This design comes from an exercise in tuning for small area, a short achievable clock period and few clock cycles per item on the open sky130 flow, not from production work.
The RTL was checked by simulation tests, not by an equivalence proof against the original design.
The series may have gaps, and a smaller design here may also do less where the tests do not look.
Power and IR drop assume default switching activity.

===== flow/standard.sh =====
#!/bin/bash
# synth_recipe.tcl (not shown) runs the flow's synth.tcl, then flattens the netlist and writes it again
# the make line also repeats each setting of config.mk as NAME=value (left out here)
make -C /OpenROAD-flow-scripts/flow DESIGN_CONFIG=/design/flow/config.mk WORK_HOME=/design/flow/orfs CLKGATE_MAP_FILE= SYNTH_SCRIPT=/design/flow/synth_recipe.tcl "${@:-finish}"

===== flow/design.v =====
module regfile (
  input  logic        clk,
  input  logic        rst,
  input  logic        we,        
  input  logic [3:0]  wa,
  input  logic [31:0] wd,
  output logic [15:1] vld_next,  
  input  logic [15:1] sel1,
  input  logic        bp1,
  input  logic [31:0] bv1,
  input  logic [15:1] sel2,
  input  logic        bp2,
  input  logic [31:0] bv2,
  output logic [31:0] rd1,
  output logic [31:0] rd2
);
  logic [15:1][31:0] regs;
  logic [15:1]       vld;
  logic [15:1]       wsel;
  always_comb begin
    for (int k = 1; k < 16; k++) begin
      wsel[k]     = we && (wa == k);
      vld_next[k] = vld[k] | wsel[k];
    end
  end
  always_ff @(posedge clk) begin
    for (int k = 1; k < 16; k++) begin
      if (rst)           vld[k] <= 1'b0;
      else if (wsel[k])  vld[k] <= 1'b1;
      if (wsel[k])       regs[k] <= wd;
    end
  end
  always_comb begin
    rd1 = {32{bp1}} & bv1;
    rd2 = {32{bp2}} & bv2;
    for (int k = 1; k < 16; k++) begin
      rd1 = rd1 | ({32{sel1[k]}} & regs[k]);
      rd2 = rd2 | ({32{sel2[k]}} & regs[k]);
    end
  end
endmodule
module miniRV_top (
  input  logic        clk,
  input  logic        rst,
  output logic [31:0] imem_addr,
  input  logic [31:0] imem_rdata,
  output logic        dmem_we,
  output logic [31:0] dmem_addr,
  output logic [3:0]  dmem_wmask,
  output logic [31:0] dmem_wdata,
  input  logic [31:0] dmem_rdata,
  output logic        halt
);
  logic [31:2] pc;           
  logic [31:0] ir;           
  logic        x_wr;         
  logic        x_ld;         
  logic        x_st;         
  logic        x_jmp;        
  logic        x_add;        
  logic        x_lui;
  logic [3:0]  x_rd;
  logic [15:1] sel1, sel2;   
  logic        fw1, fw2;     
  logic        m_wr;         
  logic        m_ld;
  logic        m_lbu;
  logic [3:0]  m_rd;
  logic [31:0] m_res;        
  logic        st_q;
  logic [3:0]  wmask_q;
  logic [31:0] wdata_q;
  logic        halt_q;
  assign imem_addr  = {pc, 2'b00};
  assign dmem_we    = st_q;
  assign dmem_addr  = {m_res[31:2], 2'b00};
  assign dmem_wmask = wmask_q;
  assign dmem_wdata = wdata_q;
  assign halt       = halt_q;
  logic [31:0] wb;
  logic [7:0]  ld_byte;
  always_comb begin
    case (m_res[1:0])
      2'd0: ld_byte = dmem_rdata[7:0];
      2'd1: ld_byte = dmem_rdata[15:8];
      2'd2: ld_byte = dmem_rdata[23:16];
      default: ld_byte = dmem_rdata[31:24];
    endcase
    if (!m_ld)      wb = m_res;
    else if (m_lbu) wb = {24'd0, ld_byte};
    else            wb = dmem_rdata;
  end
  logic [15:1] vld_next;
  logic [31:0] v1, v2;
  regfile u_regfile (
    .clk      (clk),
    .rst      (rst),
    .we       (m_wr),
    .wa       (m_rd),
    .wd       (wb),
    .vld_next (vld_next),
    .sel1     (sel1),
    .bp1      (fw1),
    .bv1      (m_res),
    .sel2     (sel2),
    .bp2      (fw2),
    .bv2      (m_res),
    .rd1      (v1),
    .rd2      (v2)
  );
  logic [31:0] fi;
  assign fi = imem_rdata;
  logic f_lui, f_jalr, f_ebreak, f_add, f_store, f_load;
  assign f_lui    = ~fi[6] &  fi[2];
  assign f_jalr   =  fi[6] & ~fi[4];
  assign f_ebreak =  fi[6] &  fi[4];
  assign f_add    = ~fi[6] &  fi[5] & fi[4] & ~fi[2];
  assign f_store  = ~fi[6] &  fi[5] & ~fi[4];
  assign f_load   = ~fi[5] & ~fi[4];
  logic [3:0] f_rs1, f_rs2, f_rd;
  assign f_rd  = fi[10:7];
  assign f_rs1 = fi[18:15];
  assign f_rs2 = fi[23:20];
  logic f_use1, f_use2;
  assign f_use1 = ~f_lui;
  assign f_use2 = f_add | f_store;
  logic stall;
  assign stall = x_wr & x_ld & ((f_use1 & (f_rs1 == x_rd)) | (f_use2 & (f_rs2 == x_rd)));
  logic f_fw1, f_fw2;
  assign f_fw1 = x_wr & ~x_ld & (f_rs1 == x_rd) & f_use1;
  assign f_fw2 = x_wr & ~x_ld & (f_rs2 == x_rd);
  logic [15:1] f_sel1, f_sel2;
  always_comb begin
    for (int k = 1; k < 16; k++) begin
      f_sel1[k] = (f_rs1 == k) && vld_next[k] && !f_fw1 && f_use1;
      f_sel2[k] = (f_rs2 == k) && vld_next[k] && !f_fw2;
    end
  end
  logic [31:0] imm;
  assign imm[31:12] = x_lui ? ir[31:12] : {20{ir[31]}};
  assign imm[11:5]  = x_lui ? 7'd0 : ir[31:25];
  assign imm[4:0]   = x_lui ? 5'd0 : (x_st ? ir[11:7] : ir[24:20]);
  logic [31:0] opb, sum;
  assign opb = x_add ? v2 : imm;
  assign sum = v1 + opb;
  logic f_go;    
  assign f_go = ~stall & ~x_jmp;
  always_ff @(posedge clk) begin
    if (rst) begin
      x_wr   <= 1'b0;
      x_st   <= 1'b0;
      x_jmp  <= 1'b0;
      halt_q <= 1'b0;
      m_wr   <= 1'b0;
      st_q   <= 1'b0;
    end else begin
      x_wr   <= f_go & ~f_store & (f_rd != 4'd0);
      x_st   <= f_go & f_store;
      x_jmp  <= f_go & f_jalr;
      halt_q <= f_go & f_ebreak;
      m_wr   <= x_wr;
      st_q   <= x_st;
    end
  end
  logic        pc_en;
  logic [31:2] pc_d;
  assign pc_en = rst | x_jmp | ~stall;
  assign pc_d  = ({30{rst}} & 30'h2000_0000)
               | ({30{~rst & x_jmp}} & sum[31:2])
               | ({30{~rst & ~x_jmp}} & (pc + 30'd1));
  always_ff @(posedge clk) begin
    if (pc_en) pc <= pc_d;
  end
  always_ff @(posedge clk) begin
    ir    <= fi;
    x_ld  <= f_load;
    x_add <= f_add;
    x_lui <= f_lui;
    x_rd  <= f_rd;
    sel1  <= f_sel1;
    sel2  <= f_sel2;
    fw1   <= f_fw1;
    fw2   <= f_fw2;
    m_ld    <= x_ld;
    m_lbu   <= ir[14];
    m_rd    <= x_rd;
    m_res   <= x_jmp ? {pc, 2'b00} : sum;
    wmask_q <= ir[13] ? 4'b1111 : (4'b0001 << sum[1:0]);
    wdata_q <= ir[13] ? v2 : {4{v2[7:0]}};
  end
endmodule

===== flow/config.mk =====
export PLATFORM = sky130hd
export DESIGN_NAME = miniRV_top
export DESIGN_NICKNAME = miniRV_top
export VERILOG_FILES = /design/flow/design.v
export SDC_FILE = /design/flow/constraint.sdc
export NUM_CORES = 4
export LEC_CHECK = 0
export CAP_MARGIN = 20
export CORE_MARGIN = 2
export CORE_UTILIZATION = 60
export SLEW_MARGIN = 20

===== flow/flow/run.sh =====
#!/bin/bash
# Layout flow: the standard ORFS flow (standard.sh, unchanged synthesis) with
#  - timing repair asked to leave a setup margin, so that the layout is optimised for a
#    period well below the design's 13 ns (the SDC itself is not changed),
#  - port buffers of a plain buffer cell (buf_4) instead of the delay-buffer cell that
#    buffer_ports picks by default, and sizing not limited to same-footprint cells,
#    so that the port buffers can be sized like any other cell.
# make's full output goes to standard.log in the work folder; ORFS's per-step logs are
# under orfs/logs/.
set -euo pipefail
export SETUP_SLACK_MARGIN=${FLOW_SETUP_MARGIN:-9.0}
export BUFFER_PORTS_ARGS="-buffer_cell sky130_fd_sc_hd__buf_4"
bash standard.sh MATCH_CELL_FOOTPRINT=0 finish > standard.log 2>&1

===== flow/constraint.sdc =====
create_clock -name core_clock -period 13.0 [get_ports {clk}]
set_input_delay 2.6000 -clock core_clock [delete_from_list [all_inputs] [get_ports {clk}]]
set_output_delay 2.6000 -clock core_clock [all_outputs]
set_load 0.01 [all_outputs]

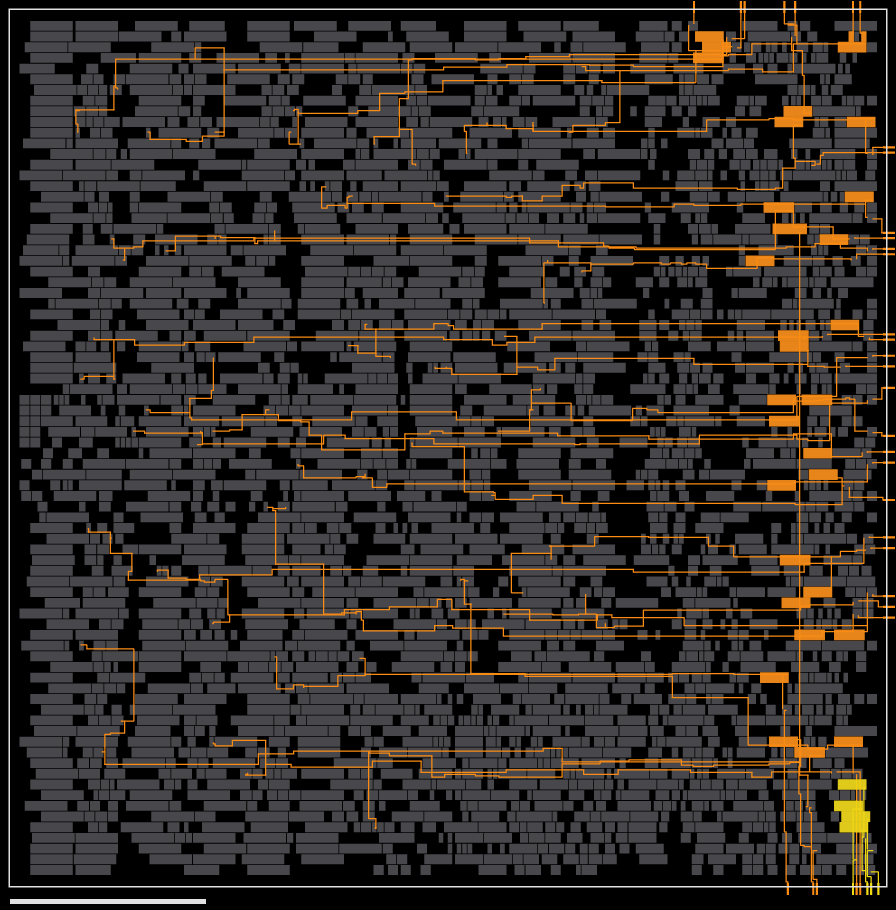
Figure 1: run 1, I/O nets highlighted.
Bar = 50 um.
`dmem_addr` -> orange  # bits 32, direction output, end cells 32, buffers 30, wire 5580 um
`dmem_wmask` -> yellow  # bits 4, direction output, end cells 4, buffers 4, wire 84.3 um
number of port buffers: 160
IO Count: 168

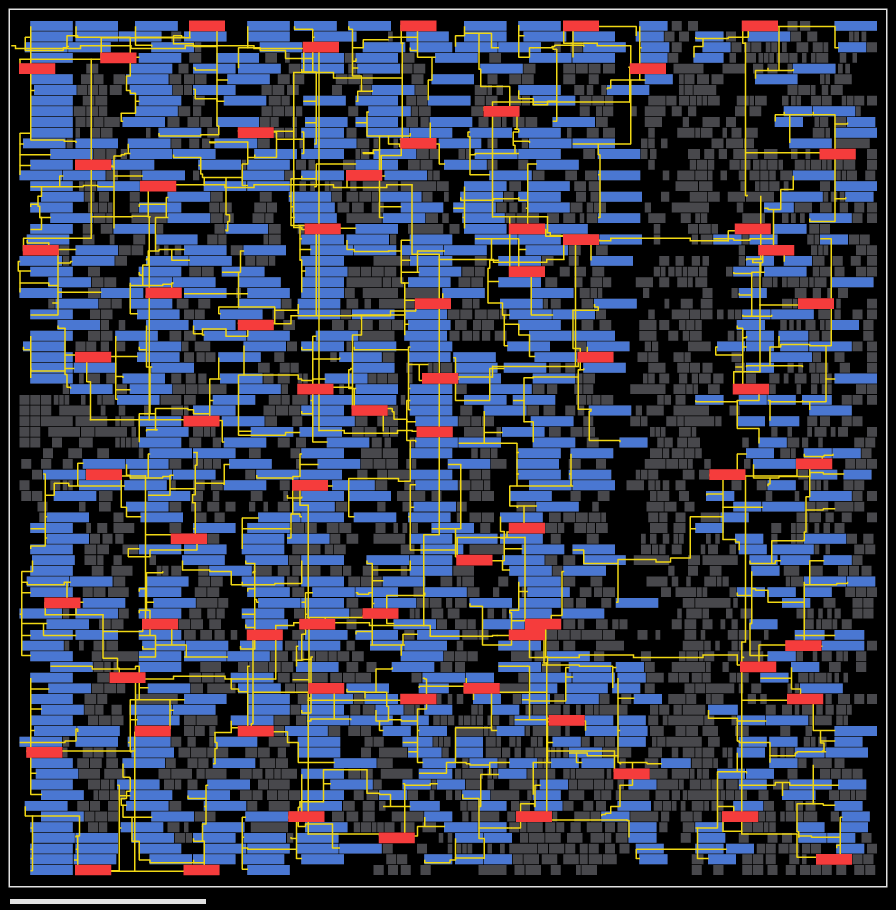
Figure 2: run 1, routed clock nets over the placement.
Bar = 50 um.
clock wires -> yellow  # length 7260 um
flip-flops -> blue  # count 665
clock-net drivers -> red  # count 67
routed clock nets = 68
Worst-Skew Late Latency: 0.63 ns
worst clock skew: 0.0396 ns
Clock Power Share: 40.4%
clock-net power: 1.88 mW

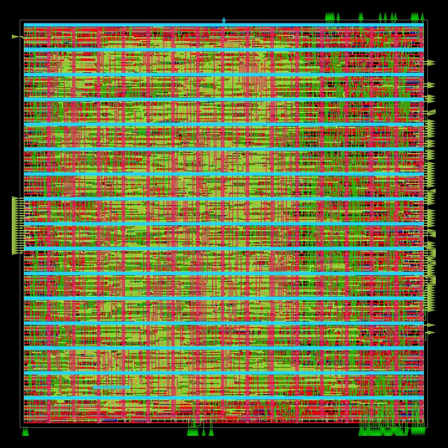
Figure 3: run 1, top view of the die.
overall routed net length: 114000 um
Die ar.: 0.0497 mm2

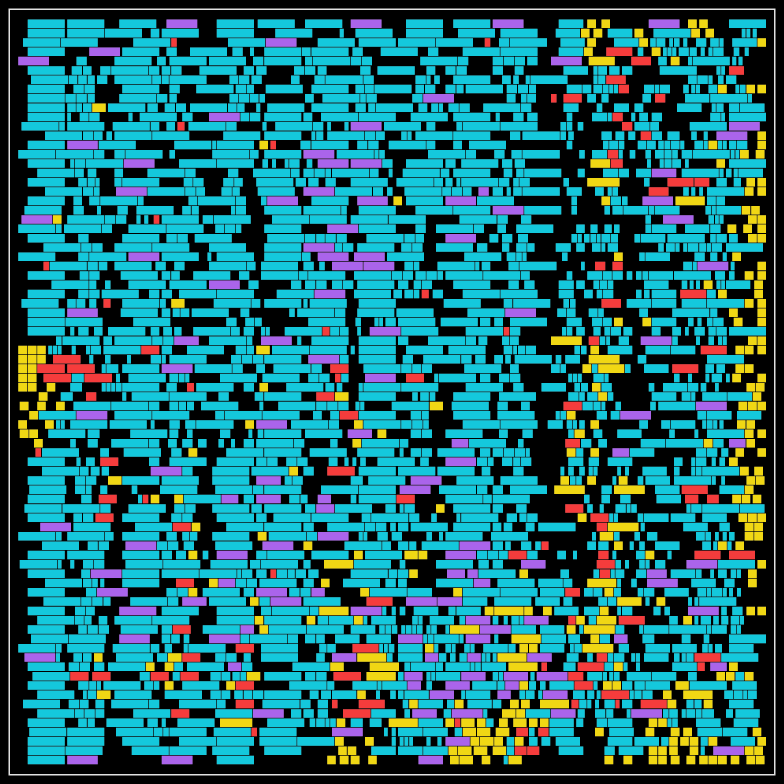
Figure 4: run 1, cells by drive strength.
x1 and smaller -> cyan  # cells 1935, share 78%
x6 and larger -> purple  # cells 129, share 5.2%
x2 -> red  # cells 107, share 4.3%
x3 and x4 -> yellow  # cells 309, share 12%
Final Cell Area: 0.0344 mm2
setup ws final: 8.69 ns
Non-CTS buffers: 301
area delta synth->final: 19.4%

==> flow_summary.ini, run 1 <==
[synth]
synth-seq-cells = 665
muxShareOfSynthArea_pct = 1.15
ys_warn_count = 2
synth_area_leaders = edfxtp_1 (53%), dfxtp_1 (11%), a22o_1 (5.4%)
synth-simple-area-share_pct = 7.64
avgSynthCellArea_um2 = 12.9
async_flop_share_pct = 0
synth_cell_type_count = 60
yosys.area_share.xor_xnor_pct = 1.95
synth_compound_area_share_pct = 20.5
syn-cell-area_mm2 = 0.0288
synth_top_area_share_pct = 53.2
synth.most_common_cell = edfxtp_1
synthCells = 2232
synth_edf_count = 510
yosys.area.top_type = edfxtp_1
synthAdderAreaFrac_pct = 1.46
synthTopCellsByCount = edfxtp_1 (510), a22o_1 (179), a221oi_1 (176)
ys.flop_type = edfxtp_1
synth_top_family_by_area = compound AO/OA/AOI/OAI gates
ys_seq_area_share_pct = 64.0

[timing]
worst_pin_slew_ns = 1.10
grt_setup_unrepaired = true
max_freq_mhz = 232
finalCriticalPeriod_ns = 4.31
hold_ws_ns = 0.395
setup-tns-final_ns = 0
setup_viol = 0
finalMaxSlewViolations = 0
final_hold_viol_count = 0
period_share_pct = 33.1
max_slew_margin_pct = 26.4

[global_routing]
grt_pass1_vias = 22100
grt_usage_pct = 44.4
grt_max_degree = 101
overflow = 0
grt_first_pass_wirelength_um = 155000
antenna_found_initial = 1

[critical_path]
startpoint_type = register
rr_startpoint = sel1[7]$_DFF_P_
reg2reg_slack_ns = 8.69
required_ns = 13.31
cp.arrival_ns = 4.61
worstSetupEndpointType = register
r2r_cells = 17
critical_path.reg2reg.endpoint = pc[30]$_DFFE_PP_
crit_type = register to register
path_max_fanout = 32

[clocking]
clk_pin_slew_ns = 0.06
ctsLongestPathBuffers = 3
cts_tree = built
cts-root-buf = clkbuf_16
cts_sinks = 665
cts_htree_levels = 3
cts_hold_buf = 0
numCtsBuffers = 67

[final_layout]
drive_gt1_share_pct = 22.0
multiInputGateArea_mm2 = 0.0101
fill_cells = 3180
layout.nets = 2529
antenna_cells = 0
register_area_mm2 = 0.0185

[floorplanning]
core-area_mm2 = 0.0475
row_count = 80
fp.dieW_um = 223
initial_core_util_pct = 60.5
die_h_um = 223

[drt]
final_antenna_net_count = 0
vias = 23700
dr.pass1.iters = 7
viasPerCell = 7.67
drc = 0
drt_iter0_markers = 4850
routedWlPerCell_um = 37.0

[flow_run]
drv_cap = 0

[min_path]
whs_path_depth = 0
whs_endpoint = m_lbu$_DFF_P_
hp-start = ir[14]$_DFF_P_
hold_path.class = register to register

[placement]
hpwl_um = 61800
gp_congestion = 0.946

[power_and_ir_drop]
p_per_area_mw_per_mm2 = 136
p_leak_nw = 12.1
ir_worst_vdd_v = 0.000119

[status]
status = no timing/DRC/antenna violations
Testbench counts for the RTL of run 1, summed over its fixed seeds: cycles 33,477, instructions 31,279.
## run 1: metal layers
layer	GRT usage (%)	share of wire (%)	up-vias
met4	24.9	7.0	2
met2	63.0	41	2418
met3	20.7	19	556
li1	-	-	9389
met5	0	0.016	-
met1	56.2	33	11400
## run 1: repair_timing
item                                    CTS  global route
endpoints found under the hold margin     0             0
endpoints found under the setup margin   70            67
pin swaps                                25            65
cloned                                    6             5
buffers inserted                         37            29
gates resized for setup                 122           116
## run 1: cell usage in the layout, fill, tap and decap left out, drive strengths merged, types with 5 or more instances in the layout
| cell type | instances |
|---|---|
| a211oi | 49 |
| a21o | 20 |
| a21oi | 84 |
| a221oi | 176 |
| a22o | 179 |
| a22oi | 162 |
| and4 | 5 |
| buf | 287 |
| clkbuf | 105 |
| clkinv | 22 |
| dfxtp | 155 |
| edfxtp | 510 |
| ha | 32 |
| inv | 44 |
| mux2i | 14 |
| mux4 | 8 |
| nand2 | 94 |
| nand2b | 14 |
| nand3 | 51 |
| nand3b | 6 |
| nand4 | 68 |
| nor2 | 148 |
| nor2b | 11 |
| nor3 | 35 |
| nor4 | 9 |
| o21ai | 71 |
| o21bai | 5 |
| o22ai | 5 |
| xnor2 | 41 |
| xor2 | 23 |
## run 1: flip-flops by register name (all words and copies together) (netlist names)
signal          flops
m_ld                1
m_res              32
x_add               1
x_ld                1
wdata_q            32
x_lui               1
m_rd                4
sel1               15
x_wr                1
wmask_q             4
x_st                1
st_q                1
x_jmp               1
pc                 30
sel2               15
x_rd                3
u_regfile.vld      15
fw1                 1
m_lbu               1
u_regfile.regs    480
ir                 22
fw2                 1
halt_q              1
m_wr                1
## run 1: report_power, final
group | leakage [nW] | switching (mW) | internal [mW] | total (mW)
Sequential | 6.01 | 0.0732 | 2.37 | 2.44
Combinational | 5.02 | 0.212 | 0.120 | 0.333
Clock | 1.04 | 0.820 | 1.06 | 1.88
Total | 12.1 | 1.11 | 3.55 | 4.66
## run 1: worst max-delay path by stage
stage,startpoint,to,slack [ns],cells past startpoint
after floorplan,imem_rdata[6],pc[10]$_DFFE_PP_,9.01,5
after global placement,rst,pc[24]$_DFFE_PP_,8.17,3
after detailed placement,rst,pc[23]$_DFFE_PP_,8.15,3
after CTS,sel2[13]$_DFF_P_,pc[26]$_DFFE_PP_,8.93,17
after global routing,sel2[3]$_DFF_P_,pc[30]$_DFFE_PP_,8.63,19
final,sel1[7]$_DFF_P_,pc[30]$_DFFE_PP_,8.69,17
## run 1: stage by stage
step / std cells / instance area [um2] / worst slack [ns] / total power, mW / util, %
final: 3095 / 34400 / 8.69 / 4.66 / 72.3
after CTS: 3059 / 33500 / 8.93 / 4.62 / 70.5
after detailed placement: 2897 / 30500 / 8.15 / 2.78 / 64.2
after global placement: 2894 / 30500 / 8.17 / 2.78 / 64.2
after floorplan: 2235 / 28800 / 9.01 / 2.63 / -
after global routing: 3095 / 34400 / 8.63 / 4.75 / 72.3
## run 1: layout make-up
class	instances	share of cell area, %
Inverter	41	0.448
Clock inverter	28	0.561
Tap cell	615	2.24
Sequential cell	665	53.8
Clock buffer	91	5.59
Multi-Input combinational cell	1354	29.3
Timing Repair Buffer	301	8.09
## run 1: cells by family (layout without fill, tap and decap cells)
logic type,after synthesis,after routing
AND/OR/NAND/NOR,457,457
adder cells (fa/ha/maj),33,33
other,1,4
multiplexers,23,23
XOR/XNOR,64,64
AO/OA/AOI/OAI,773,773
buffers and inverters,216,461
flip-flops,665,665
## run 1: worst max-delay path, cell delays in order, from the launching register on
cell,delay [ns]
dfxtp_1,0.32
buf_8,0.20
a22o_1,0.23
a221oi_2,0.19
nand4_1,0.39
ha_2,0.35
inv_2,0.06
fa_2,0.21
nor2b_2,0.05
o31a_1,0.34
nor4b_4,0.37
o21ai_2,0.15
buf_4,0.17
o2111ai_4,0.22
a21oi_2,0.09
nor3_2,0.20
xor2_1,0.28
a211oi_1,0.13
Figure 5. Placement by cell class (run 1).
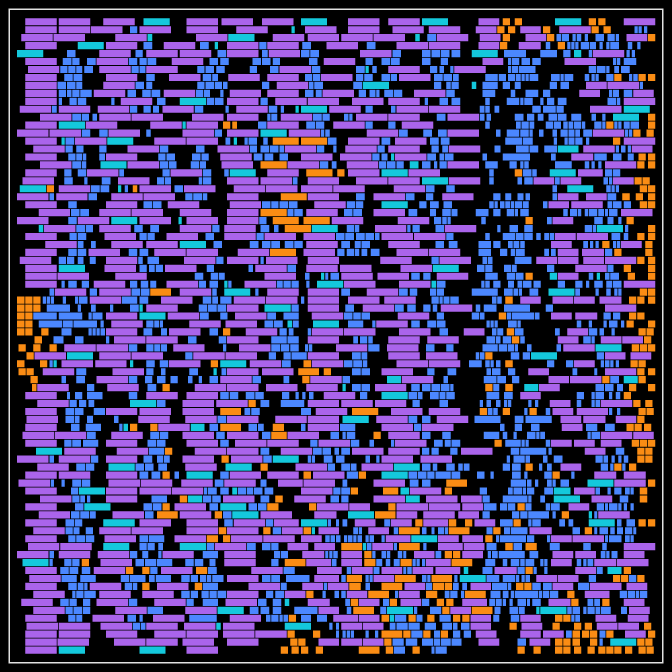

==> inputs of run 2 (changes only) <==
==> flow/flow/run.sh (replaced) <==
#!/bin/bash
# Layout flow: the standard ORFS flow (standard.sh, unchanged synthesis) with
#  - timing repair asked to leave a setup margin, so that the layout is optimised for a
#    period well below the design's 13 ns (the SDC itself is not changed),
#  - port buffers of a plain buffer cell (buf_2) instead of the delay-buffer cell that
#    buffer_ports picks by default, and sizing not limited to same-footprint cells,
#    so that the port buffers can be sized like any other cell.
# make's full output goes to standard.log in the work folder; ORFS's per-step logs are
# under orfs/logs/.
set -euo pipefail
export SETUP_SLACK_MARGIN=${FLOW_SETUP_MARGIN:-9.0}
export BUFFER_PORTS_ARGS="-buffer_cell sky130_fd_sc_hd__buf_2"
bash standard.sh MATCH_CELL_FOOTPRINT=0 finish > standard.log 2>&1
--- a/flow/config.mk
+++ b/flow/config.mk
@@ -8,4 +8,6 @@
 export CAP_MARGIN = 20
 export CORE_MARGIN = 2
 export CORE_UTILIZATION = 60
+export CTS_CLUSTER_DIAMETER = 60
+export CTS_CLUSTER_SIZE = 30
 export SLEW_MARGIN = 20
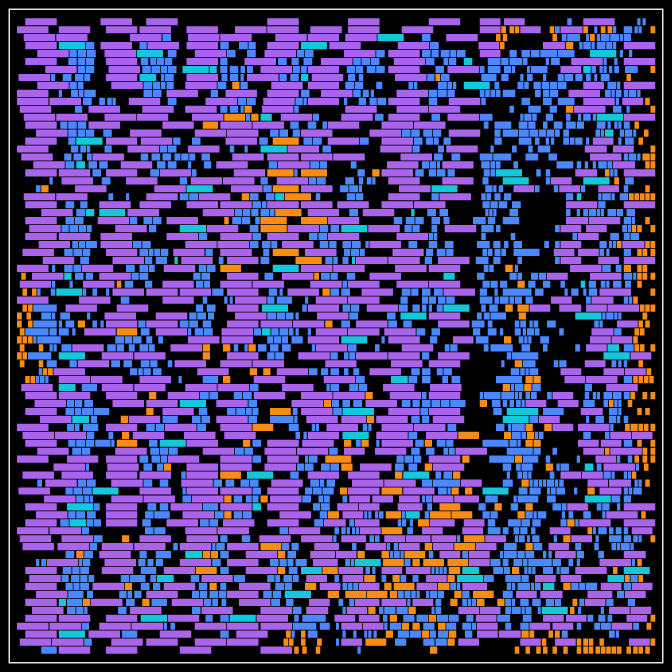
Figure 6: run 2, placement by cell class.
remaining logic cells -> blue  # cells 1395
sequential cells -> purple  # cells 665
remaining buffers and delay cells -> orange  # cells 321
clock drivers and dummy loads -> cyan  # cells 80

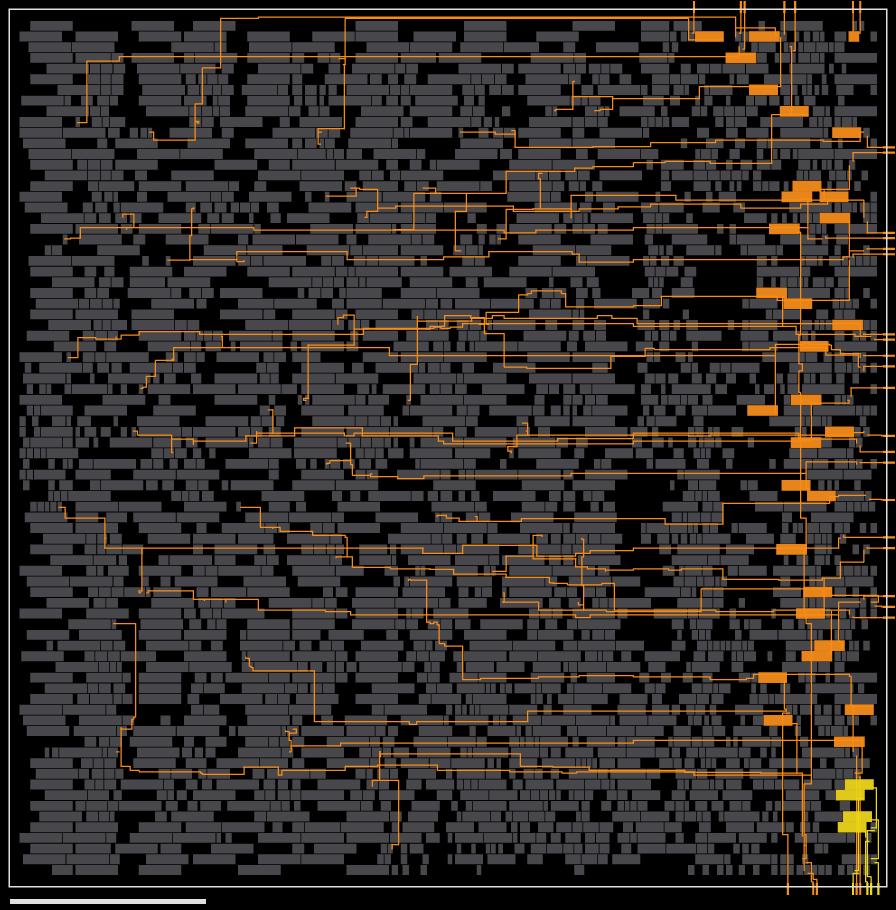
Figure 7: run 2, I/O nets highlighted.
Bar = 50 um.
`dmem_addr` -> orange  # bits 32, direction output, end cells 32, buffers 30, wire 5610 um
`dmem_wmask` -> yellow  # bits 4, direction output, end cells 4, buffers 4, wire 88.2 um

==> run 2 against run 1 <==
Routed wire length is 1.1% higher; still clean on timing, DRC and antenna; highest routed layer is now met4; clock-buffer cell count shrank 43; sequential cell count stayed put; fmax increased by 3.3%; first-iteration DRC count grew 2.5%; clock skew up 0.0079 ns.
==> flow_summary.ini, run 2 <==
[status]
status = no timing/DRC/antenna violations

[global_routing]
grt_usage_pct = 45.3
antenna_found_initial = 1
grt_max_degree = 104
overflow = 0
grt_first_pass_wirelength_um = 158000
grt_pass1_vias = 22100

[critical_path]
cp.arrival_ns = 4.48
path_max_fanout = 16
crit_type = register to register
worstSetupEndpointType = register
required_ns = 13.31
reg2reg_slack_ns = 8.83
startpoint_type = register

[power_and_ir_drop]
p_per_area_mw_per_mm2 = 127
p_leak_nw = 11.8
ir_worst_vdd_v = 0.000126

[placement]
dp.cells = 2902
hpwl_um = 62100
placed_area_mm2 = 0.0302
io_buffers = 160

[drt]
drt-total-wl_um = 116000
vias = 23700
drc = 0
wl_met1_um = 38300
route.met3.wl_um = 21400
dr.pass1.iters = 8
wl_met2_um = 47100
drt_iter0_markers = 4973
final_antenna_net_count = 0
routedWlPerCell_um = 37.6
top_layer_used = met4
viasPerCell = 7.70

[final_layout]
layout_common_cells = edfxtp_1 (510), a22o_1 (179), buf_2 (163)
largest-register = u_regfile.regs
fin_area_mm2 = 0.0336
drive_gt1_share_pct = 22.3
final_common_cell = edfxtp_1
final_util_pct = 70.7
largest_reg_flops = 480
top_regs = u_regfile.regs: 480 flops, m_res: 32 flops, wdata_q: 32 flops
area_growth_pct = 16.8
final_cell_count_no_fill = 3078
fill_cells = 3190

[floorplanning]
dieArea_mm2 = 0.0497
initial_core_util_pct = 60.5
pin_count = 168
row_count = 80
fp.dieW_um = 223
core-area_mm2 = 0.0475

[synth]
ys.flop_type = edfxtp_1
synth-seq-cells = 665
synth.most_common_cell = edfxtp_1
ys_warn_count = 2
async_flop_share_pct = 0
synth_top_area_share_pct = 53.2
yosys.area.top_type = edfxtp_1
synth_edf_count = 510
ys_seq_area_share_pct = 64.0
synthCells = 2232
synthTopCellsByCount = edfxtp_1 (510), a22o_1 (179), a221oi_1 (176)
avgSynthCellArea_um2 = 12.9
synth_area_leaders = edfxtp_1 (53%), dfxtp_1 (11%), a22o_1 (5.4%)
syn-cell-area_mm2 = 0.0288

[timing]
setup-tns-final_ns = 0
grt_setup_unrepaired = true
fin_skew_ns = 0.0475
period_share_pct = 32.1
finalMaxSlewViolations = 0
final_hold_viol_count = 0
setup_viol = 0
finalCriticalPeriod_ns = 4.17
max_slew_margin_pct = 30.2

[clocking]
numCtsBuffers = 44
cts-root-buf = clkbuf_16
clk_pin_slew_ns = 0.10
cts_sinks = 665
cts_htree_levels = 2
cts_tree = built
run 2: cell counts after synthesis:
Identical to the previous run, type by type.
run 2: cells by family after synthesis:
kind of cell	share of synthesized area [%]
compound gates	20.5
xor+xnor	1.95
fa+ha+maj	1.46
buf+inv	3.26
flops	64.0
mux	1.15
other cells	0.0130
simple gates	7.64
run 2: per-layer routing:
metal,GRT usage (%),vias up
li1,-,9364
met1,57.4,11200
met2,64.1,2503
met3,19.9,629
met4,27.5,0
met5,0,-
run 2: final timing paths:
path	from	to	depth (start not counted)
max	sel1[5]$_DFF_P_	pc[31]$_DFFE_PP_	15
min	ir[14]$_DFF_P_	m_lbu$_DFF_P_	0
max reg2reg	sel1[5]$_DFF_P_	pc[31]$_DFFE_PP_	15
min reg2reg	ir[14]$_DFF_P_	m_lbu$_DFF_P_	0
run 2: worst max-delay path: stages, from the launching register on:
cell and delay, ns:
dfxtp_4 0.36, buf_12 0.16, a22o_1 0.25, a221oi_2 0.21
nand4_1 0.53, ha_4 0.53, and4_4 0.24, nand2_4 0.06
a211oi_4 0.32, nor4_4 0.05, buf_4 0.16, a211o_4 0.37
a21oi_4 0.18, o21ai_2 0.09, xnor2_2 0.19, a22oi_1 0.10
run 2: area by class of cell:
type                    instances  area (um2)  area share (%)
clock buffers                  48        1150            3.41
flip-flops and latches        665       18500            55.0
inverters                      41         154           0.458
multi-input cells            1354       10100            29.9
diodes                          2        5.00          0.0149
clock inverters                32         393            1.17
repair buffers                321        2590            7.71
well taps                     615         769            2.29
run 2: timing repair:
action                     4_1_cts  5_1_grt
pin swaps                       44       54
resized for setup              182       69
setup endpoints to repair       82       37
buffers inserted                41       41
cloned                           9        3
hold buffers                     0        0
run 2: report_power, final:
group / internal [mW] / switching, mW / leakage (nW)
registers: 2.37 / 0.0706 / 6.01
clock network: 0.706 / 0.818 / 0.724
logic: 0.103 / 0.213 / 5.08
total: 3.18 / 1.10 / 11.8
run 2: per-stage QoR:
| stage | hold WS [ns] | power (mW) | setup slack (ns) |
|---|---|---|---|
| 2_1_floorplan | 0.331 | 2.63 | 9.01 |
| 3_3_place_gp | 0.392 | 2.76 | 8.02 |
| 3_5_place_dp | 0.385 | 2.77 | 8.04 |
| 4_1_cts | 0.399 | 4.24 | 9.00 |
| 5_1_grt | 0.399 | 4.37 | 8.80 |
| 6_report | 0.404 | 4.28 | 8.83 |
Figure 8. Routed clock nets over the placement (run 2).
Bar = 50 um.
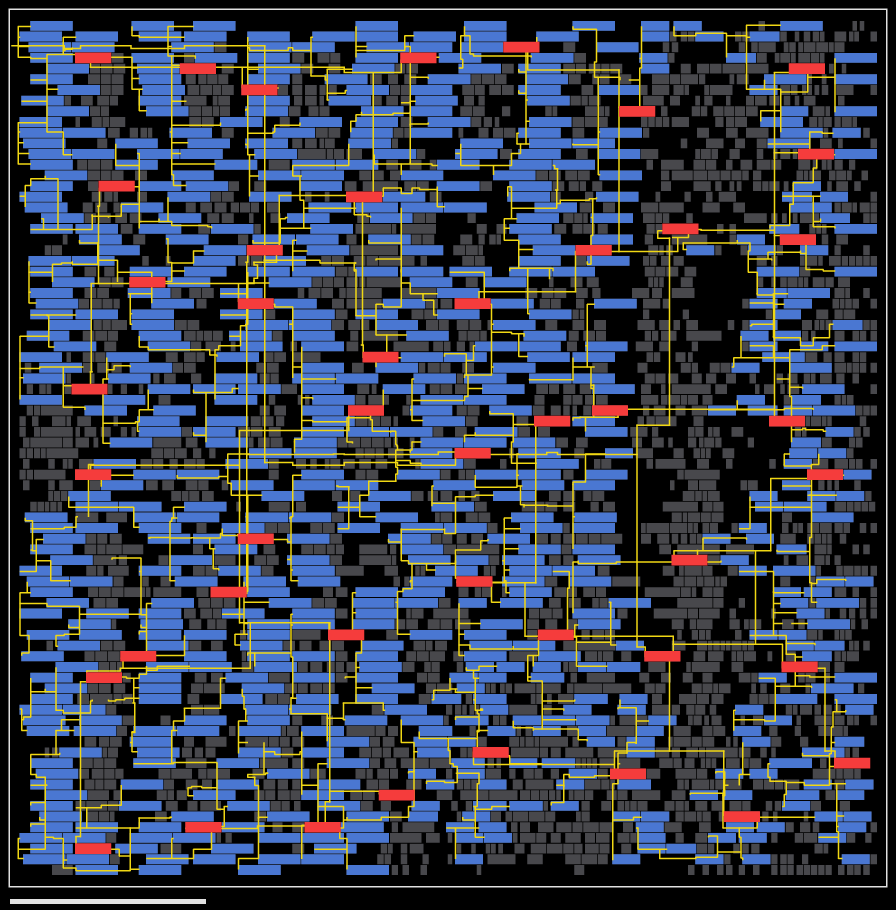

==> inputs of run 3 (changes only) <==
--- a/flow/flow/run.sh
+++ b/flow/flow/run.sh
@@ -8,6 +8,6 @@
 # make's full output goes to standard.log in the work folder; ORFS's per-step logs are
 # under orfs/logs/.
 set -euo pipefail
-export SETUP_SLACK_MARGIN=${FLOW_SETUP_MARGIN:-9.0}
+export SETUP_SLACK_MARGIN=${FLOW_SETUP_MARGIN:-9.4}
 export BUFFER_PORTS_ARGS="-buffer_cell sky130_fd_sc_hd__buf_2"
 bash standard.sh MATCH_CELL_FOOTPRINT=0 finish > standard.log 2>&1
--- a/flow/config.mk
+++ b/flow/config.mk
@@ -5,6 +5,7 @@
 export SDC_FILE = /design/flow/constraint.sdc
 export NUM_CORES = 4
 export LEC_CHECK = 0
+export ABC_AREA = 1
 export CAP_MARGIN = 20
 export CORE_MARGIN = 2
 export CORE_UTILIZATION = 60
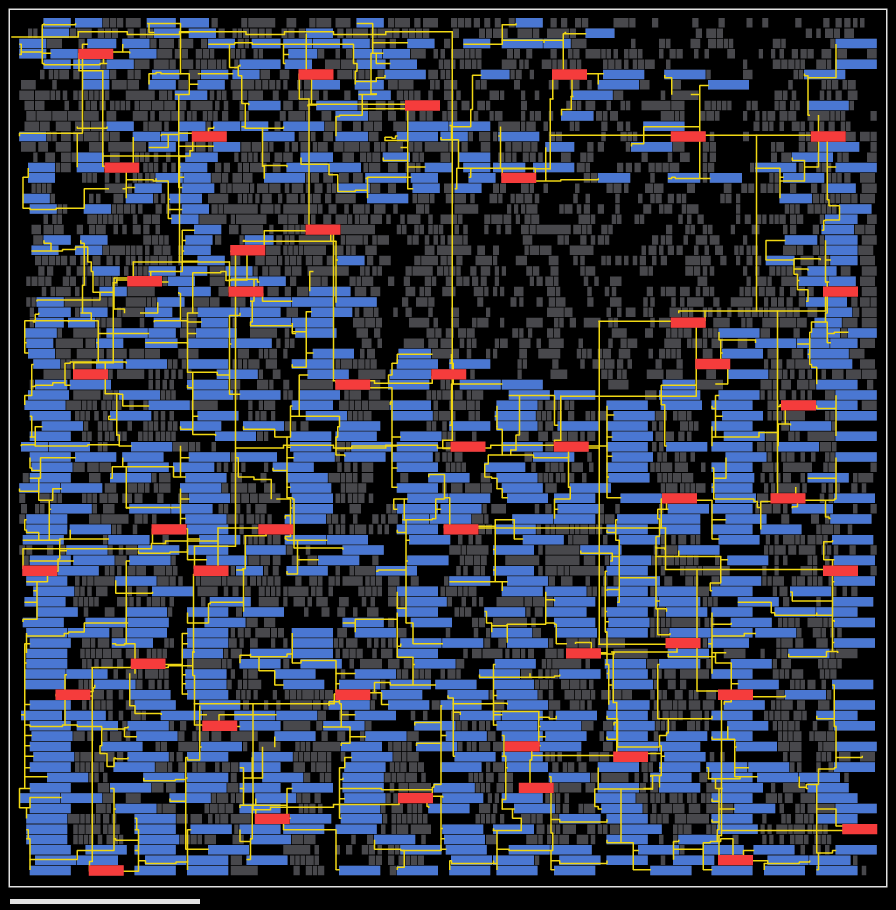
Figure 9: run 3, routed clock nets over the placement.
Bar = 50 um.
flip-flops -> blue  # count 665
clock wires -> yellow  # length 6820 um
clock-net drivers -> red  # count 45
flops lie = spread over the die
worst clock skew: 0.0377 ns
Worst-Skew Late Latency: 0.64 ns
Clock Power Share: 36.0%

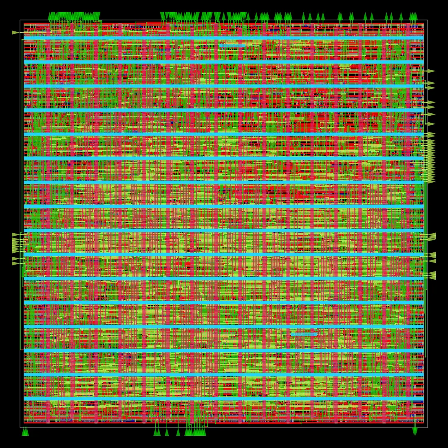
Figure 10: run 3, top view of the die.
Chip Height: 230 um
Core Util, Final: 71.8%
Core Rows: 83

==> run 3 against run 2 <==
Power grew 3.3%; global-route usage rose by 2.4 points; die area up 6.8%; non-clock buffer count rose by 39; hold slack better by 0.016 ns; sequential cell count did not move; core utilization up 1.1 points; largest power group unchanged.
==> flow_summary.ini, run 3 <==
[min_path]
whs_endpoint = m_ld$_DFF_P_
hold_path.class = register to register
whs_path_depth = 0
hp-start = x_ld$_DFF_P_

[global_routing]
grt_pass1_vias = 25800
overflow = 0
grt_first_pass_wirelength_um = 178000
grt_max_degree = 36
antenna_found_initial = 5
grt_usage_pct = 47.6

[timing]
max_freq_mhz = 253
finalCriticalPeriod_ns = 3.95
setup_viol = 0
period_share_pct = 30.4
finalMaxSlewViolations = 0
setup-tns-final_ns = 0
grt_setup_unrepaired = true
final_hold_viol_count = 0
worst_pin_slew_ns = 1.26
max_slew_margin_pct = 15.0

[floorplanning]
dieArea_mm2 = 0.0531
fp.dieW_um = 230
initial_core_util_pct = 60.4
pin_count = 168
core-area_mm2 = 0.0510

[final_layout]
area_growth_pct = 18.9
largest_reg_flops = 480
fin_area_mm2 = 0.0366
final_common_cell = nand2_1
final_cell_count_no_fill = 4166
largest-register = u_regfile.regs
layout_common_cells = nand2_1 (959), edfxtp_1 (510), inv_1 (272)
layout.nets = 3546
top_regs = u_regfile.regs: 480 flops, m_res: 32 flops, wdata_q: 32 flops
drive_gt1_share_pct = 19.2

[synth]
ys.flop_type = edfxtp_1
ys_warn_count = 2
synth_cell_type_count = 52
synth_area_leaders = edfxtp_1 (50%), nand2_1 (12%), dfxtp_1 (10%)
avgSynthCellArea_um2 = 9.63
synthCells = 3197
yosys.area.top_type = edfxtp_1
synth_top_area_share_pct = 49.8
syn-cell-area_mm2 = 0.0308
ys_seq_area_share_pct = 59.8
synthTopCellsByCount = nand2_1 (971), edfxtp_1 (510), inv_1 (280)
async_flop_share_pct = 0
synth-seq-cells = 665
synth_edf_count = 510
synth.most_common_cell = nand2_1

[placement]
gp_congestion = 1.01
hpwl_um = 75500
io_buffers = 160
dp.cells = 3935
placed_area_mm2 = 0.0323

[power_and_ir_drop]
comb_power_share_pct = 9.6
power_switching_mw = 1.18
p_per_area_mw_per_mm2 = 121
power_frac_seq_pct = 54.4
p_int_mw = 3.24
switching_share_pct = 26.7
ir_worst_vdd_v = 0.000162
p_leak_nw = 14.5

[critical_path]
required_ns = 10.40
worstSetupEndpointType = output port
reg2reg_slack_ns = 9.26
path_max_fanout = 2
cp_num_buf_inv = 1
crit_chain = buf_2
slowest_stage = edfxtp_1
max_stage_delay_ns = 0.52
r2r_cells = 18
critical_path.reg2reg.endpoint = pc[27]$_DFFE_PP_
critical_path.top_delay_family = flip-flops
startpoint_type = register
cp.arrival_ns = 1.35
rr_startpoint = sel1[1]$_DFF_P_
crit_type = register to output port

[drt]
final_antenna_net_count = 0
routedWlPerCell_um = 31.2
drt_iter0_markers = 5736
viasPerCell = 6.82
vias = 28400
drc = 0
dr.pass1.iters = 9
drt-total-wl_um = 130000

[flow_run]
drv_cap = 0

[clocking]
numCtsBuffers = 45
cts_tree = built
cts_sinks = 665
cts-root-buf = clkbuf_16
clk_pin_slew_ns = 0.10
cts_htree_levels = 2
ctsLongestPathBuffers = 3

[status]
status = no timing/DRC/antenna violations
==> run 3: cell types whose count changed after synthesis, sizes merged, moves of 64 or more <==
cell / change
o21ai: +64
nand2: +884
inv: +247
a22o: -133
a221oi: -72
nand3: +109
a22oi: -162
==> run 3: area by class of cell <==
type	instances	area [um2]
Fill cell	3781	14400
Multi-Input combinational cell	2086	11300
Clock inverter	33	433
Sequential cell	665	18600
Antenna cell	2	5.00
Tap cell	680	851
Clock buffer	51	1210
Timing Repair Buffer	360	3110
Inverter	289	1110
==> run 3: cells by family after synthesis <==
| group | after synthesis | share of synthesized area, % |
|---|---|---|
| xor+xnor | 21 | 0.622 |
| flops | 665 | 59.8 |
| buf+inv | 450 | 6.07 |
| compound gates | 519 | 11.2 |
| fa+ha+maj | 33 | 1.37 |
| simple gates | 1508 | 20.9 |
| other cells | 1 | 0.0122 |
==> run 3: power by group through the flow <==
stage | clock (mW) | combinational (mW) | sequential [mW]
2_1_floorplan | 0 | 0.193 | 2.44
3_3_place_gp | 0 | 0.300 | 2.47
3_5_place_dp | 0 | 0.307 | 2.47
4_1_cts | 1.58 | 0.381 | 2.40
5_1_grt | 1.66 | 0.439 | 2.41
6_report | 1.59 | 0.424 | 2.41
==> run 3: worst max-delay path by stage <==
stage                          start                to  depth (start not counted)
finish              pc[23]$_DFFE_PP_     imem_addr[23]                          1
global route         pc[2]$_DFFE_PP_      imem_addr[2]                          1
CTS                  pc[2]$_DFFE_PP_      imem_addr[2]                          1
detailed placement   sel2[1]$_DFF_P_  pc[31]$_DFFE_PP_                         20
global placement         fw1$_DFF_P_  pc[30]$_DFFE_PP_                         19
floorplan             imem_rdata[16]  pc[10]$_DFFE_PP_                          5
==> run 3: stage by stage <==
stage	power (mW)	worst slack, ns	utilization, %	hold slack (ns)
after floorplan	2.63	9.15	-	0.331
after global placement	2.77	8.43	63.3	0.405
after detailed placement	2.78	8.36	63.3	0.399
after CTS	4.37	9.07	69.5	0.413
after global routing	4.51	9.06	71.8	0.430
final	4.42	9.05	71.8	0.420
==> run 3: layer usage <==
metal	global-route usage, %	vias to the layer above	part of all wire, %
li1	-	11700	-
met1	61.9	13100	33
met4	34.7	4	9.1
met5	0	-	0.019
met2	67.1	2899	41
met3	15.5	727	17
==> run 3: timing repair <==
action / in CTS / in global routing
buffers inserted: 94 / 44
hold buffers: 0 / 0
setup endpoints to repair: 193 / 160
gates resized for setup: 189 / 183
pin swaps: 23 / 37
cloned: 4 / 2
Figure 11. Placement by cell class (run 3).
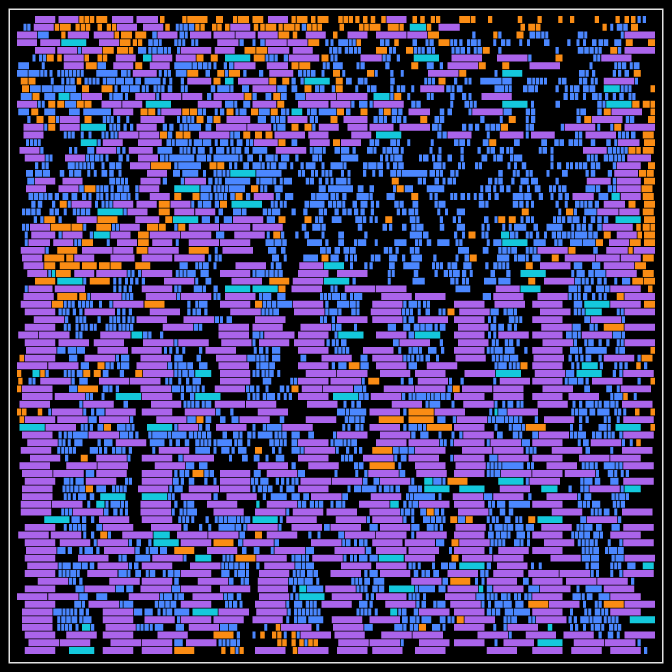

==> inputs of run 4 (changes only) <==
==> flow/flow/run.sh (replaced) <==
#!/bin/bash
# Layout flow: the standard ORFS flow (standard.sh, unchanged synthesis) with
#  - timing repair asked to leave a setup margin, so that the layout is optimised for a
#    period well below the design's 13 ns (the SDC itself is not changed),
#  - port buffers of a plain buffer cell (buf_2) instead of the delay-buffer cell that
#    buffer_ports picks by default, and sizing not limited to same-footprint cells,
#    so that the port buffers can be sized like any other cell,
#  - clock tree sinks clustered 30 to a buffer within 60 um, with no dummy loads.
# make's full output goes to standard.log in the work folder; ORFS's per-step logs are
# under orfs/logs/.
set -euo pipefail
export SETUP_SLACK_MARGIN=${FLOW_SETUP_MARGIN:-9.0}
export CTS_ARGS="-sink_clustering_enable -repair_clock_nets -dont_use_dummy_load -sink_clustering_size 30 -sink_clustering_max_diameter 60"
export BUFFER_PORTS_ARGS="-buffer_cell sky130_fd_sc_hd__buf_2"
bash standard.sh MATCH_CELL_FOOTPRINT=0 finish > standard.log 2>&1
==> flow/config.mk (replaced) <==
export PLATFORM = sky130hd
export DESIGN_NAME = miniRV_top
export DESIGN_NICKNAME = miniRV_top
export VERILOG_FILES = /design/flow/design.v
export SDC_FILE = /design/flow/constraint.sdc
export NUM_CORES = 4
export LEC_CHECK = 0
export CAP_MARGIN = 20
export CORE_MARGIN = 2
export CORE_UTILIZATION = 70
export SLEW_MARGIN = 20
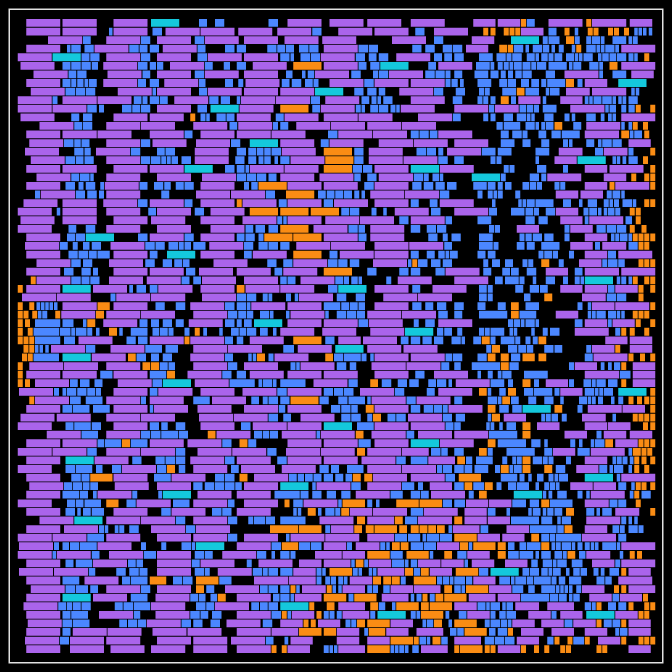
Figure 12: run 4, placement by cell class.
remaining buffers and delay cells -> orange  # cells 323
sequential cells -> purple  # cells 665
clock-net drivers -> cyan  # cells 38
remaining logic cells -> blue  # cells 1395
Core Rows: 74
Core Util, Final: 81.2%
sequential share of cell area: 55.9%

==> run 4 against run 3 <==
Still clean on timing, DRC and antenna; via count down 14%; non-clock buffer count down 37; hold slack got worse by 0.013 ns; first-iteration DRC count rose by 5.7%; fmax shrank 5.7%; power is 11% lower; die area is 20% lower; combinational power is 25% lower; worst setup slack worse by 0.24 ns; core utilization grew 9.5 points; critical endpoint is now pc[30]$_DFFE_PP_; largest power group unchanged.
==> flow_summary.ini, run 4 <==
[placement]
gp_congestion = 0.985
placed_area_mm2 = 0.0300
hpwl_um = 59600
io_buffers = 160

[timing]
setup-tns-final_ns = 0
max_slew_margin_pct = 31.3
final_hold_viol_count = 0
setup_viol = 0
finalMaxSlewViolations = 0
hold_ws_ns = 0.407
grt_setup_unrepaired = true
period_share_pct = 32.2
fin_skew_ns = 0.0701
max_freq_mhz = 239
worst_pin_slew_ns = 1.02

[drt]
vias = 24500
wl_met2_um = 46300
final_antenna_net_count = 0
drt_iter0_markers = 6061
routedWlPerCell_um = 39.5
top_layer_used = met5
dr.pass1.iters = 12
viasPerCell = 8.30
drc = 0
route.met3.wl_um = 24400
drt-total-wl_um = 117000

[synth]
ys_seq_area_share_pct = 64.0
yosys.area.top_type = edfxtp_1
syn-cell-area_mm2 = 0.0288
async_flop_share_pct = 0
synth-seq-cells = 665
ys.flop_type = edfxtp_1
avgSynthCellArea_um2 = 12.9
synth_edf_count = 510
ys_warn_count = 2
synth_cell_type_count = 60
synthCells = 2232
synth.most_common_cell = edfxtp_1
synthTopCellsByCount = edfxtp_1 (510), a22o_1 (179), a221oi_1 (176)
synth_top_area_share_pct = 53.2
synth_area_leaders = edfxtp_1 (53%), dfxtp_1 (11%), a22o_1 (5.4%)

[power_and_ir_drop]
p_per_area_mw_per_mm2 = 119
comb_power_share_pct = 8.1
clockPowerShare_pct = 29.9
ir_worst_vdd_v = 0.000116
power_switching_mw = 0.946
switching_share_pct = 24.0
p_int_mw = 2.99
power_frac_seq_pct = 62.1
p_leak_nw = 11.6
finalPower_mw = 3.94

[clocking]
cts_sinks = 665
cts_htree_levels = 2
cts_tree = built
cts-root-buf = clkbuf_16
ctsLongestPathBuffers = 3
clk_pin_slew_ns = 0.10
numCtsBuffers = 38
worstSkewPairLatency_ns = 0.61

[floorplanning]
pin_count = 168
initial_core_util_pct = 70.6
fp.dieW_um = 207

[min_path]
hold_path.class = register to register

[final_layout]
layout.nets = 2522
layout_common_cells = edfxtp_1 (510), a22o_1 (179), a22oi_1 (162), buf_2 (162), a221oi_1 (144)
final_common_cell = edfxtp_1
largest_reg_flops = 480
area_growth_pct = 15.0
largest-register = u_regfile.regs
top_regs = u_regfile.regs: 480 flops, m_res: 32 flops, wdata_q: 32 flops
fin_area_mm2 = 0.0331
drive_gt1_share_pct = 21.6

[critical_path]
cp.arrival_ns = 4.47
crit_path_end = pc[30]$_DFFE_PP_
rr_startpoint = sel1[10]$_DFF_P_
worstSetupEndpointType = register
startpoint = sel1[10]$_DFF_P_
crit_type = register to register
required_ns = 13.29
critical_path.reg2reg.endpoint = pc[30]$_DFFE_PP_
path_max_fanout = 32
startpoint_type = register
r2r_cells = 15

[global_routing]
overflow = 0
grt_pass1_vias = 22500
grt_max_degree = 95
grt_usage_pct = 51.4
grt_first_pass_wirelength_um = 153000

[flow_run]
drv_cap = 0

[status]
status = no timing/DRC/antenna violations
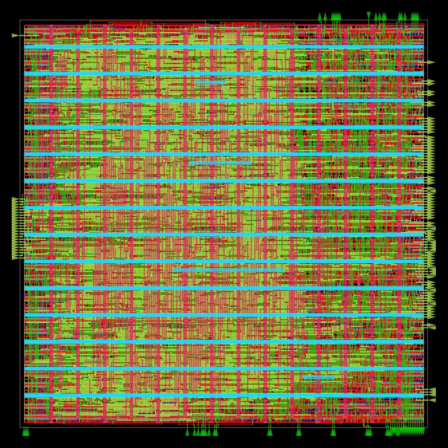
Figure 13: run 4, top view of the die.
Chip Height: 207 um
Die ar.: 0.0427 mm2
Layout Cells excl Fill: 2954

## run 4: per-layer routing
metal / vias to the layer above / global-route usage, %
met5: - / 0.461
met4: 8 / 33.3
met3: 853 / 29.4
met2: 2966 / 70.9
met1: 11400 / 61.6
li1: 9308 / -
## run 4: timing repair
action	4_1_cts	5_1_grt
buffers inserted	28	50
hold buffers	0	0
pin swaps	39	62
cloned	8	10
endpoints found under the setup margin	70	45
gates resized for setup	155	122
## run 4: cells by family after synthesis
group | synth area share [%]
fa+ha+maj | 1.46
compound gates | 20.5
simple gates | 7.64
flops | 64.0
buf+inv | 3.26
other cells | 0.0130
xor+xnor | 1.95
mux | 1.15
## run 4: critical path, stage by stage (launching register included)
cell and delay, ns:
dfxtp_1 0.32, buf_6 0.25, a22o_1 0.26, a221oi_1 0.32, nand4_1 0.45, ha_4 0.41, a21oi_1 0.20, o22ai_1 0.14
a311oi_2 0.39, o21ai_4 0.16, o2111ai_2 0.23, a21oi_1 0.09, nor3_1 0.22, xor2_1 0.17, buf_4 0.15, a211oi_2 0.07
## run 4: final cells by class
class                   instances  area, um2
repair buffers                323       2720
clock buffers                  38        951
inverters                      41        154
flip-flops and latches        665      18500
diodes                          1       2.50
well taps                     532        666
multi-input cells            1354      10100
fillers                      2146       7640
## run 4: worst min path at each step
stage	slack, ns	endpoint	start	cells past startpoint
after global placement	0.39	m_ld$_DFF_P_	x_ld$_DFF_P_	0
after CTS	0.40	m_ld$_DFF_P_	x_ld$_DFF_P_	0
after floorplan	0.33	m_lbu$_DFF_P_	ir[14]$_DFF_P_	0
after global routing	0.41	m_lbu$_DFF_P_	ir[14]$_DFF_P_	0
final	0.41	m_lbu$_DFF_P_	ir[14]$_DFF_P_	0
after detailed placement	0.38	m_ld$_DFF_P_	x_ld$_DFF_P_	0
## run 4: through the flow
stage                     worst slack [ns]  std cells
final                                 8.81       2954
after global routing                  8.75       2953
after CTS                             8.93       2889
after detailed placement              8.09       2815
after global placement                8.05       2808
after floorplan                       9.01       2235
## run 4: power by group through the flow
| stage | sequential [mW] | combinational [mW] | clock [mW] |
|---|---|---|---|
| finish | 2.45 | 0.317 | 1.18 |
| global route | 2.44 | 0.334 | 1.22 |
| CTS | 2.44 | 0.283 | 1.15 |
| detailed placement | 2.48 | 0.273 | 0 |
| global placement | 2.48 | 0.263 | 0 |
| floorplan | 2.45 | 0.178 | 0 |
Figure 14. Cells by drive strength (run 4).
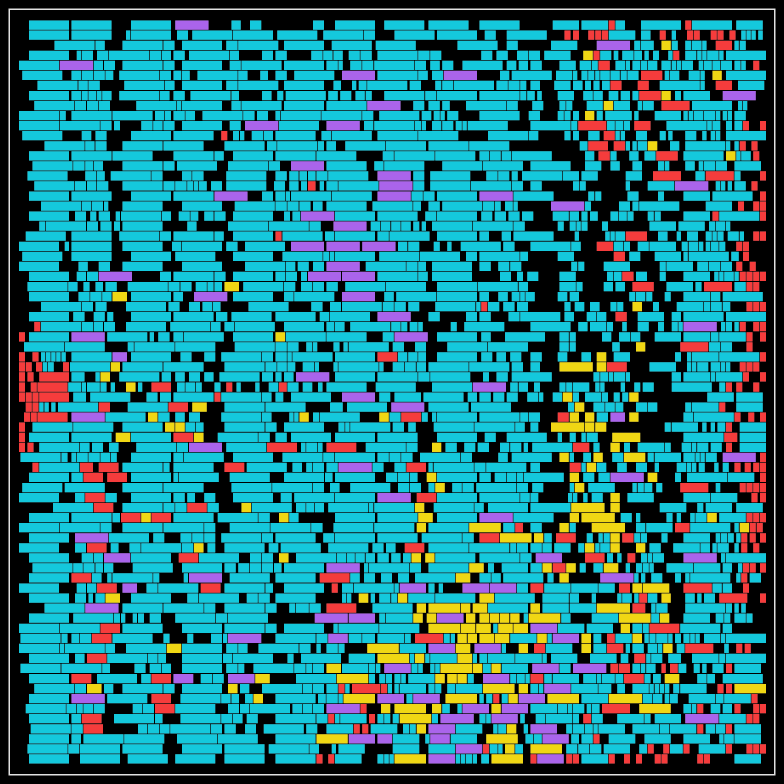

==> inputs of run 5 (changes only) <==
--- a/flow/config.mk
+++ b/flow/config.mk
@@ -7,5 +7,5 @@
 export LEC_CHECK = 0
 export CAP_MARGIN = 20
 export CORE_MARGIN = 2
-export CORE_UTILIZATION = 70
+export CORE_UTILIZATION = 60
 export SLEW_MARGIN = 20
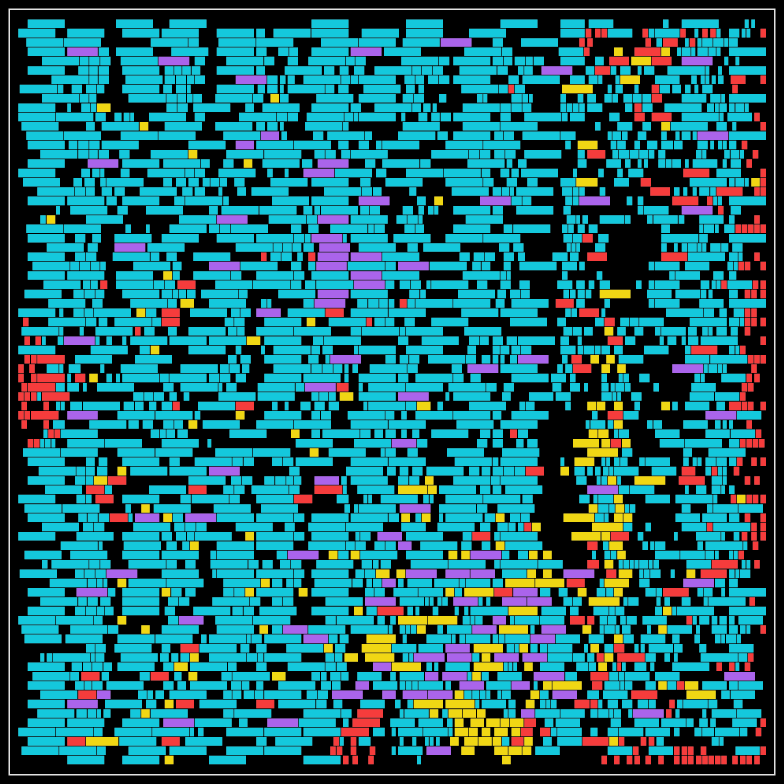
Figure 15: run 5, cells by drive strength.
x1 and smaller -> cyan  # cells 1903, share 78%
x2 -> red  # cells 261, share 11%
x3 and x4 -> yellow  # cells 173, share 7.1%
x6 and larger -> purple  # cells 97, share 4.0%
area delta synth->final: 15.9%
Final Cell Area: 0.0333 mm2

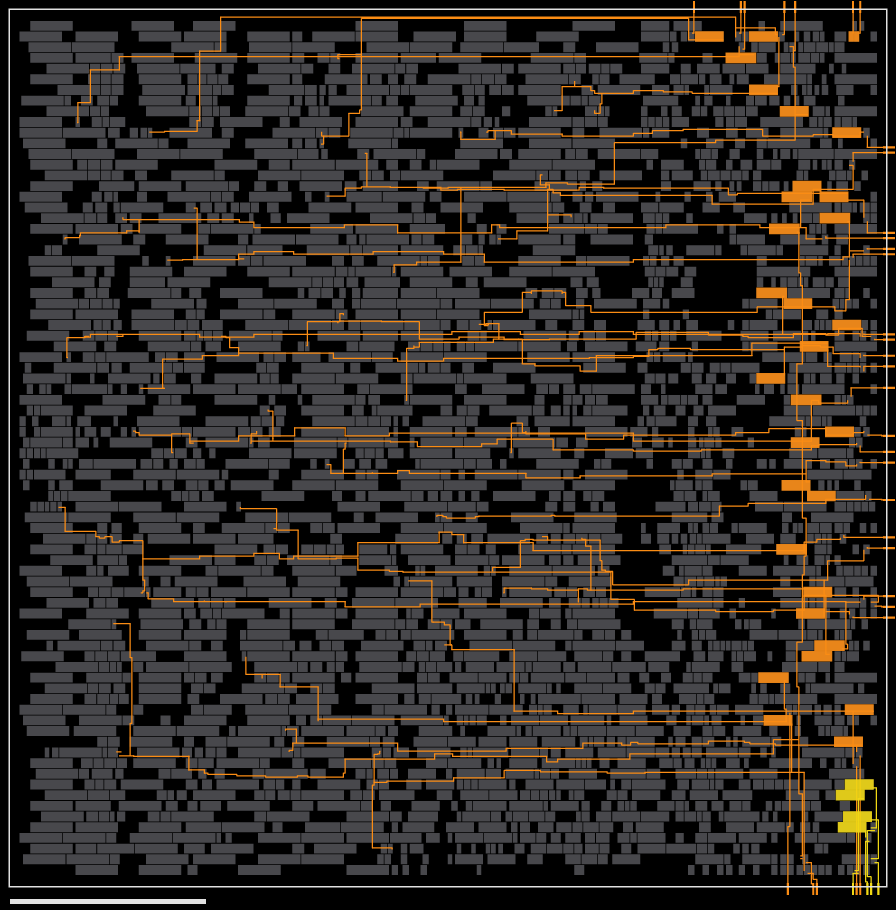
Figure 16: run 5, I/O nets highlighted.
Bar = 50 um.
`dmem_wmask` -> yellow  # bits 4, direction output, end cells 4, buffers 4, wire 88.2 um
`dmem_addr` -> orange  # bits 32, direction output, end cells 32, buffers 30, wire 5590 um

==> run 5 against run 4 <==
Still clean on timing, DRC and antenna; die area grew 16%; sequential power about the same; clock power rose by 8%; via count down 4.3%; worst setup slack better by 0.097 ns; sequential cell count is the same; largest cell class unchanged.
==> flow_summary.ini, run 5 <==
[drt]
final_antenna_net_count = 0
drt_iter0_markers = 4555
routedWlPerCell_um = 37.9
vias = 23500
drt-total-wl_um = 116000
viasPerCell = 7.69
drc = 0
dr.pass1.iters = 9

[placement]
gp_congestion = 0.928
hpwl_um = 62100
dp.cells = 2902
pre_cts_slack_ns = 8.04
placed_area_mm2 = 0.0302
io_buffers = 160

[synth]
synthCells = 2232
synthTopCellsByCount = edfxtp_1 (510), a22o_1 (179), a221oi_1 (176)
async_flop_share_pct = 0
yosys.area.top_type = edfxtp_1
synth_top_area_share_pct = 53.2
avgSynthCellArea_um2 = 12.9
synth.most_common_cell = edfxtp_1
synth-seq-cells = 665
synth_cell_type_count = 60
synth_edf_count = 510
syn-cell-area_mm2 = 0.0288
synth_area_leaders = edfxtp_1 (53%), dfxtp_1 (11%), a22o_1 (5.4%)
ys_warn_count = 2
ys.flop_type = edfxtp_1
ys_seq_area_share_pct = 64.0

[critical_path]
required_ns = 13.29
path_max_fanout = 32
cp.arrival_ns = 4.39
critical_path.top_delay_family = compound AO/OA/AOI/OAI gates
max_stage_delay_ns = 0.38
slowest_stage = ha_1
startpoint_type = register
crit_type = register to register
cp_num_buf_inv = 1

[final_layout]
largest-register = u_regfile.regs
largest_reg_flops = 480
layout.nets = 2535
top_regs = u_regfile.regs: 480 flops, m_res: 32 flops, wdata_q: 32 flops
final_util_pct = 70.1
final_cell_count_no_fill = 3051
fill_cells = 3264
layout_common_cells = edfxtp_1 (510), a22o_1 (179), buf_2 (163)
drive_gt1_share_pct = 21.8

[clocking]
worstSkewPairLatency_ns = 0.64
numCtsBuffers = 44
cts_hold_buf = 0
ctsLongestPathBuffers = 3
cts-root-buf = clkbuf_16
cts_sinks = 665

[power_and_ir_drop]
clockPowerShare_pct = 31.7
comb_power_share_pct = 7.9
p_int_mw = 3.07
switching_share_pct = 23.9
power_switching_mw = 0.965
p_per_area_mw_per_mm2 = 121
finalPower_mw = 4.04
p_leak_nw = 11.7
power_frac_seq_pct = 60.4
ir_worst_vdd_v = 0.000106

[global_routing]
grt_first_pass_wirelength_um = 157000
grt_max_degree = 104
grt_usage_pct = 44.9
grt_pass1_vias = 22100
overflow = 0

[timing]
fin_skew_ns = 0.0680
finalCriticalPeriod_ns = 4.09
max_freq_mhz = 244
finalMaxSlewViolations = 0
max_slew_margin_pct = 28.4
hold_ws_ns = 0.405
setup_viol = 0
final_hold_viol_count = 0
setup-tns-final_ns = 0
grt_setup_unrepaired = true
worst_pin_slew_ns = 1.07
period_share_pct = 31.5
worst_slack_ns = 8.91

[floorplanning]
initial_core_util_pct = 60.5
core-area_mm2 = 0.0475
row_count = 80
pin_count = 168
dieArea_mm2 = 0.0497
die_h_um = 223
fp.dieW_um = 223

[min_path]
hold_path.class = register to register

[status]
status = no timing/DRC/antenna violations
[run 5: layout make-up]
class	count	area, um2	share of cell area [%]
antenna	2	5.00	0.0150
clock buffer	44	1100	3.30
inverter	41	154	0.462
sequential	665	18500	55.5
tap	615	769	2.31
timing repair buffer	330	2710	8.13
multi-input combinational	1354	10100	30.3
[run 5: worst paths after layout]
path,start,to,slack [ns],cells past startpoint
worst max-delay path,sel2[9]$_DFF_P_,pc[24]$_DFFE_PP_,8.91,16
worst max register to register,sel2[9]$_DFF_P_,pc[24]$_DFFE_PP_,8.91,16
worst min register to register,x_ld$_DFF_P_,m_ld$_DFF_P_,0.41,0
worst min-delay path,x_ld$_DFF_P_,m_ld$_DFF_P_,0.41,0
[run 5: what timing repair did]
action / in CTS / in global routing
endpoints found under the setup margin: 80 / 36
setup buffers: 43 / 46
cloned: 8 / 6
pin swaps: 45 / 48
hold endpoints to repair: 0 / 0
resized for setup: 176 / 86
[run 5: power groups by stage]
| stage | combinational [mW] | clock (mW) | sequential (mW) |
|---|---|---|---|
| after global placement | 0.276 | 0 | 2.48 |
| after CTS | 0.298 | 1.27 | 2.43 |
| after floorplan | 0.178 | 0 | 2.45 |
| final | 0.318 | 1.28 | 2.44 |
| after detailed placement | 0.286 | 0 | 2.48 |
| after global routing | 0.339 | 1.34 | 2.44 |
[run 5: metal layers]
layer  up-vias  global-route usage, %  share of wire [%]
met2      2447                   63.1                 40
met3       594                   19.3                 19
li1       9350                      -                  -
met1     11100                   57.2                 33
met4        10                   28.0                7.9
met5         -                      0               0.10
[run 5: cells by family after synthesis]
| kind of cell | Yosys count | synth area share (%) |
|---|---|---|
| fa+ha+maj | 33 | 1.46 |
| xor+xnor | 64 | 1.95 |
| buf+inv | 216 | 3.26 |
| compound gates | 773 | 20.5 |
| simple gates | 457 | 7.64 |
| flops | 665 | 64.0 |
| other cells | 1 | 0.0130 |
| mux | 23 | 1.15 |
Figure 17. Top view of the die (run 5).
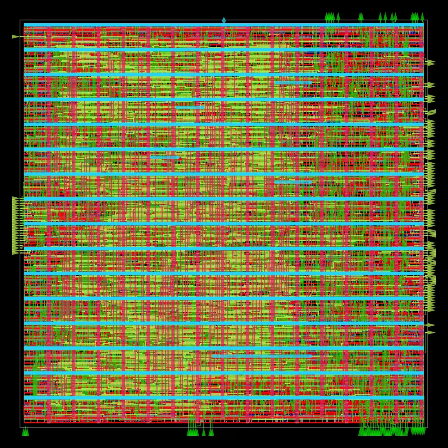

==> inputs of run 6 (changes only) <==
--- a/flow/flow/run.sh
+++ b/flow/flow/run.sh
@@ -9,7 +9,7 @@
 # make's full output goes to standard.log in the work folder; ORFS's per-step logs are
 # under orfs/logs/.
 set -euo pipefail
-export SETUP_SLACK_MARGIN=${FLOW_SETUP_MARGIN:-9.0}
+export SETUP_SLACK_MARGIN=${FLOW_SETUP_MARGIN:-9.3}
 export CTS_ARGS="-sink_clustering_enable -repair_clock_nets -dont_use_dummy_load -sink_clustering_size 30 -sink_clustering_max_diameter 60"
 export BUFFER_PORTS_ARGS="-buffer_cell sky130_fd_sc_hd__buf_2"
 bash standard.sh MATCH_CELL_FOOTPRINT=0 finish > standard.log 2>&1
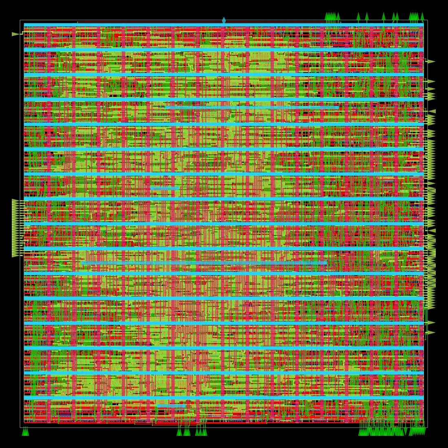
Figure 18: run 6, top view of the die.
Die X-Extent: 223 um
Chip Height: 223 um

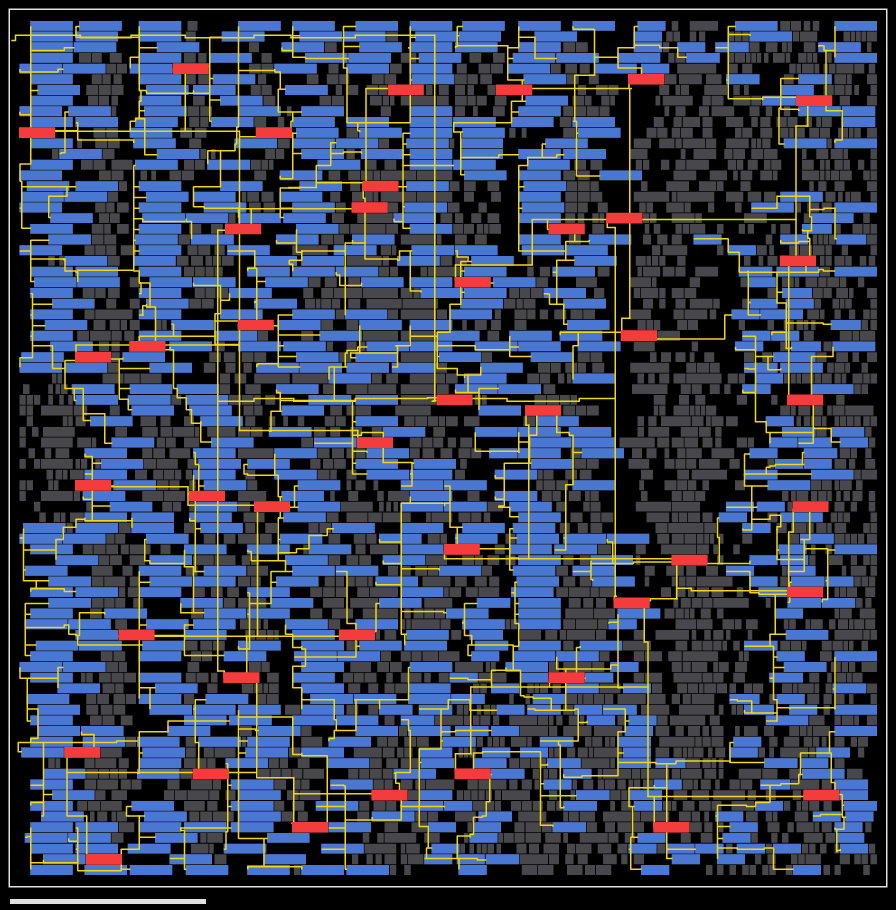
Figure 19: run 6, routed clock nets over the placement.
Bar = 50 um.
clock wires -> yellow  # length 6580 um
clock-net drivers -> red  # count 42
flip-flops -> blue  # count 665
flops lie = spread over the die
routed clock nets = 43

==> run 6 against run 5 <==
Still clean on timing, DRC and antenna; design area increased by 6.3%; non-clock buffer count increased by 133; first-iteration DRC count increased by 13%; global-route usage increased by 3.7 points; power increased by 0.64%; combinational power increased by 28%; worst setup slack improved by 0.043 ns; clock skew increased by 0.0060 ns; sequential power about the same; hold slack improved by 0.012 ns; routed wire length increased by 6.3%; critical path type unchanged; critical endpoint is now pc[25]$_DFFE_PP_; largest cell class unchanged.
==> flow_summary.ini, run 6 <==
[critical_path]
required_ns = 13.28
path_max_fanout = 11
reg2reg_slack_ns = 8.95
r2r_cells = 16
startpoint_type = register
critical_path.reg2reg.endpoint = pc[25]$_DFFE_PP_
cp.arrival_ns = 4.33

[min_path]
hold_path.class = register to register
hp-start = x_ld$_DFF_P_
whs_endpoint = m_ld$_DFF_P_

[synth]
async_flop_share_pct = 0
synth_edf_count = 510
ys_seq_area_share_pct = 64.0
syn-cell-area_mm2 = 0.0288
synthTopCellsByCount = edfxtp_1 (510), a22o_1 (179), a221oi_1 (176)
ys_warn_count = 2
synth-seq-cells = 665
yosys.area.top_type = edfxtp_1
synth_area_leaders = edfxtp_1 (53%), dfxtp_1 (11%), a22o_1 (5.4%)
avgSynthCellArea_um2 = 12.9
synth_top_area_share_pct = 53.2
synthCells = 2232
synth.most_common_cell = edfxtp_1
ys.flop_type = edfxtp_1

[timing]
max_slew_margin_pct = 29.9
grt_setup_unrepaired = true
fin_skew_ns = 0.0740
finalMaxSlewViolations = 0
finalCriticalPeriod_ns = 4.05
period_share_pct = 31.1
final_hold_viol_count = 0
worst_pin_slew_ns = 1.04
setup-tns-final_ns = 0
max_freq_mhz = 247
hold_ws_ns = 0.417

[global_routing]
grt_max_degree = 97
grt_usage_pct = 48.5
grt_first_pass_wirelength_um = 167000
antenna_found_initial = 3
overflow = 0

[final_layout]
largest-register = u_regfile.regs
final_common_cell = edfxtp_1
fin_area_mm2 = 0.0354
drive_gt1_share_pct = 30.1
layout.nets = 2666
largest_reg_flops = 480
final_cell_count_no_fill = 3182
layout_common_cells = edfxtp_1 (510), buf_4 (217), a22o_1 (179)

[floorplanning]
initial_core_util_pct = 60.5
core-area_mm2 = 0.0475
pin_count = 168
dieArea_mm2 = 0.0497

[status]
status = no timing/DRC/antenna violations

[drt]
routedWlPerCell_um = 38.7
final_antenna_net_count = 0
drt_iter0_markers = 5151
drt-total-wl_um = 123000
viasPerCell = 7.71
drc = 0

[clocking]
worstSkewPairLatency_ns = 0.62
cts-root-buf = clkbuf_16
ctsLongestPathBuffers = 3
cts_htree_levels = 2

[placement]
dp.cells = 2896
hpwl_um = 62200

[power_and_ir_drop]
p_leak_nw = 12.6
[run 6: how the worst max path moves through the flow]
stage | from | end | slack (ns) | depth (start not counted)
after floorplan | imem_rdata[20] | pc[10]$_DFFE_PP_ | 9.30 | 5
after global placement | sel2[11]$_DFF_P_ | pc[20]$_DFFE_PP_ | 8.14 | 16
after detailed placement | sel2[5]$_DFF_P_ | pc[26]$_DFFE_PP_ | 8.15 | 17
after CTS | sel1[2]$_DFF_P_ | pc[30]$_DFFE_PP_ | 9.03 | 17
after global routing | sel1[2]$_DFF_P_ | pc[30]$_DFFE_PP_ | 8.88 | 17
final | sel1[11]$_DFF_P_ | pc[25]$_DFFE_PP_ | 8.95 | 16
[run 6: per-stage QoR]
| stage | setup WS [ns] | total power, mW | util (%) |
|---|---|---|---|
| 3_3_place_gp | 8.14 | 2.76 | 63.4 |
| 2_1_floorplan | 9.30 | 2.63 | - |
| 6_report | 8.95 | 4.06 | 74.5 |
| 3_5_place_dp | 8.15 | 2.77 | 63.5 |
| 4_1_cts | 9.03 | 4.01 | 72.8 |
| 5_1_grt | 8.88 | 4.14 | 74.5 |
[run 6: layer usage]
| metal | global-route usage (%) | share of wire [%] | routed length, um | up-vias |
|---|---|---|---|---|
| met1 | 58.4 | 32 | 39900 | 11700 |
| met4 | 32.6 | 8.2 | 10100 | 8 |
| met3 | 25.5 | 19 | 23100 | 646 |
| li1 | - | - | - | 9631 |
| met5 | 1.96 | 0.21 | 253 | - |
| met2 | 67.4 | 40 | 49600 | 2515 |
[run 6: final cells by class]
| class | instances | area (um2) | area share (%) |
|---|---|---|---|
| Inverter | 41 | 154 | 0.434 |
| Multi-Input combinational cell | 1354 | 10600 | 30.0 |
| Tap cell | 615 | 769 | 2.17 |
| Clock buffer | 42 | 1050 | 2.97 |
| Timing Repair Buffer | 463 | 4180 | 11.8 |
| Antenna cell | 2 | 5.00 | 0.0141 |
| Sequential cell | 665 | 18600 | 52.6 |
[run 6: logic make-up after synthesis]
kind of cell               after synthesis  synth area share, %
AOI/OAI and AO/OA                      773                 20.5
buffers and inverters                  216                 3.26
other                                    1               0.0130
and+or+nand+nor                        457                 7.64
adders and majority gates               33                 1.46
muxes                                   23                 1.15
DFF                                    665                 64.0
xor gates and xnor gates                64                 1.95
[run 6: power by group]
group | switching (mW) | internal [mW]
logic | 0.263 | 0.144
clock network | 0.671 | 0.573
registers | 0.0429 | 2.37
[run 6: critical path: stages (launching register included)]
cell and delay [ns]:
dfxtp_4 0.40, buf_12 0.18, a22o_1 0.19, a221oi_2 0.22, nand4_1 0.44, ha_4 0.46
and2_4 0.14, nand4_1 0.09, buf_6 0.15, a211oi_4 0.27, nor4_4 0.05, buf_4 0.16
a211o_4 0.36, a21oi_4 0.16, nor2_2 0.07, xor2_2 0.22, a211oi_2 0.13
[run 6: repair_timing]
item / 4_1_cts / 5_1_grt
setup buffers: 174 / 41
hold buffers: 0 / 0
setup endpoints to repair: 158 / 151
cloned: 26 / 0
pin swaps: 60 / 73
resized for setup: 369 / 92
Figure 20. Cells by drive strength (run 6).
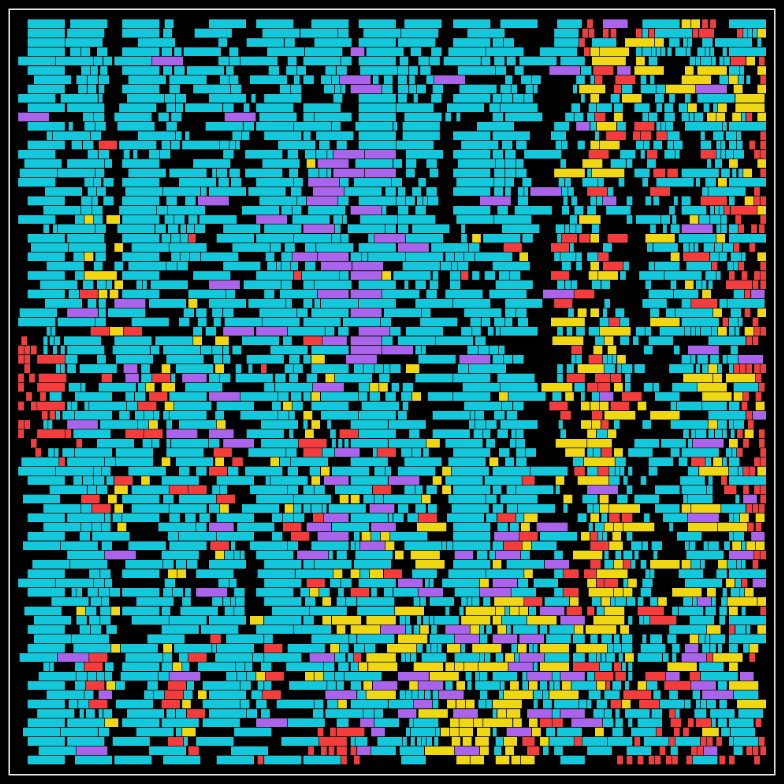

==> inputs of run 7 (changes only) <==
--- a/flow/flow/run.sh
+++ b/flow/flow/run.sh
@@ -9,7 +9,7 @@
 # make's full output goes to standard.log in the work folder; ORFS's per-step logs are
 # under orfs/logs/.
 set -euo pipefail
-export SETUP_SLACK_MARGIN=${FLOW_SETUP_MARGIN:-9.3}
+export SETUP_SLACK_MARGIN=${FLOW_SETUP_MARGIN:-8.8}
 export CTS_ARGS="-sink_clustering_enable -repair_clock_nets -dont_use_dummy_load -sink_clustering_size 30 -sink_clustering_max_diameter 60"
 export BUFFER_PORTS_ARGS="-buffer_cell sky130_fd_sc_hd__buf_2"
 bash standard.sh MATCH_CELL_FOOTPRINT=0 finish > standard.log 2>&1
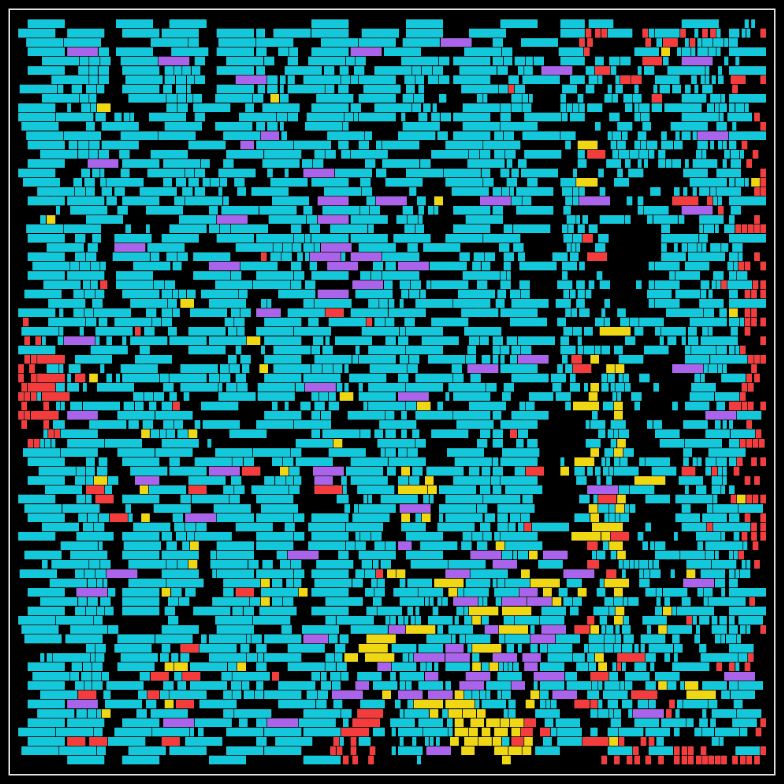
Figure 21: run 7, cells by drive strength.
x1 and smaller -> cyan  # cells 1949, share 81%
x3 and x4 -> yellow  # cells 131, share 5.5%
x6 and larger -> purple  # cells 86, share 3.6%
x2 -> red  # cells 230, share 9.6%

==> run 7 against run 6 <==
Sequential cell count unchanged; final cell count down 5.3%; non-clock buffer count down 171; sequential power about the same; critical endpoint is now pc[31]$_DFFE_PP_; register-to-register slack worse by 0.21 ns; critical path depth unchanged; die area unchanged; worst setup slack worse by 0.21 ns; routed wire length down 7.9%; combinational power down 24%; hold slack worse by 0.015 ns.
==> flow_summary.ini, run 7 <==
[critical_path]
crit_chain = buf_12 -> a221oi_1 -> nand3_1 -> nor2_4 -> o21ai_0 -> ha_4 -> and4_4 -> nand2_1 -> a211oi_4 -> nor4_4 -> buf_4 -> a211o_4 -> a21oi_2 -> o21ai_1 -> xnor2_1 -> a22oi_1
startpoint_type = register
max_stage_delay_ns = 0.47
startpoint = sel2[15]$_DFF_P_
worstSetupEndpointType = register
critical_path.reg2reg.endpoint = pc[31]$_DFFE_PP_
required_ns = 13.27
slowest_stage = dfxtp_1
cp_num_buf_inv = 2
r2r_cells = 16
critical_path.top_delay_family = compound AO/OA/AOI/OAI gates
cp.arrival_ns = 4.53
crit_type = register to register
reg2reg_slack_ns = 8.74
rr_startpoint = sel2[15]$_DFF_P_
path_max_fanout = 28

[power_and_ir_drop]
clockPowerShare_pct = 31.8
power_frac_seq_pct = 60.5
p_per_area_mw_per_mm2 = 123
power_switching_mw = 0.961
p_int_mw = 3.07
p_leak_nw = 11.4
switching_share_pct = 23.9
comb_power_share_pct = 7.7
ir_worst_vdd_v = 0.000106

[floorplanning]
pin_count = 168
initial_core_util_pct = 60.5
fp.dieW_um = 223
core-area_mm2 = 0.0475
die_h_um = 223

[timing]
setup-tns-final_ns = 0
grt_setup_unrepaired = false
max_freq_mhz = 235
fin_skew_ns = 0.0711
finalMaxSlewViolations = 0
worst_pin_slew_ns = 1.07
final_hold_viol_count = 0
finalCriticalPeriod_ns = 4.26
max_slew_margin_pct = 28.4
period_share_pct = 32.8
hold_ws_ns = 0.401
setup_viol = 0

[clocking]
cts_tree = built
cts_htree_levels = 2
clk_pin_slew_ns = 0.10
worstSkewPairLatency_ns = 0.64
cts-root-buf = clkbuf_16
numCtsBuffers = 44
cts_sinks = 665
ctsLongestPathBuffers = 3

[min_path]
whs_endpoint = m_ld$_DFF_P_
hp-start = x_ld$_DFF_P_
hold_path.class = register to register
whs_path_depth = 0

[drt]
drt_iter0_markers = 4896
dr.pass1.iters = 6
vias = 23300
viasPerCell = 7.72
final_antenna_net_count = 0
drc = 0
routedWlPerCell_um = 37.6
drt-total-wl_um = 113000

[synth]
synth_area_leaders = edfxtp_1 (53%), dfxtp_1 (11%), a22o_1 (5.4%)
async_flop_share_pct = 0
synth_top_area_share_pct = 53.2
synth-seq-cells = 665
synth.most_common_cell = edfxtp_1
synthTopCellsByCount = edfxtp_1 (510), a22o_1 (179), a221oi_1 (176)
synthCells = 2232
synth_edf_count = 510
syn-cell-area_mm2 = 0.0288
ys_warn_count = 2
synth_cell_type_count = 60
avgSynthCellArea_um2 = 12.9
ys_seq_area_share_pct = 64.0
yosys.area.top_type = edfxtp_1
ys.flop_type = edfxtp_1

[final_layout]
top_regs = u_regfile.regs: 480 flops, m_res: 32 flops, wdata_q: 32 flops
multiInputGateArea_mm2 = 0.00988
largest_reg_flops = 480
final_common_cell = edfxtp_1
final_cell_count_no_fill = 3012
fill_cells = 3322
drive_gt1_share_pct = 18.7
layout.nets = 2497
register_area_mm2 = 0.0185
layout_common_cells = edfxtp_1 (510), a22o_1 (179), buf_2 (163)
largest-register = u_regfile.regs
area_growth_pct = 13.4

[placement]
gp_congestion = 0.928
io_buffers = 160
hpwl_um = 62100
dp.cells = 2902
placed_area_mm2 = 0.0302

[status]
status = no timing/DRC/antenna violations

[global_routing]
grt_first_pass_wirelength_um = 152000
overflow = 0
antenna_found_initial = 5
grt_max_degree = 104
grt_pass1_vias = 21700
grt_usage_pct = 43.3

[flow_run]
drv_cap = 0
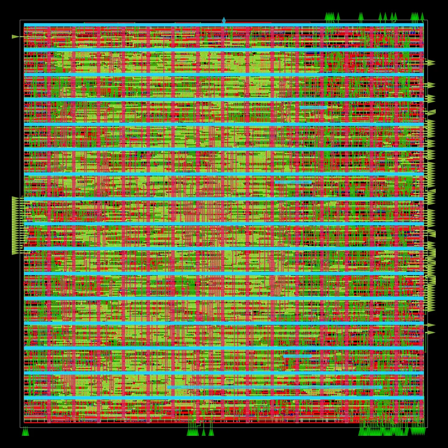
Figure 22: run 7, top view of the die.
Core Rows: 80
Core Util, Final: 68.6%
Die ar.: 0.0497 mm2
Final Cell Area: 0.0326 mm2

==> run 7: cell count changes in the layout (fill, tap and decap cells not counted), sizes merged <==
cell	delta
diode	-1
buf	-154
clkbuf	-15
==> run 7: power groups by stage <==
stage / sequential [mW] / clock [mW] / combinational, mW
floorplan: 2.45 / 0 / 0.178
global placement: 2.48 / 0 / 0.276
detailed placement: 2.48 / 0 / 0.286
CTS: 2.43 / 1.27 / 0.290
global route: 2.44 / 1.34 / 0.330
finish: 2.44 / 1.28 / 0.309
==> run 7: through the flow <==
step / power (mW) / worst slack [ns]
floorplan: 2.63 / 9.01
global placement: 2.76 / 8.02
detailed placement: 2.77 / 8.04
CTS: 3.99 / 8.75
global route: 4.11 / 8.72
finish: 4.03 / 8.74
==> run 7: how the worst max path moves through the flow <==
stage	end	slack [ns]	cells past startpoint
detailed placement	pc[23]$_DFFE_PP_	8.04	4
global route	pc[31]$_DFFE_PP_	8.72	17
global placement	pc[20]$_DFFE_PP_	8.02	16
CTS	pc[20]$_DFFE_PP_	8.75	18
finish	pc[31]$_DFFE_PP_	8.74	16
floorplan	pc[10]$_DFFE_PP_	9.01	5
==> run 7: cell families after synthesis <==
kind of cell               after synthesis  share of synthesized area [%]
and+or+nand+nor                        457                           7.64
other                                    1                         0.0130
buffers and inverters                  216                           3.26
xor gates and xnor gates                64                           1.95
DFF                                    665                           64.0
adders and majority gates               33                           1.46
AOI/OAI and AO/OA                      773                           20.5
muxes                                   23                           1.15
==> run 7: metal layers <==
metal | wire length, um | up-vias | track usage [%]
li1 | - | 9256 | -
met1 | 38700 | 11200 | 56.1
met2 | 47200 | 2318 | 63.0
met3 | 20500 | 457 | 17.9
met4 | 6680 | 8 | 21.8
met5 | 161 | - | 0
==> run 7: timing repair <==
item                                    in CTS  in global routing
pin swaps                                   14                 45
gates resized for setup                     64                124
endpoints found under the setup margin      67                 29
hold endpoints to repair                     0                  0
buffers inserted                            10                 46
hold buffers                                 0                  0
gates cloned                                 0                  9
==> run 7: final cells by class <==
class,instances,share of cell area (%)
flip-flops and latches,665,56.6
multi-input cells,1354,30.3
repair buffers,292,6.90
clock buffers,44,3.37
well taps,615,2.36
inverters,41,0.472
diodes,1,0.00767
Figure 23. Placement by cell class (run 7).
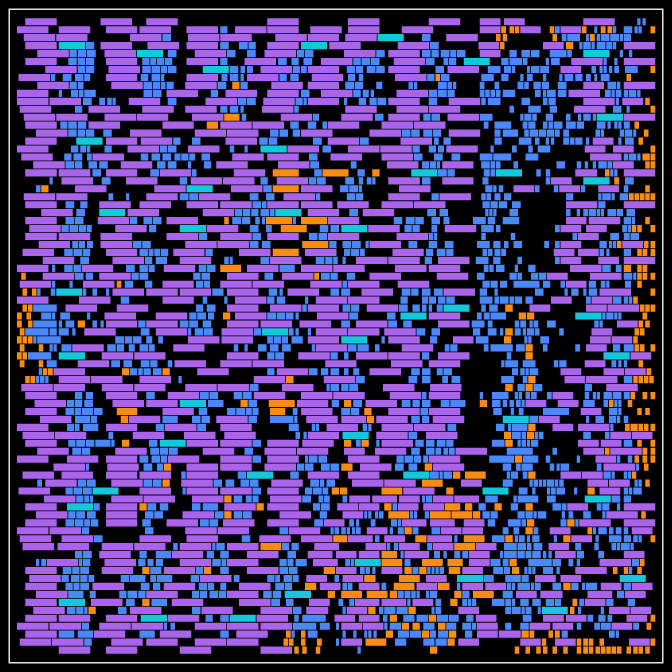

==> inputs of run 8 (changes only) <==
--- a/flow/design.v
+++ b/flow/design.v
@@ -162,14 +162,17 @@
       st_q   <= x_st;
     end
   end
-  logic        pc_en;
-  logic [31:2] pc_d;
-  assign pc_en = rst | x_jmp | ~stall;
-  assign pc_d  = ({30{rst}} & 30'h2000_0000)
-               | ({30{~rst & x_jmp}} & sum[31:2])
-               | ({30{~rst & ~x_jmp}} & (pc + 30'd1));
+  logic [31:2] pc_ones;    
+  always_comb begin
+    pc_ones[2] = 1'b1;
+    for (int i = 3; i < 32; i++) pc_ones[i] = pc_ones[i-1] & pc[i-1];
+  end
+  logic [31:2] pc_seq;
+  assign pc_seq = pc ^ (pc_ones & {30{~stall}});
   always_ff @(posedge clk) begin
-    if (pc_en) pc <= pc_d;
+    if (rst)        pc <= 30'h2000_0000;
+    else if (x_jmp) pc <= sum[31:2];
+    else            pc <= pc_seq;
   end
   always_ff @(posedge clk) begin
     ir    <= fi;
--- a/flow/flow/run.sh
+++ b/flow/flow/run.sh
@@ -9,7 +9,7 @@
 # make's full output goes to standard.log in the work folder; ORFS's per-step logs are
 # under orfs/logs/.
 set -euo pipefail
-export SETUP_SLACK_MARGIN=${FLOW_SETUP_MARGIN:-8.8}
+export SETUP_SLACK_MARGIN=${FLOW_SETUP_MARGIN:-9.0}
 export CTS_ARGS="-sink_clustering_enable -repair_clock_nets -dont_use_dummy_load -sink_clustering_size 30 -sink_clustering_max_diameter 60"
 export BUFFER_PORTS_ARGS="-buffer_cell sky130_fd_sc_hd__buf_2"
 bash standard.sh MATCH_CELL_FOOTPRINT=0 finish > standard.log 2>&1
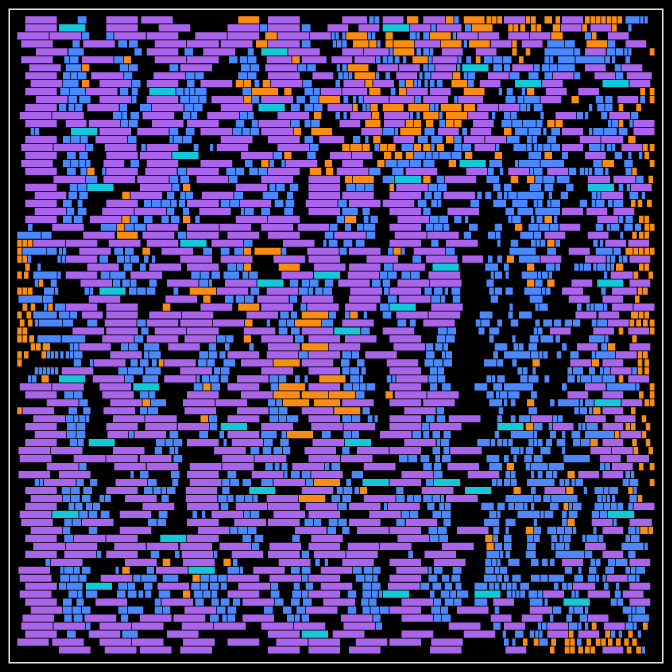
Figure 24: run 8, placement by cell class.
remaining logic cells -> blue  # cells 1387
clock-net drivers -> cyan  # cells 42
sequential cells -> purple  # cells 665
remaining buffers and delay cells -> orange  # cells 328
CORE AREA: 0.0473 mm2
Core Util, Final: 70.2%
Final Cell Area: 0.0332 mm2

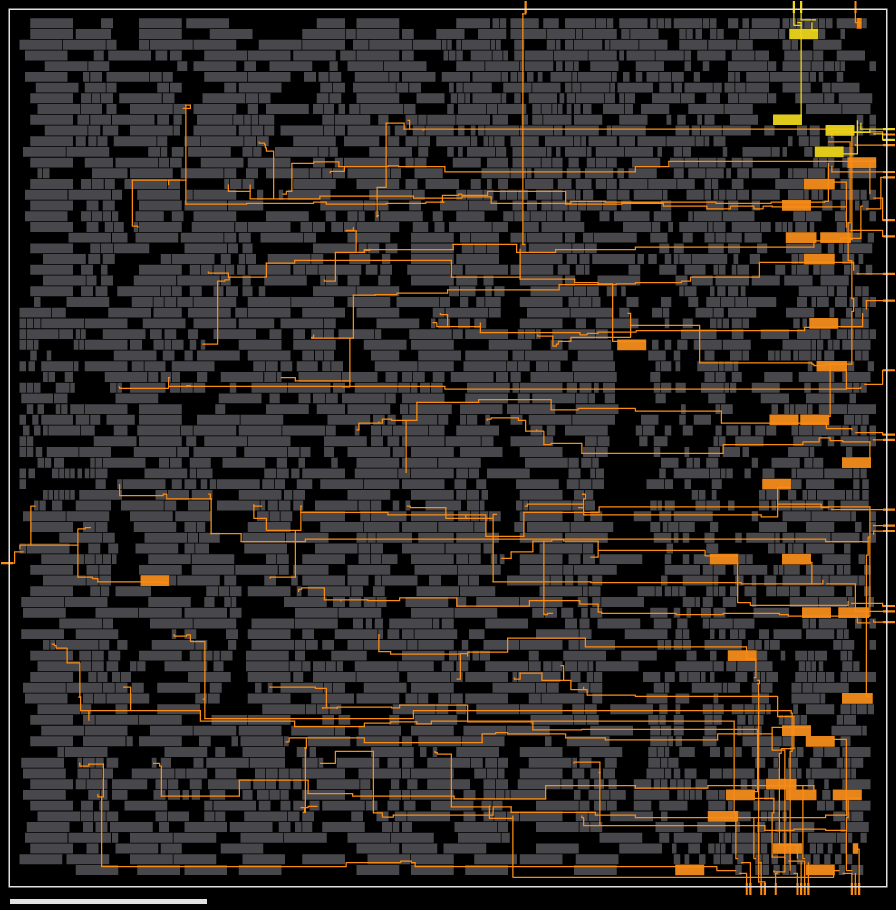
Figure 25: run 8, I/O nets highlighted.
Bar = 50 um.
`dmem_addr` -> orange  # bits 32, direction output, end cells 32, buffers 30, wire 5510 um
`dmem_wmask` -> yellow  # bits 4, direction output, end cells 4, buffers 4, wire 68.7 um

==> run 8 against run 7 <==
Still clean on timing, DRC and antenna; critical path depth fell by 1; synthesized cell count fell by 0.22%; first-iteration DRC count rose by 2.3%; final cell count rose by 0.83%; clock power barely moved; die area fell by 0.59%; non-clock buffer count rose by 36; fmax rose by 4.7%; sequential cell count did not move; via count rose by 1.4%; highest routed layer unchanged.
==> flow_summary.ini, run 8 <==
[synth]
ys.flop_type = edfxtp_1
synth-simple-area-share_pct = 8.04
synthCells = 2227
synth-seq-cells = 665
syn-cell-area_mm2 = 0.0286
synth_top_family_by_area = compound AO/OA/AOI/OAI gates
yosys.area_share.xor_xnor_pct = 1.81
synth_compound_area_share_pct = 20.8
yosys.area.top_type = edfxtp_1
async_flop_share_pct = 0
synth_top_area_share_pct = 50.4
synth_area_leaders = edfxtp_1 (50%), dfxtp_1 (13%), a22o_1 (5.5%)
synth_edf_count = 480
ys_warn_count = 2
synth_cell_type_count = 78
synthTopCellsByCount = edfxtp_1 (480), dfxtp_1 (185), a22o_1 (178)
synth.most_common_cell = edfxtp_1
muxShareOfSynthArea_pct = 1.23
avgSynthCellArea_um2 = 12.8
synthAdderAreaFrac_pct = 1.47
ys_seq_area_share_pct = 63.3

[timing]
max_slew_margin_pct = 31.2
worst_pin_slew_ns = 1.03
finalCriticalPeriod_ns = 4.07
setup_viol = 0
finalMaxSlewViolations = 0
fin_skew_ns = 0.0429
worst_slack_ns = 8.93
max_freq_mhz = 246
hold_ws_ns = 0.396
grt_setup_unrepaired = true
period_share_pct = 31.3
final_hold_viol_count = 0
setup-tns-final_ns = 0

[final_layout]
area_growth_pct = 16.2
layout_common_cells = edfxtp_1 (480), a22o_1 (178), a22oi_1 (163)
antenna_cells = 0
layout.nets = 2523
largest_reg_flops = 480
drive_gt1_share_pct = 22.5
largest-register = u_regfile.regs
top_regs = u_regfile.regs: 480 flops, m_res: 32 flops, wdata_q: 32 flops
final_common_cell = edfxtp_1

[power_and_ir_drop]
p_int_mw = 3.03
power_frac_seq_pct = 60.7
clockPowerShare_pct = 31.2
finalPower_mw = 4.00
switching_share_pct = 24.1
ir_worst_vdd_v = 0.000105
p_per_area_mw_per_mm2 = 120
power_switching_mw = 0.964
p_leak_nw = 11.6
comb_power_share_pct = 8.2

[critical_path]
path_max_fanout = 7
cp.arrival_ns = 4.53
crit_type = register to register
required_ns = 13.46
worstSetupEndpointType = register
startpoint_type = register

[drt]
drt_iter0_markers = 5007
routedWlPerCell_um = 38.3
dr.pass1.iters = 6
drc = 0
vias = 23600
drt-total-wl_um = 116000
viasPerCell = 7.77
final_antenna_net_count = 0

[global_routing]
grt_pass1_vias = 21600
grt_usage_pct = 43.9
grt_max_degree = 82
antenna_found_initial = 4
grt_first_pass_wirelength_um = 153000
overflow = 0

[floorplanning]
row_count = 80
die_h_um = 222
pin_count = 168
dieArea_mm2 = 0.0494
initial_core_util_pct = 60.4
fp.dieW_um = 222

[min_path]
hold_path.class = register to register

[clocking]
worstSkewPairLatency_ns = 0.62
clk_pin_slew_ns = 0.10
cts_sinks = 665
numCtsBuffers = 42
cts-root-buf = clkbuf_16
ctsLongestPathBuffers = 3
cts_htree_levels = 2
cts_tree = built

[status]
status = no timing/DRC/antenna violations

[flow_run]
drv_cap = 0

[placement]
hpwl_um = 62600
pre_cts_slack_ns = 8.18
gp_congestion = 0.966
io_buffers = 160
Testbench counts for the RTL of run 8, summed over its fixed seeds: cycles 33,477, instructions 31,279.
run 8: cell types whose count changed in the layout (fill, tap and decap cells not counted), sizes merged, moves of 8 or more:
cell	change
a21o	-12
clkbuf	+10
o21ai	-8
buf	+24
nor2	-14
edfxtp	-30
a21oi	-9
dfxtp	+30
run 8: power groups by stage:
stage                     clock (mW)  combinational (mW)  sequential [mW]
after global placement             0               0.284             2.47
after CTS                       1.24               0.300             2.42
after global routing            1.31               0.347             2.43
final                           1.25               0.327             2.42
after floorplan                    0               0.187             2.43
after detailed placement           0               0.292             2.47
run 8: kinds of logic after synthesis:
group           count (synthesis)
compound gates                767
flops                         665
simple gates                  464
buf+inv                       213
xor+xnor                       59
fa+ha+maj                      33
mux                            25
other cells                     1
run 8: timing repair:
item,in CTS,in global routing
setup endpoints to repair,42,34
gates cloned,3,16
buffers inserted,13,72
pin swaps,21,66
hold buffers,0,0
gates resized for setup,114,159
run 8: final timing paths:
kind | startpoint | end | slack (ns) | depth (start not counted)
worst max-delay path | sel1[2]$_DFF_P_ | pc[30]$_SDFF_PP0_ | 8.93 | 15
worst min-delay path | x_ld$_DFF_P_ | m_ld$_DFF_P_ | 0.40 | 0
worst max register to register | sel1[2]$_DFF_P_ | pc[30]$_SDFF_PP0_ | 8.93 | 15
worst min register to register | x_ld$_DFF_P_ | m_ld$_DFF_P_ | 0.40 | 0
run 8: layout make-up:
type | instances | area, um2
fill | 3251 | 14100
inverter | 35 | 131
tap | 615 | 769
multi-input combinational | 1352 | 10300
clock buffer | 42 | 1050
timing repair buffer | 328 | 2760
sequential | 665 | 18200
run 8: per-layer routing:
metal | wire [um] | global-route usage (%)
met2 | 48100 | 61.3
met3 | 22100 | 19.7
met4 | 7490 | 23.8
met5 | 46 | 0
met1 | 38700 | 57.4
run 8: critical path: stages, from the launching register on:
cell       delay (ns)
dfxtp_4          0.38
buf_4            0.16
clkbuf_16        0.18
buf_4            0.14
a22o_1           0.20
a221oi_1         0.22
nand4_1          0.37
ha_4             0.36
a211o_1          0.28
a2111oi_2        0.22
a21bo_4          0.30
a311oi_4         0.37
o31ai_4          0.13
a2111o_1         0.40
nand3_2          0.12
a2111oi_4        0.08
run 8: through the flow:
stage | area, um2 | utilization [%] | std cells
finish | 33200 | 70.2 | 3037
global route | 33200 | 70.2 | 3037
CTS | 31600 | 66.8 | 2947
detailed placement | 30000 | 63.4 | 2889
global placement | 30000 | 63.4 | 2888
floorplan | 28700 | - | 2230
Figure 26. Top view of the die (run 8).
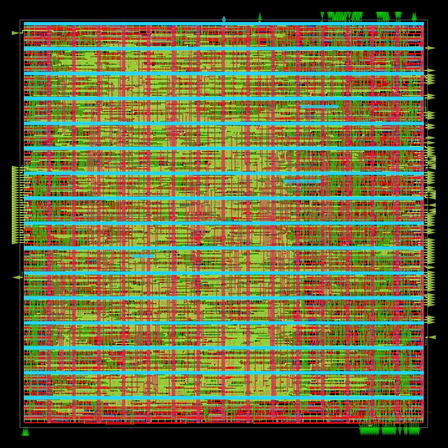

==> inputs of run 9 (changes only) <==
--- a/flow/config.mk
+++ b/flow/config.mk
@@ -7,5 +7,5 @@
 export LEC_CHECK = 0
 export CAP_MARGIN = 20
 export CORE_MARGIN = 2
-export CORE_UTILIZATION = 60
+export CORE_UTILIZATION = 55
 export SLEW_MARGIN = 20
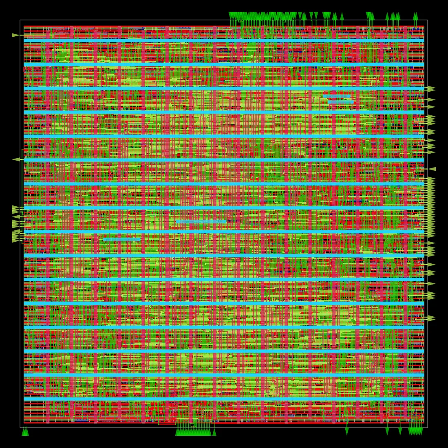
Figure 27: run 9, top view of the die.
Final Cell Area: 0.0332 mm2
Chip Height: 232 um

==> run 9 against run 8 <==
Combinational power rose by 8.0%; power rose by 2.2%; hold slack got worse by 0.030 ns; synthesized cell count did not move; still clean on timing, DRC and antenna; fmax fell by 1.9%; clock power rose by 5%; non-clock buffer count fell by 26.
==> flow_summary.ini, run 9 <==
[placement]
pre_cts_slack_ns = 8.19
placed_area_mm2 = 0.0302
io_buffers = 160
gp_congestion = 1.01
dp.cells = 2965

[timing]
hold_ws_ns = 0.366
finalMaxSlewViolations = 0
max_freq_mhz = 241
period_share_pct = 31.9
worst_pin_slew_ns = 1.15
finalCriticalPeriod_ns = 4.15
final_hold_viol_count = 0
worst_slack_ns = 8.85
setup_viol = 0

[power_and_ir_drop]
ir_worst_vdd_v = 0.000153
finalPower_mw = 4.09
p_leak_nw = 11.5
power_frac_seq_pct = 59.3
switching_share_pct = 24.3
p_per_area_mw_per_mm2 = 123
comb_power_share_pct = 8.6

[synth]
async_flop_share_pct = 0
yosys.area.top_type = edfxtp_1
synth_edf_count = 480
syn-cell-area_mm2 = 0.0286
synth-seq-cells = 665
synthTopCellsByCount = edfxtp_1 (480), dfxtp_1 (185), a22o_1 (178)
ys.flop_type = edfxtp_1
ys_warn_count = 2
ys_seq_area_share_pct = 63.3
avgSynthCellArea_um2 = 12.8
synthCells = 2227

[critical_path]
r2r_cells = 13
cp.arrival_ns = 4.61
max_stage_delay_ns = 0.48
rr_startpoint = sel1[12]$_DFF_P_
critical_path.top_delay_family = compound AO/OA/AOI/OAI gates
slowest_stage = a2111o_1
crit_type = register to register
crit_chain = buf_12 -> a22o_1 -> a221oi_1 -> nand4_1 -> ha_2 -> a211o_1 -> a2111oi_1 -> a21bo_2 -> a311oi_2 -> o31ai_2 -> a2111o_1 -> nand3_4 -> a2111oi_4
startpoint = sel1[12]$_DFF_P_

[drt]
drt-total-wl_um = 124000
vias = 23700
dr.pass1.iters = 6
drt_iter0_markers = 4453
drc = 0

[global_routing]
grt_usage_pct = 44.3
grt_first_pass_wirelength_um = 165000
grt_max_degree = 87
grt_pass1_vias = 22100

[floorplanning]
initial_core_util_pct = 55.6
core-area_mm2 = 0.0514
fp.dieW_um = 232

[min_path]
whs_endpoint = m_ld$_DFF_P_
hold_path.class = register to register
hp-start = x_ld$_DFF_P_

[status]
status = no timing/DRC/antenna violations

[clocking]
numCtsBuffers = 46
clk_pin_slew_ns = 0.08
ctsLongestPathBuffers = 3
cts_hold_buf = 0
cts-root-buf = clkbuf_16
worstSkewPairLatency_ns = 0.64
cts_tree = built

[final_layout]
area_growth_pct = 16.2
layout_common_cells = edfxtp_1 (480), a22o_1 (178), a22oi_1 (162)
layout.nets = 2501
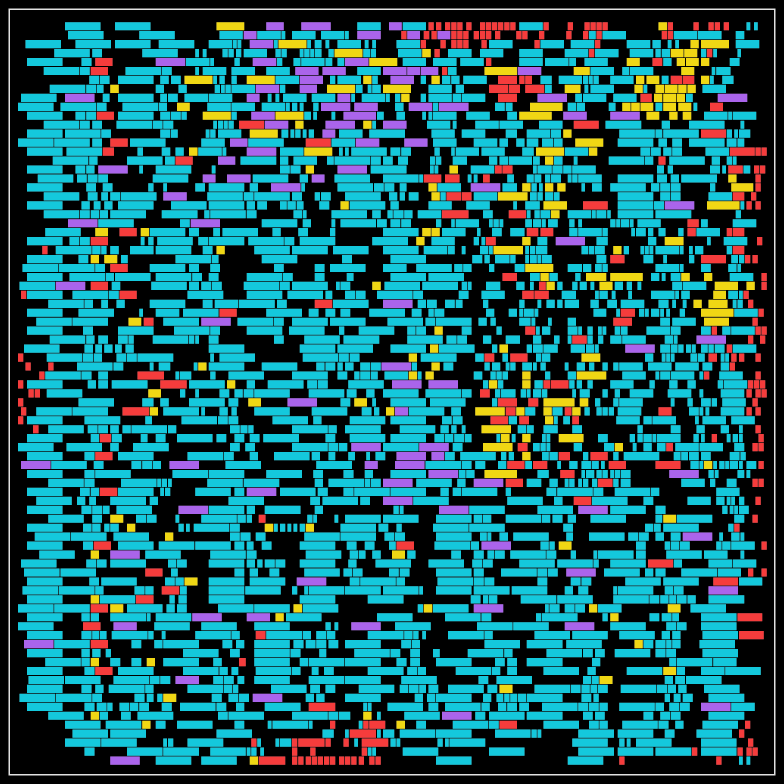
Figure 28: run 9, cells by drive strength.
x6 and larger -> purple  # cells 100, share 4.2%
x2 -> red  # cells 268, share 11%
x1 and smaller -> cyan  # cells 1864, share 78%
x3 and x4 -> yellow  # cells 168, share 7.0%

==> run 9: how the worst max path moves through the flow <==
stage / end / slack [ns] / cells after the start
2_1_floorplan: pc[30]$_SDFF_PP0_ / 8.80 / 9
3_3_place_gp: u_regfile.regs[163]$_DFFE_PP_ / 8.21 / 4
3_5_place_dp: u_regfile.regs[163]$_DFFE_PP_ / 8.19 / 4
4_1_cts: m_res[28]$_DFF_P_ / 8.95 / 13
5_1_grt: pc[30]$_SDFF_PP0_ / 8.81 / 13
6_report: pc[30]$_SDFF_PP0_ / 8.85 / 13
==> run 9: cells by family after synthesis <==
kind of cell / count (synthesis) / synth area share, %
buffers and inverters: 213 / 3.27
AOI/OAI and AO/OA: 767 / 20.8
other: 1 / 0.0131
muxes: 25 / 1.23
xor gates and xnor gates: 59 / 1.81
and+or+nand+nor: 464 / 8.04
DFF: 665 / 63.3
adders and majority gates: 33 / 1.47
==> run 9: power by group through the flow <==
stage          clock [mW]  sequential, mW  combinational [mW]
2_1_floorplan           0            2.43               0.187
5_1_grt              1.38            2.42               0.372
6_report             1.31            2.42               0.353
4_1_cts              1.31            2.42               0.324
3_5_place_dp            0            2.47               0.312
3_3_place_gp            0            2.46               0.305
==> run 9: routing by layer <==
layer / vias up / part of all wire [%] / GRT usage [%]
met5: - / 0.058 / 0
li1: 9293 / - / -
met3: 579 / 17 / 15.8
met4: 8 / 7.8 / 28.2
met1: 11400 / 34 / 57.5
met2: 2377 / 41 / 63.1
==> run 9: cell type report <==
class                           instances  area [um2]  area share, %
Timing Repair Buffer                  302        2480           7.47
Multi-Input combinational cell       1352       10400           31.4
Antenna cell                            3        7.51         0.0226
Inverter                               35         131          0.395
Clock buffer                           46        1150           3.46
Tap cell                              680         851           2.56
Sequential cell                       665       18200           54.7
==> run 9: timing repair <==
action / in CTS / in global routing
setup buffers: 16 / 40
gates resized for setup: 168 / 137
cloned: 4 / 8
endpoints found under the setup margin: 74 / 44
hold endpoints to repair: 0 / 0
pin swaps: 33 / 71
Figure 29. Placement by cell class (run 9).
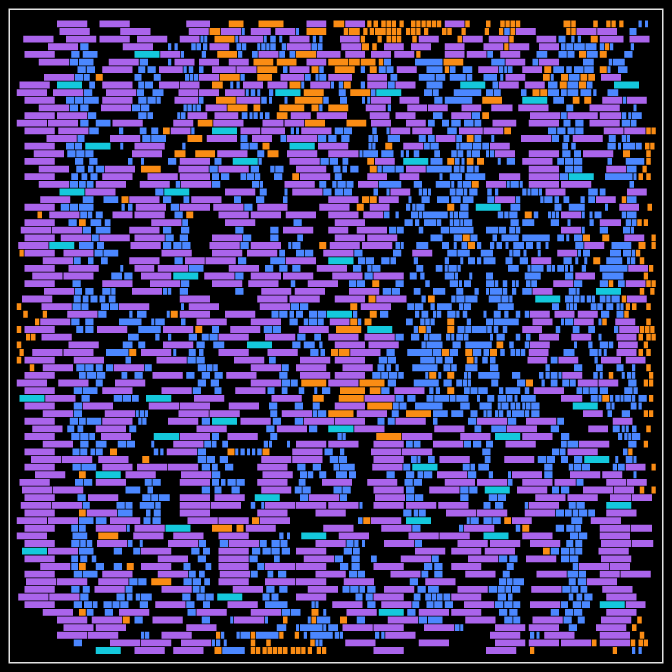

==> inputs of run 10 (changes only) <==
--- a/flow/config.mk
+++ b/flow/config.mk
@@ -7,5 +7,6 @@
 export LEC_CHECK = 0
 export CAP_MARGIN = 20
 export CORE_MARGIN = 2
-export CORE_UTILIZATION = 55
+export CORE_UTILIZATION = 60
+export GPL_TIMING_DRIVEN = 0
 export SLEW_MARGIN = 20
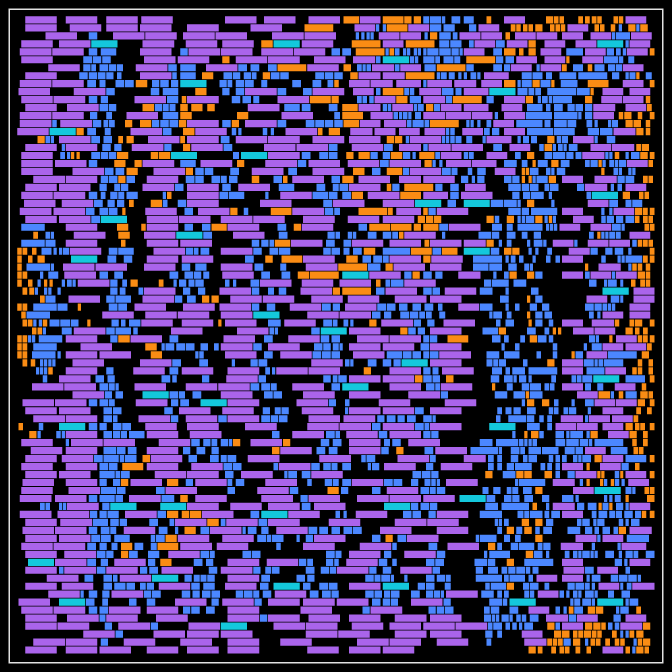
Figure 30: run 10, placement by cell class.
clock-net drivers -> cyan  # cells 41
remaining buffers and delay cells -> orange  # cells 433
remaining logic cells -> blue  # cells 1387
sequential cells -> purple  # cells 665
sequential share of cell area: 53.6%
Final Cell Area: 0.0340 mm2
Core Util, Final: 71.8%

==> run 10 against run 9 <==
Sequential share of layout area shrank 1.1 points; register-to-register slack worse by 0.08 ns; design area is 2.2% higher; synthesized cell count is the same; synthesized area unchanged; worst setup slack worse by 0.085 ns; fmax shrank 2.0%; routed wire length up 6.0%; critical path type unchanged; via count rose by 7.8%.
==> flow_summary.ini, run 10 <==
[placement]
hpwl_um = 90100
gp_congestion = 1.04
pre_cts_slack_ns = 7.41
dp.cells = 3050

[timing]
finalMaxSlewViolations = 0
max_slew_margin_pct = 14.7
final_hold_viol_count = 0
setup-tns-final_ns = 0
fin_skew_ns = 0.0533
worst_pin_slew_ns = 1.28
period_share_pct = 32.5
worst_slack_ns = 8.77

[synth]
synth_top_area_share_pct = 50.4
synth_edf_count = 480
avgSynthCellArea_um2 = 12.8
ys_warn_count = 2
synth.most_common_cell = edfxtp_1
syn-cell-area_mm2 = 0.0286
yosys.area.top_type = edfxtp_1
ys_seq_area_share_pct = 63.3
ys.flop_type = edfxtp_1
synthCells = 2227
synth-seq-cells = 665

[critical_path]
path_max_fanout = 10
required_ns = 13.44
cp.arrival_ns = 4.67
crit_type = register to register
worstSetupEndpointType = register

[final_layout]
largest_reg_flops = 480
drive_gt1_share_pct = 25.3
final_cell_count_no_fill = 3147
multiInputGateArea_mm2 = 0.0105
fill_cells = 3226
layout.nets = 2627

[drt]
final_antenna_net_count = 0
routedWlPerCell_um = 41.8
drt-total-wl_um = 131000
dr.pass1.iters = 11
vias = 25500
drt_iter0_markers = 5821
viasPerCell = 8.12

[power_and_ir_drop]
comb_power_share_pct = 9.1
finalPower_mw = 4.03
p_int_mw = 3.04
p_leak_nw = 11.9
power_frac_seq_pct = 60.3
power_switching_mw = 0.989
p_per_area_mw_per_mm2 = 119

[status]
status = no timing/DRC/antenna violations

[clocking]
ctsLongestPathBuffers = 3
numCtsBuffers = 41
clk_pin_slew_ns = 0.09
cts_htree_levels = 2
worstSkewPairLatency_ns = 0.62
cts_tree = built
cts_sinks = 665

[flow_run]
drv_cap = 0

[floorplanning]
core-area_mm2 = 0.0473
initial_core_util_pct = 60.4
row_count = 80
pin_count = 168

[min_path]
hold_path.class = register to register

[global_routing]
grt_max_degree = 31
grt_usage_pct = 51.5
overflow = 0
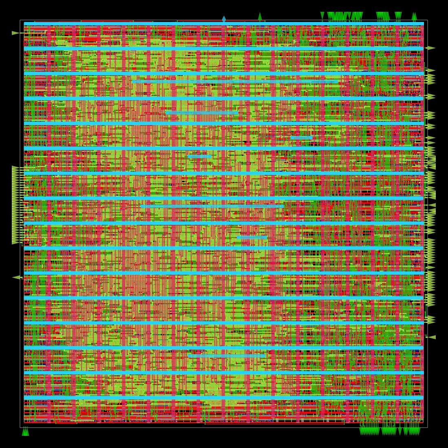
Figure 31: run 10, top view of the die.
Die X-Extent: 222 um
Die ar.: 0.0494 mm2
Chip Height: 222 um

## run 10: critical path, cell delays in order (launching register included)
cell and delay [ns]:
dfxtp_1 0.46, buf_2 0.39, a221oi_1 0.36, nand4_1 0.50, ha_4 0.38, or3_4 0.40, o21bai_4 0.22, a21bo_4 0.26
a311oi_4 0.31, o31ai_4 0.13, a2111o_1 0.47, nand3_4 0.11, a2111oi_4 0.08
## run 10: cells by family after synthesis
logic type	share of synthesized area [%]
AOI/OAI and AO/OA	20.8
xor gates and xnor gates	1.81
adders and majority gates	1.47
buffers and inverters	3.27
DFF	63.3
muxes	1.23
other	0.0131
and+or+nand+nor	8.04
## run 10: final timing paths
path                   start           endpoint  slack [ns]  cells past startpoint
max          sel1[1]$_DFF_P_  pc[30]$_SDFF_PP0_        8.77                     12
min reg2reg     x_ld$_DFF_P_       m_ld$_DFF_P_        0.37                      0
min             x_ld$_DFF_P_       m_ld$_DFF_P_        0.37                      0
max reg2reg  sel1[1]$_DFF_P_  pc[30]$_SDFF_PP0_        8.77                     12
## run 10: layout make-up
cell class / instances / share of cell area (%)
diodes: 6 / 0.0442
plain buffers: 178 / 3.99
clock buffers: 41 / 3.02
inverters: 35 / 0.387
multi-input cells: 1352 / 30.8
flip-flops and latches: 665 / 53.6
well taps: 615 / 2.26
repair buffers: 255 / 5.93
## run 10: metal layers
layer	vias up	global-route usage (%)	wire length [um]
met4	14	34.5	13000
li1	9548	-	-
met1	12000	60.5	41100
met3	925	29.0	25800
met2	3032	71.6	51300
met5	-	2.74	300
## run 10: power by group through the flow
| stage | sequential (mW) | clock [mW] | combinational, mW |
|---|---|---|---|
| after CTS | 2.42 | 1.22 | 0.337 |
| after floorplan | 2.43 | 0 | 0.187 |
| after detailed placement | 2.47 | 0 | 0.325 |
| after global routing | 2.43 | 1.28 | 0.384 |
| final | 2.43 | 1.23 | 0.369 |
| after global placement | 2.47 | 0 | 0.309 |
## run 10: timing repair
action,4_1_cts,5_1_grt
gates resized for setup,597,170
buffers inserted,30,20
setup endpoints to repair,73,44
pin swaps,44,63
Figure 32. I/O nets highlighted (run 10).
Bar = 50 um.
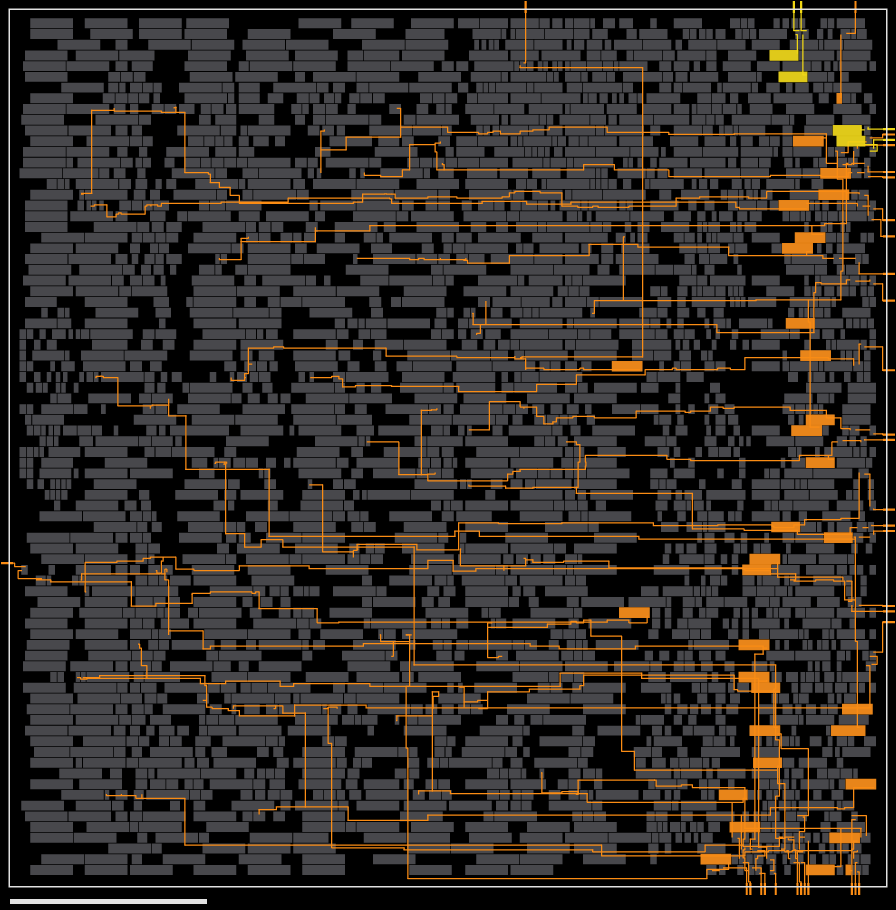

==> inputs of run 11 (changes only) <==
--- a/flow/config.mk
+++ b/flow/config.mk
@@ -8,5 +8,5 @@
 export CAP_MARGIN = 20
 export CORE_MARGIN = 2
 export CORE_UTILIZATION = 60
-export GPL_TIMING_DRIVEN = 0
+export PLACE_DENSITY = 0.72
 export SLEW_MARGIN = 20
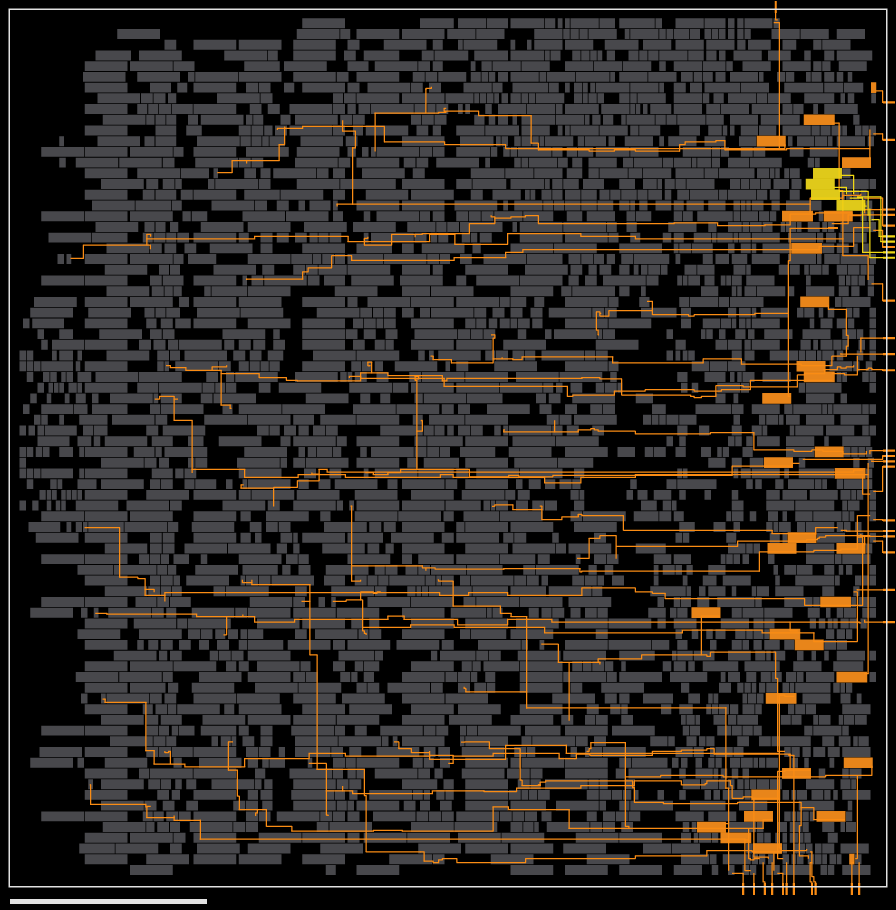
Figure 33: run 11, I/O nets highlighted.
Bar = 50 um.
`dmem_addr` -> orange  # bits 32, direction output, end cells 32, buffers 30, wire 5420 um
`dmem_wmask` -> yellow  # bits 4, direction output, end cells 4, buffers 4, wire 92.8 um

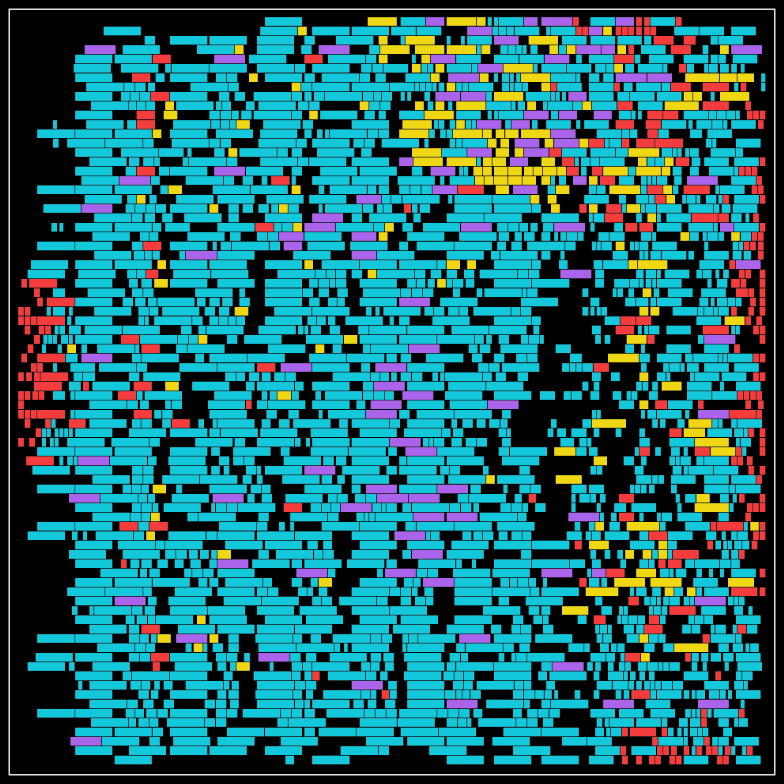
Figure 34: run 11, cells by drive strength.
x1 and smaller -> cyan  # cells 1867, share 78%
x2 -> red  # cells 263, share 11%
x6 and larger -> purple  # cells 100, share 4.2%
x3 and x4 -> yellow  # cells 179, share 7.4%

==> run 11 against run 10 <==
Still clean on timing, DRC and antenna; first-iteration DRC count shrank 16%; register-to-register slack gained 0.14 ns; routed wire length shrank 12%; hold slack lost 0.0027 ns; global-route usage shrank 6.5 points; non-clock buffer count shrank 120; worst setup slack gained 0.14 ns; die area is the same; core utilization shrank 1.5 points; via count shrank 7.0%.
==> flow_summary.ini, run 11 <==
[drt]
dr.pass1.iters = 7
drt-total-wl_um = 116000
routedWlPerCell_um = 38.2
viasPerCell = 7.85
final_antenna_net_count = 0
drt_iter0_markers = 4878
vias = 23800
drc = 0

[final_layout]
final_common_cell = edfxtp_1
final_cell_count_no_fill = 3026
layout.nets = 2510
drive_gt1_share_pct = 22.5
largest_reg_flops = 480
largest-register = u_regfile.regs
fill_cells = 3197
area_growth_pct = 16.3
layout_common_cells = edfxtp_1 (480), a22o_1 (178), a22oi_1 (163)
fin_area_mm2 = 0.0333
top_regs = u_regfile.regs: 480 flops, m_res: 32 flops, wdata_q: 32 flops
final_util_pct = 70.2

[power_and_ir_drop]
p_leak_nw = 11.5
p_int_mw = 3.06
power_switching_mw = 0.973
finalPower_mw = 4.03
comb_power_share_pct = 8.2
ir_worst_vdd_v = 0.0000901
p_per_area_mw_per_mm2 = 121
switching_share_pct = 24.1
clockPowerShare_pct = 31.7
power_frac_seq_pct = 60.1

[placement]
io_buffers = 160
hpwl_um = 61900
pre_cts_slack_ns = 8.03
dp.cells = 2888
gp_congestion = 0.966
placed_area_mm2 = 0.0300

[timing]
setup-tns-final_ns = 0
hold_ws_ns = 0.371
worst_slack_ns = 8.91
fin_skew_ns = 0.0845
finalCriticalPeriod_ns = 4.09
max_slew_margin_pct = 29.9
setup_viol = 0
period_share_pct = 31.5
grt_setup_unrepaired = true
final_hold_viol_count = 0
worst_pin_slew_ns = 1.05
finalMaxSlewViolations = 0
max_freq_mhz = 244

[floorplanning]
die_h_um = 222
fp.dieW_um = 222
core-area_mm2 = 0.0473
pin_count = 168
dieArea_mm2 = 0.0494
initial_core_util_pct = 60.4
row_count = 80

[global_routing]
antenna_found_initial = 6
grt_first_pass_wirelength_um = 157000
grt_usage_pct = 45.1
grt_max_degree = 97
overflow = 0
grt_pass1_vias = 22300

[critical_path]
reg2reg_slack_ns = 8.91
required_ns = 13.44
rr_startpoint = sel1[1]$_DFF_P_
startpoint_type = register
path_max_fanout = 32
r2r_cells = 13
worstSetupEndpointType = register
startpoint = sel1[1]$_DFF_P_
crit_type = register to register
cp.arrival_ns = 4.54
crit_path_end = m_res[29]$_DFF_P_
critical_path.reg2reg.endpoint = m_res[29]$_DFF_P_

[synth]
synth_cell_type_count = 78
synthTopCellsByCount = edfxtp_1 (480), dfxtp_1 (185), a22o_1 (178)
syn-cell-area_mm2 = 0.0286
yosys.area.top_type = edfxtp_1
synth.most_common_cell = edfxtp_1
synth_area_leaders = edfxtp_1 (50%), dfxtp_1 (13%), a22o_1 (5.5%)
async_flop_share_pct = 0
synth_edf_count = 480
synthCells = 2227
synth_top_area_share_pct = 50.4
ys_seq_area_share_pct = 63.3
synth-seq-cells = 665
ys_warn_count = 2
ys.flop_type = edfxtp_1
avgSynthCellArea_um2 = 12.8

[clocking]
cts-root-buf = clkbuf_16
cts_htree_levels = 2
ctsLongestPathBuffers = 3
clk_pin_slew_ns = 0.07
cts_sinks = 665
numCtsBuffers = 44
cts_tree = built
worstSkewPairLatency_ns = 0.64

[status]
status = no timing/DRC/antenna violations

[min_path]
hold_path.class = register to register

[flow_run]
drv_cap = 0
[run 11: cell counts after synthesis]
Identical to the previous run, type by type.
[run 11: power by group through the flow]
stage                     combinational, mW  clock (mW)  sequential [mW]
final                                 0.331        1.28             2.42
after global routing                  0.348        1.33             2.42
after CTS                             0.305        1.27             2.42
after detailed placement              0.292           0             2.47
after global placement                0.282           0             2.47
after floorplan                       0.187           0             2.43
[run 11: cell families after synthesis]
kind of cell | Yosys count | share of synthesized area [%]
other cells | 1 | 0.0131
xor+xnor | 59 | 1.81
flops | 665 | 63.3
simple gates | 464 | 8.04
fa+ha+maj | 33 | 1.47
compound gates | 767 | 20.8
mux | 25 | 1.23
buf+inv | 213 | 3.27
[run 11: layout make-up]
class	count	area [um2]	share of cell area, %
Sequential cell	665	18200	54.7
Inverter	35	131	0.395
Clock buffer	44	1100	3.31
Antenna cell	2	5.00	0.0150
Multi-Input combinational cell	1352	10400	31.3
Tap cell	615	769	2.31
Timing Repair Buffer	313	2640	7.94
[run 11: worst min path at each step]
stage | from | end | slack, ns | cells past startpoint
4_1_cts | x_ld$_DFF_P_ | m_ld$_DFF_P_ | 0.37 | 0
3_5_place_dp | x_ld$_DFF_P_ | m_ld$_DFF_P_ | 0.35 | 0
5_1_grt | x_ld$_DFF_P_ | m_ld$_DFF_P_ | 0.38 | 0
2_1_floorplan | ir[14]$_DFF_P_ | m_lbu$_DFF_P_ | 0.33 | 0
6_report | x_ld$_DFF_P_ | m_ld$_DFF_P_ | 0.37 | 0
3_3_place_gp | x_ld$_DFF_P_ | m_ld$_DFF_P_ | 0.36 | 0
[run 11: what timing repair did]
item                                    4_1_cts  5_1_grt
setup buffers                                56       19
pin swaps                                    33       53
gates resized for setup                     197      106
gates cloned                                 13        4
endpoints found under the setup margin       53       47
hold buffers                                  0        0
[run 11: critical path, cell delays in order (launching register included)]
cell,delay [ns]
dfxtp_1,0.31
buf_6,0.25
a22o_1,0.28
a221oi_1,0.24
nand4_1,0.44
ha_2,0.41
a2111oi_4,0.37
o21ai_2,0.10
a311o_1,0.39
a31oi_4,0.26
a21oi_4,0.10
or3_4,0.39
o32ai_4,0.23
o31ai_1,0.11
[run 11: metal layers]
metal | up-vias | part of all wire [%] | global-route usage [%]
li1 | 9317 | - | -
met1 | 11300 | 33 | 55.5
met2 | 2501 | 41 | 62.3
met3 | 649 | 19 | 21.8
met4 | 4 | 7.9 | 31.3
met5 | - | 0.020 | 0

==> port drivers added, routing unchanged <==
Ports are ideal in the flow. The routed layouts listed here were re-timed in OpenROAD. Step 1: set_driving_cell puts a clkbuf_16 on clk and a buf_2 on each other input, an assumption about the parent block. Step 2 times the ports against the registers' clock, not the clock port: input delays grow and output delays shrink by t, the midpoint of the rising clock arrivals with the driver on. Three values: no drivers, after step 1, after step 2; two values: the first two.
| run | t, ns | setup WS [ns] | clock arrival spread, ns | worst register clock-pin slew, ns | pins driven straight from the clock port |
|---|---|---|---|---|---|
| run 1 | 0.672 | 8.693 / 8.693 / 8.550 | 0.040 / 0.040 | 0.07 / 0.07 | 1 |
| run 2 | 0.677 | 8.832 / 8.832 / 8.529 | 0.048 / 0.048 | 0.11 / 0.11 | 1 |
| run 3 | 0.688 | 9.049 / 8.981 / 8.787 | 0.039 / 0.039 | 0.11 / 0.11 | 1 |
| run 4 | 0.644 | 8.811 / 8.811 / 8.549 | 0.080 / 0.080 | 0.10 / 0.10 | 1 |
| run 5 | 0.667 | 8.909 / 8.909 / 8.502 | 0.071 / 0.071 | 0.11 / 0.11 | 1 |
| run 6 | 0.645 | 8.952 / 8.952 / 8.743 | 0.074 / 0.074 | 0.11 / 0.11 | 1 |
| run 7 | 0.671 | 8.742 / 8.742 / 8.228 | 0.072 / 0.072 | 0.11 / 0.11 | 1 |
| run 8 | 0.662 | 8.932 / 8.892 / 8.415 | 0.044 / 0.044 | 0.10 / 0.10 | 1 |
| run 9 | 0.669 | 8.855 / 8.855 / 8.380 | 0.062 / 0.062 | 0.11 / 0.11 | 1 |
| run 10 | 0.659 | 8.770 / 8.770 / 8.235 | 0.056 / 0.055 | 0.11 / 0.11 | 1 |
| run 11 | 0.657 | 8.905 / 8.905 / 8.319 | 0.085 / 0.084 | 0.11 / 0.11 | 1 |
After both steps setup and hold are still met in every run listed. For run 11, which loses most, drivers alone change the setup slack by 0.000 ns; drivers and shift together by -0.586 ns.
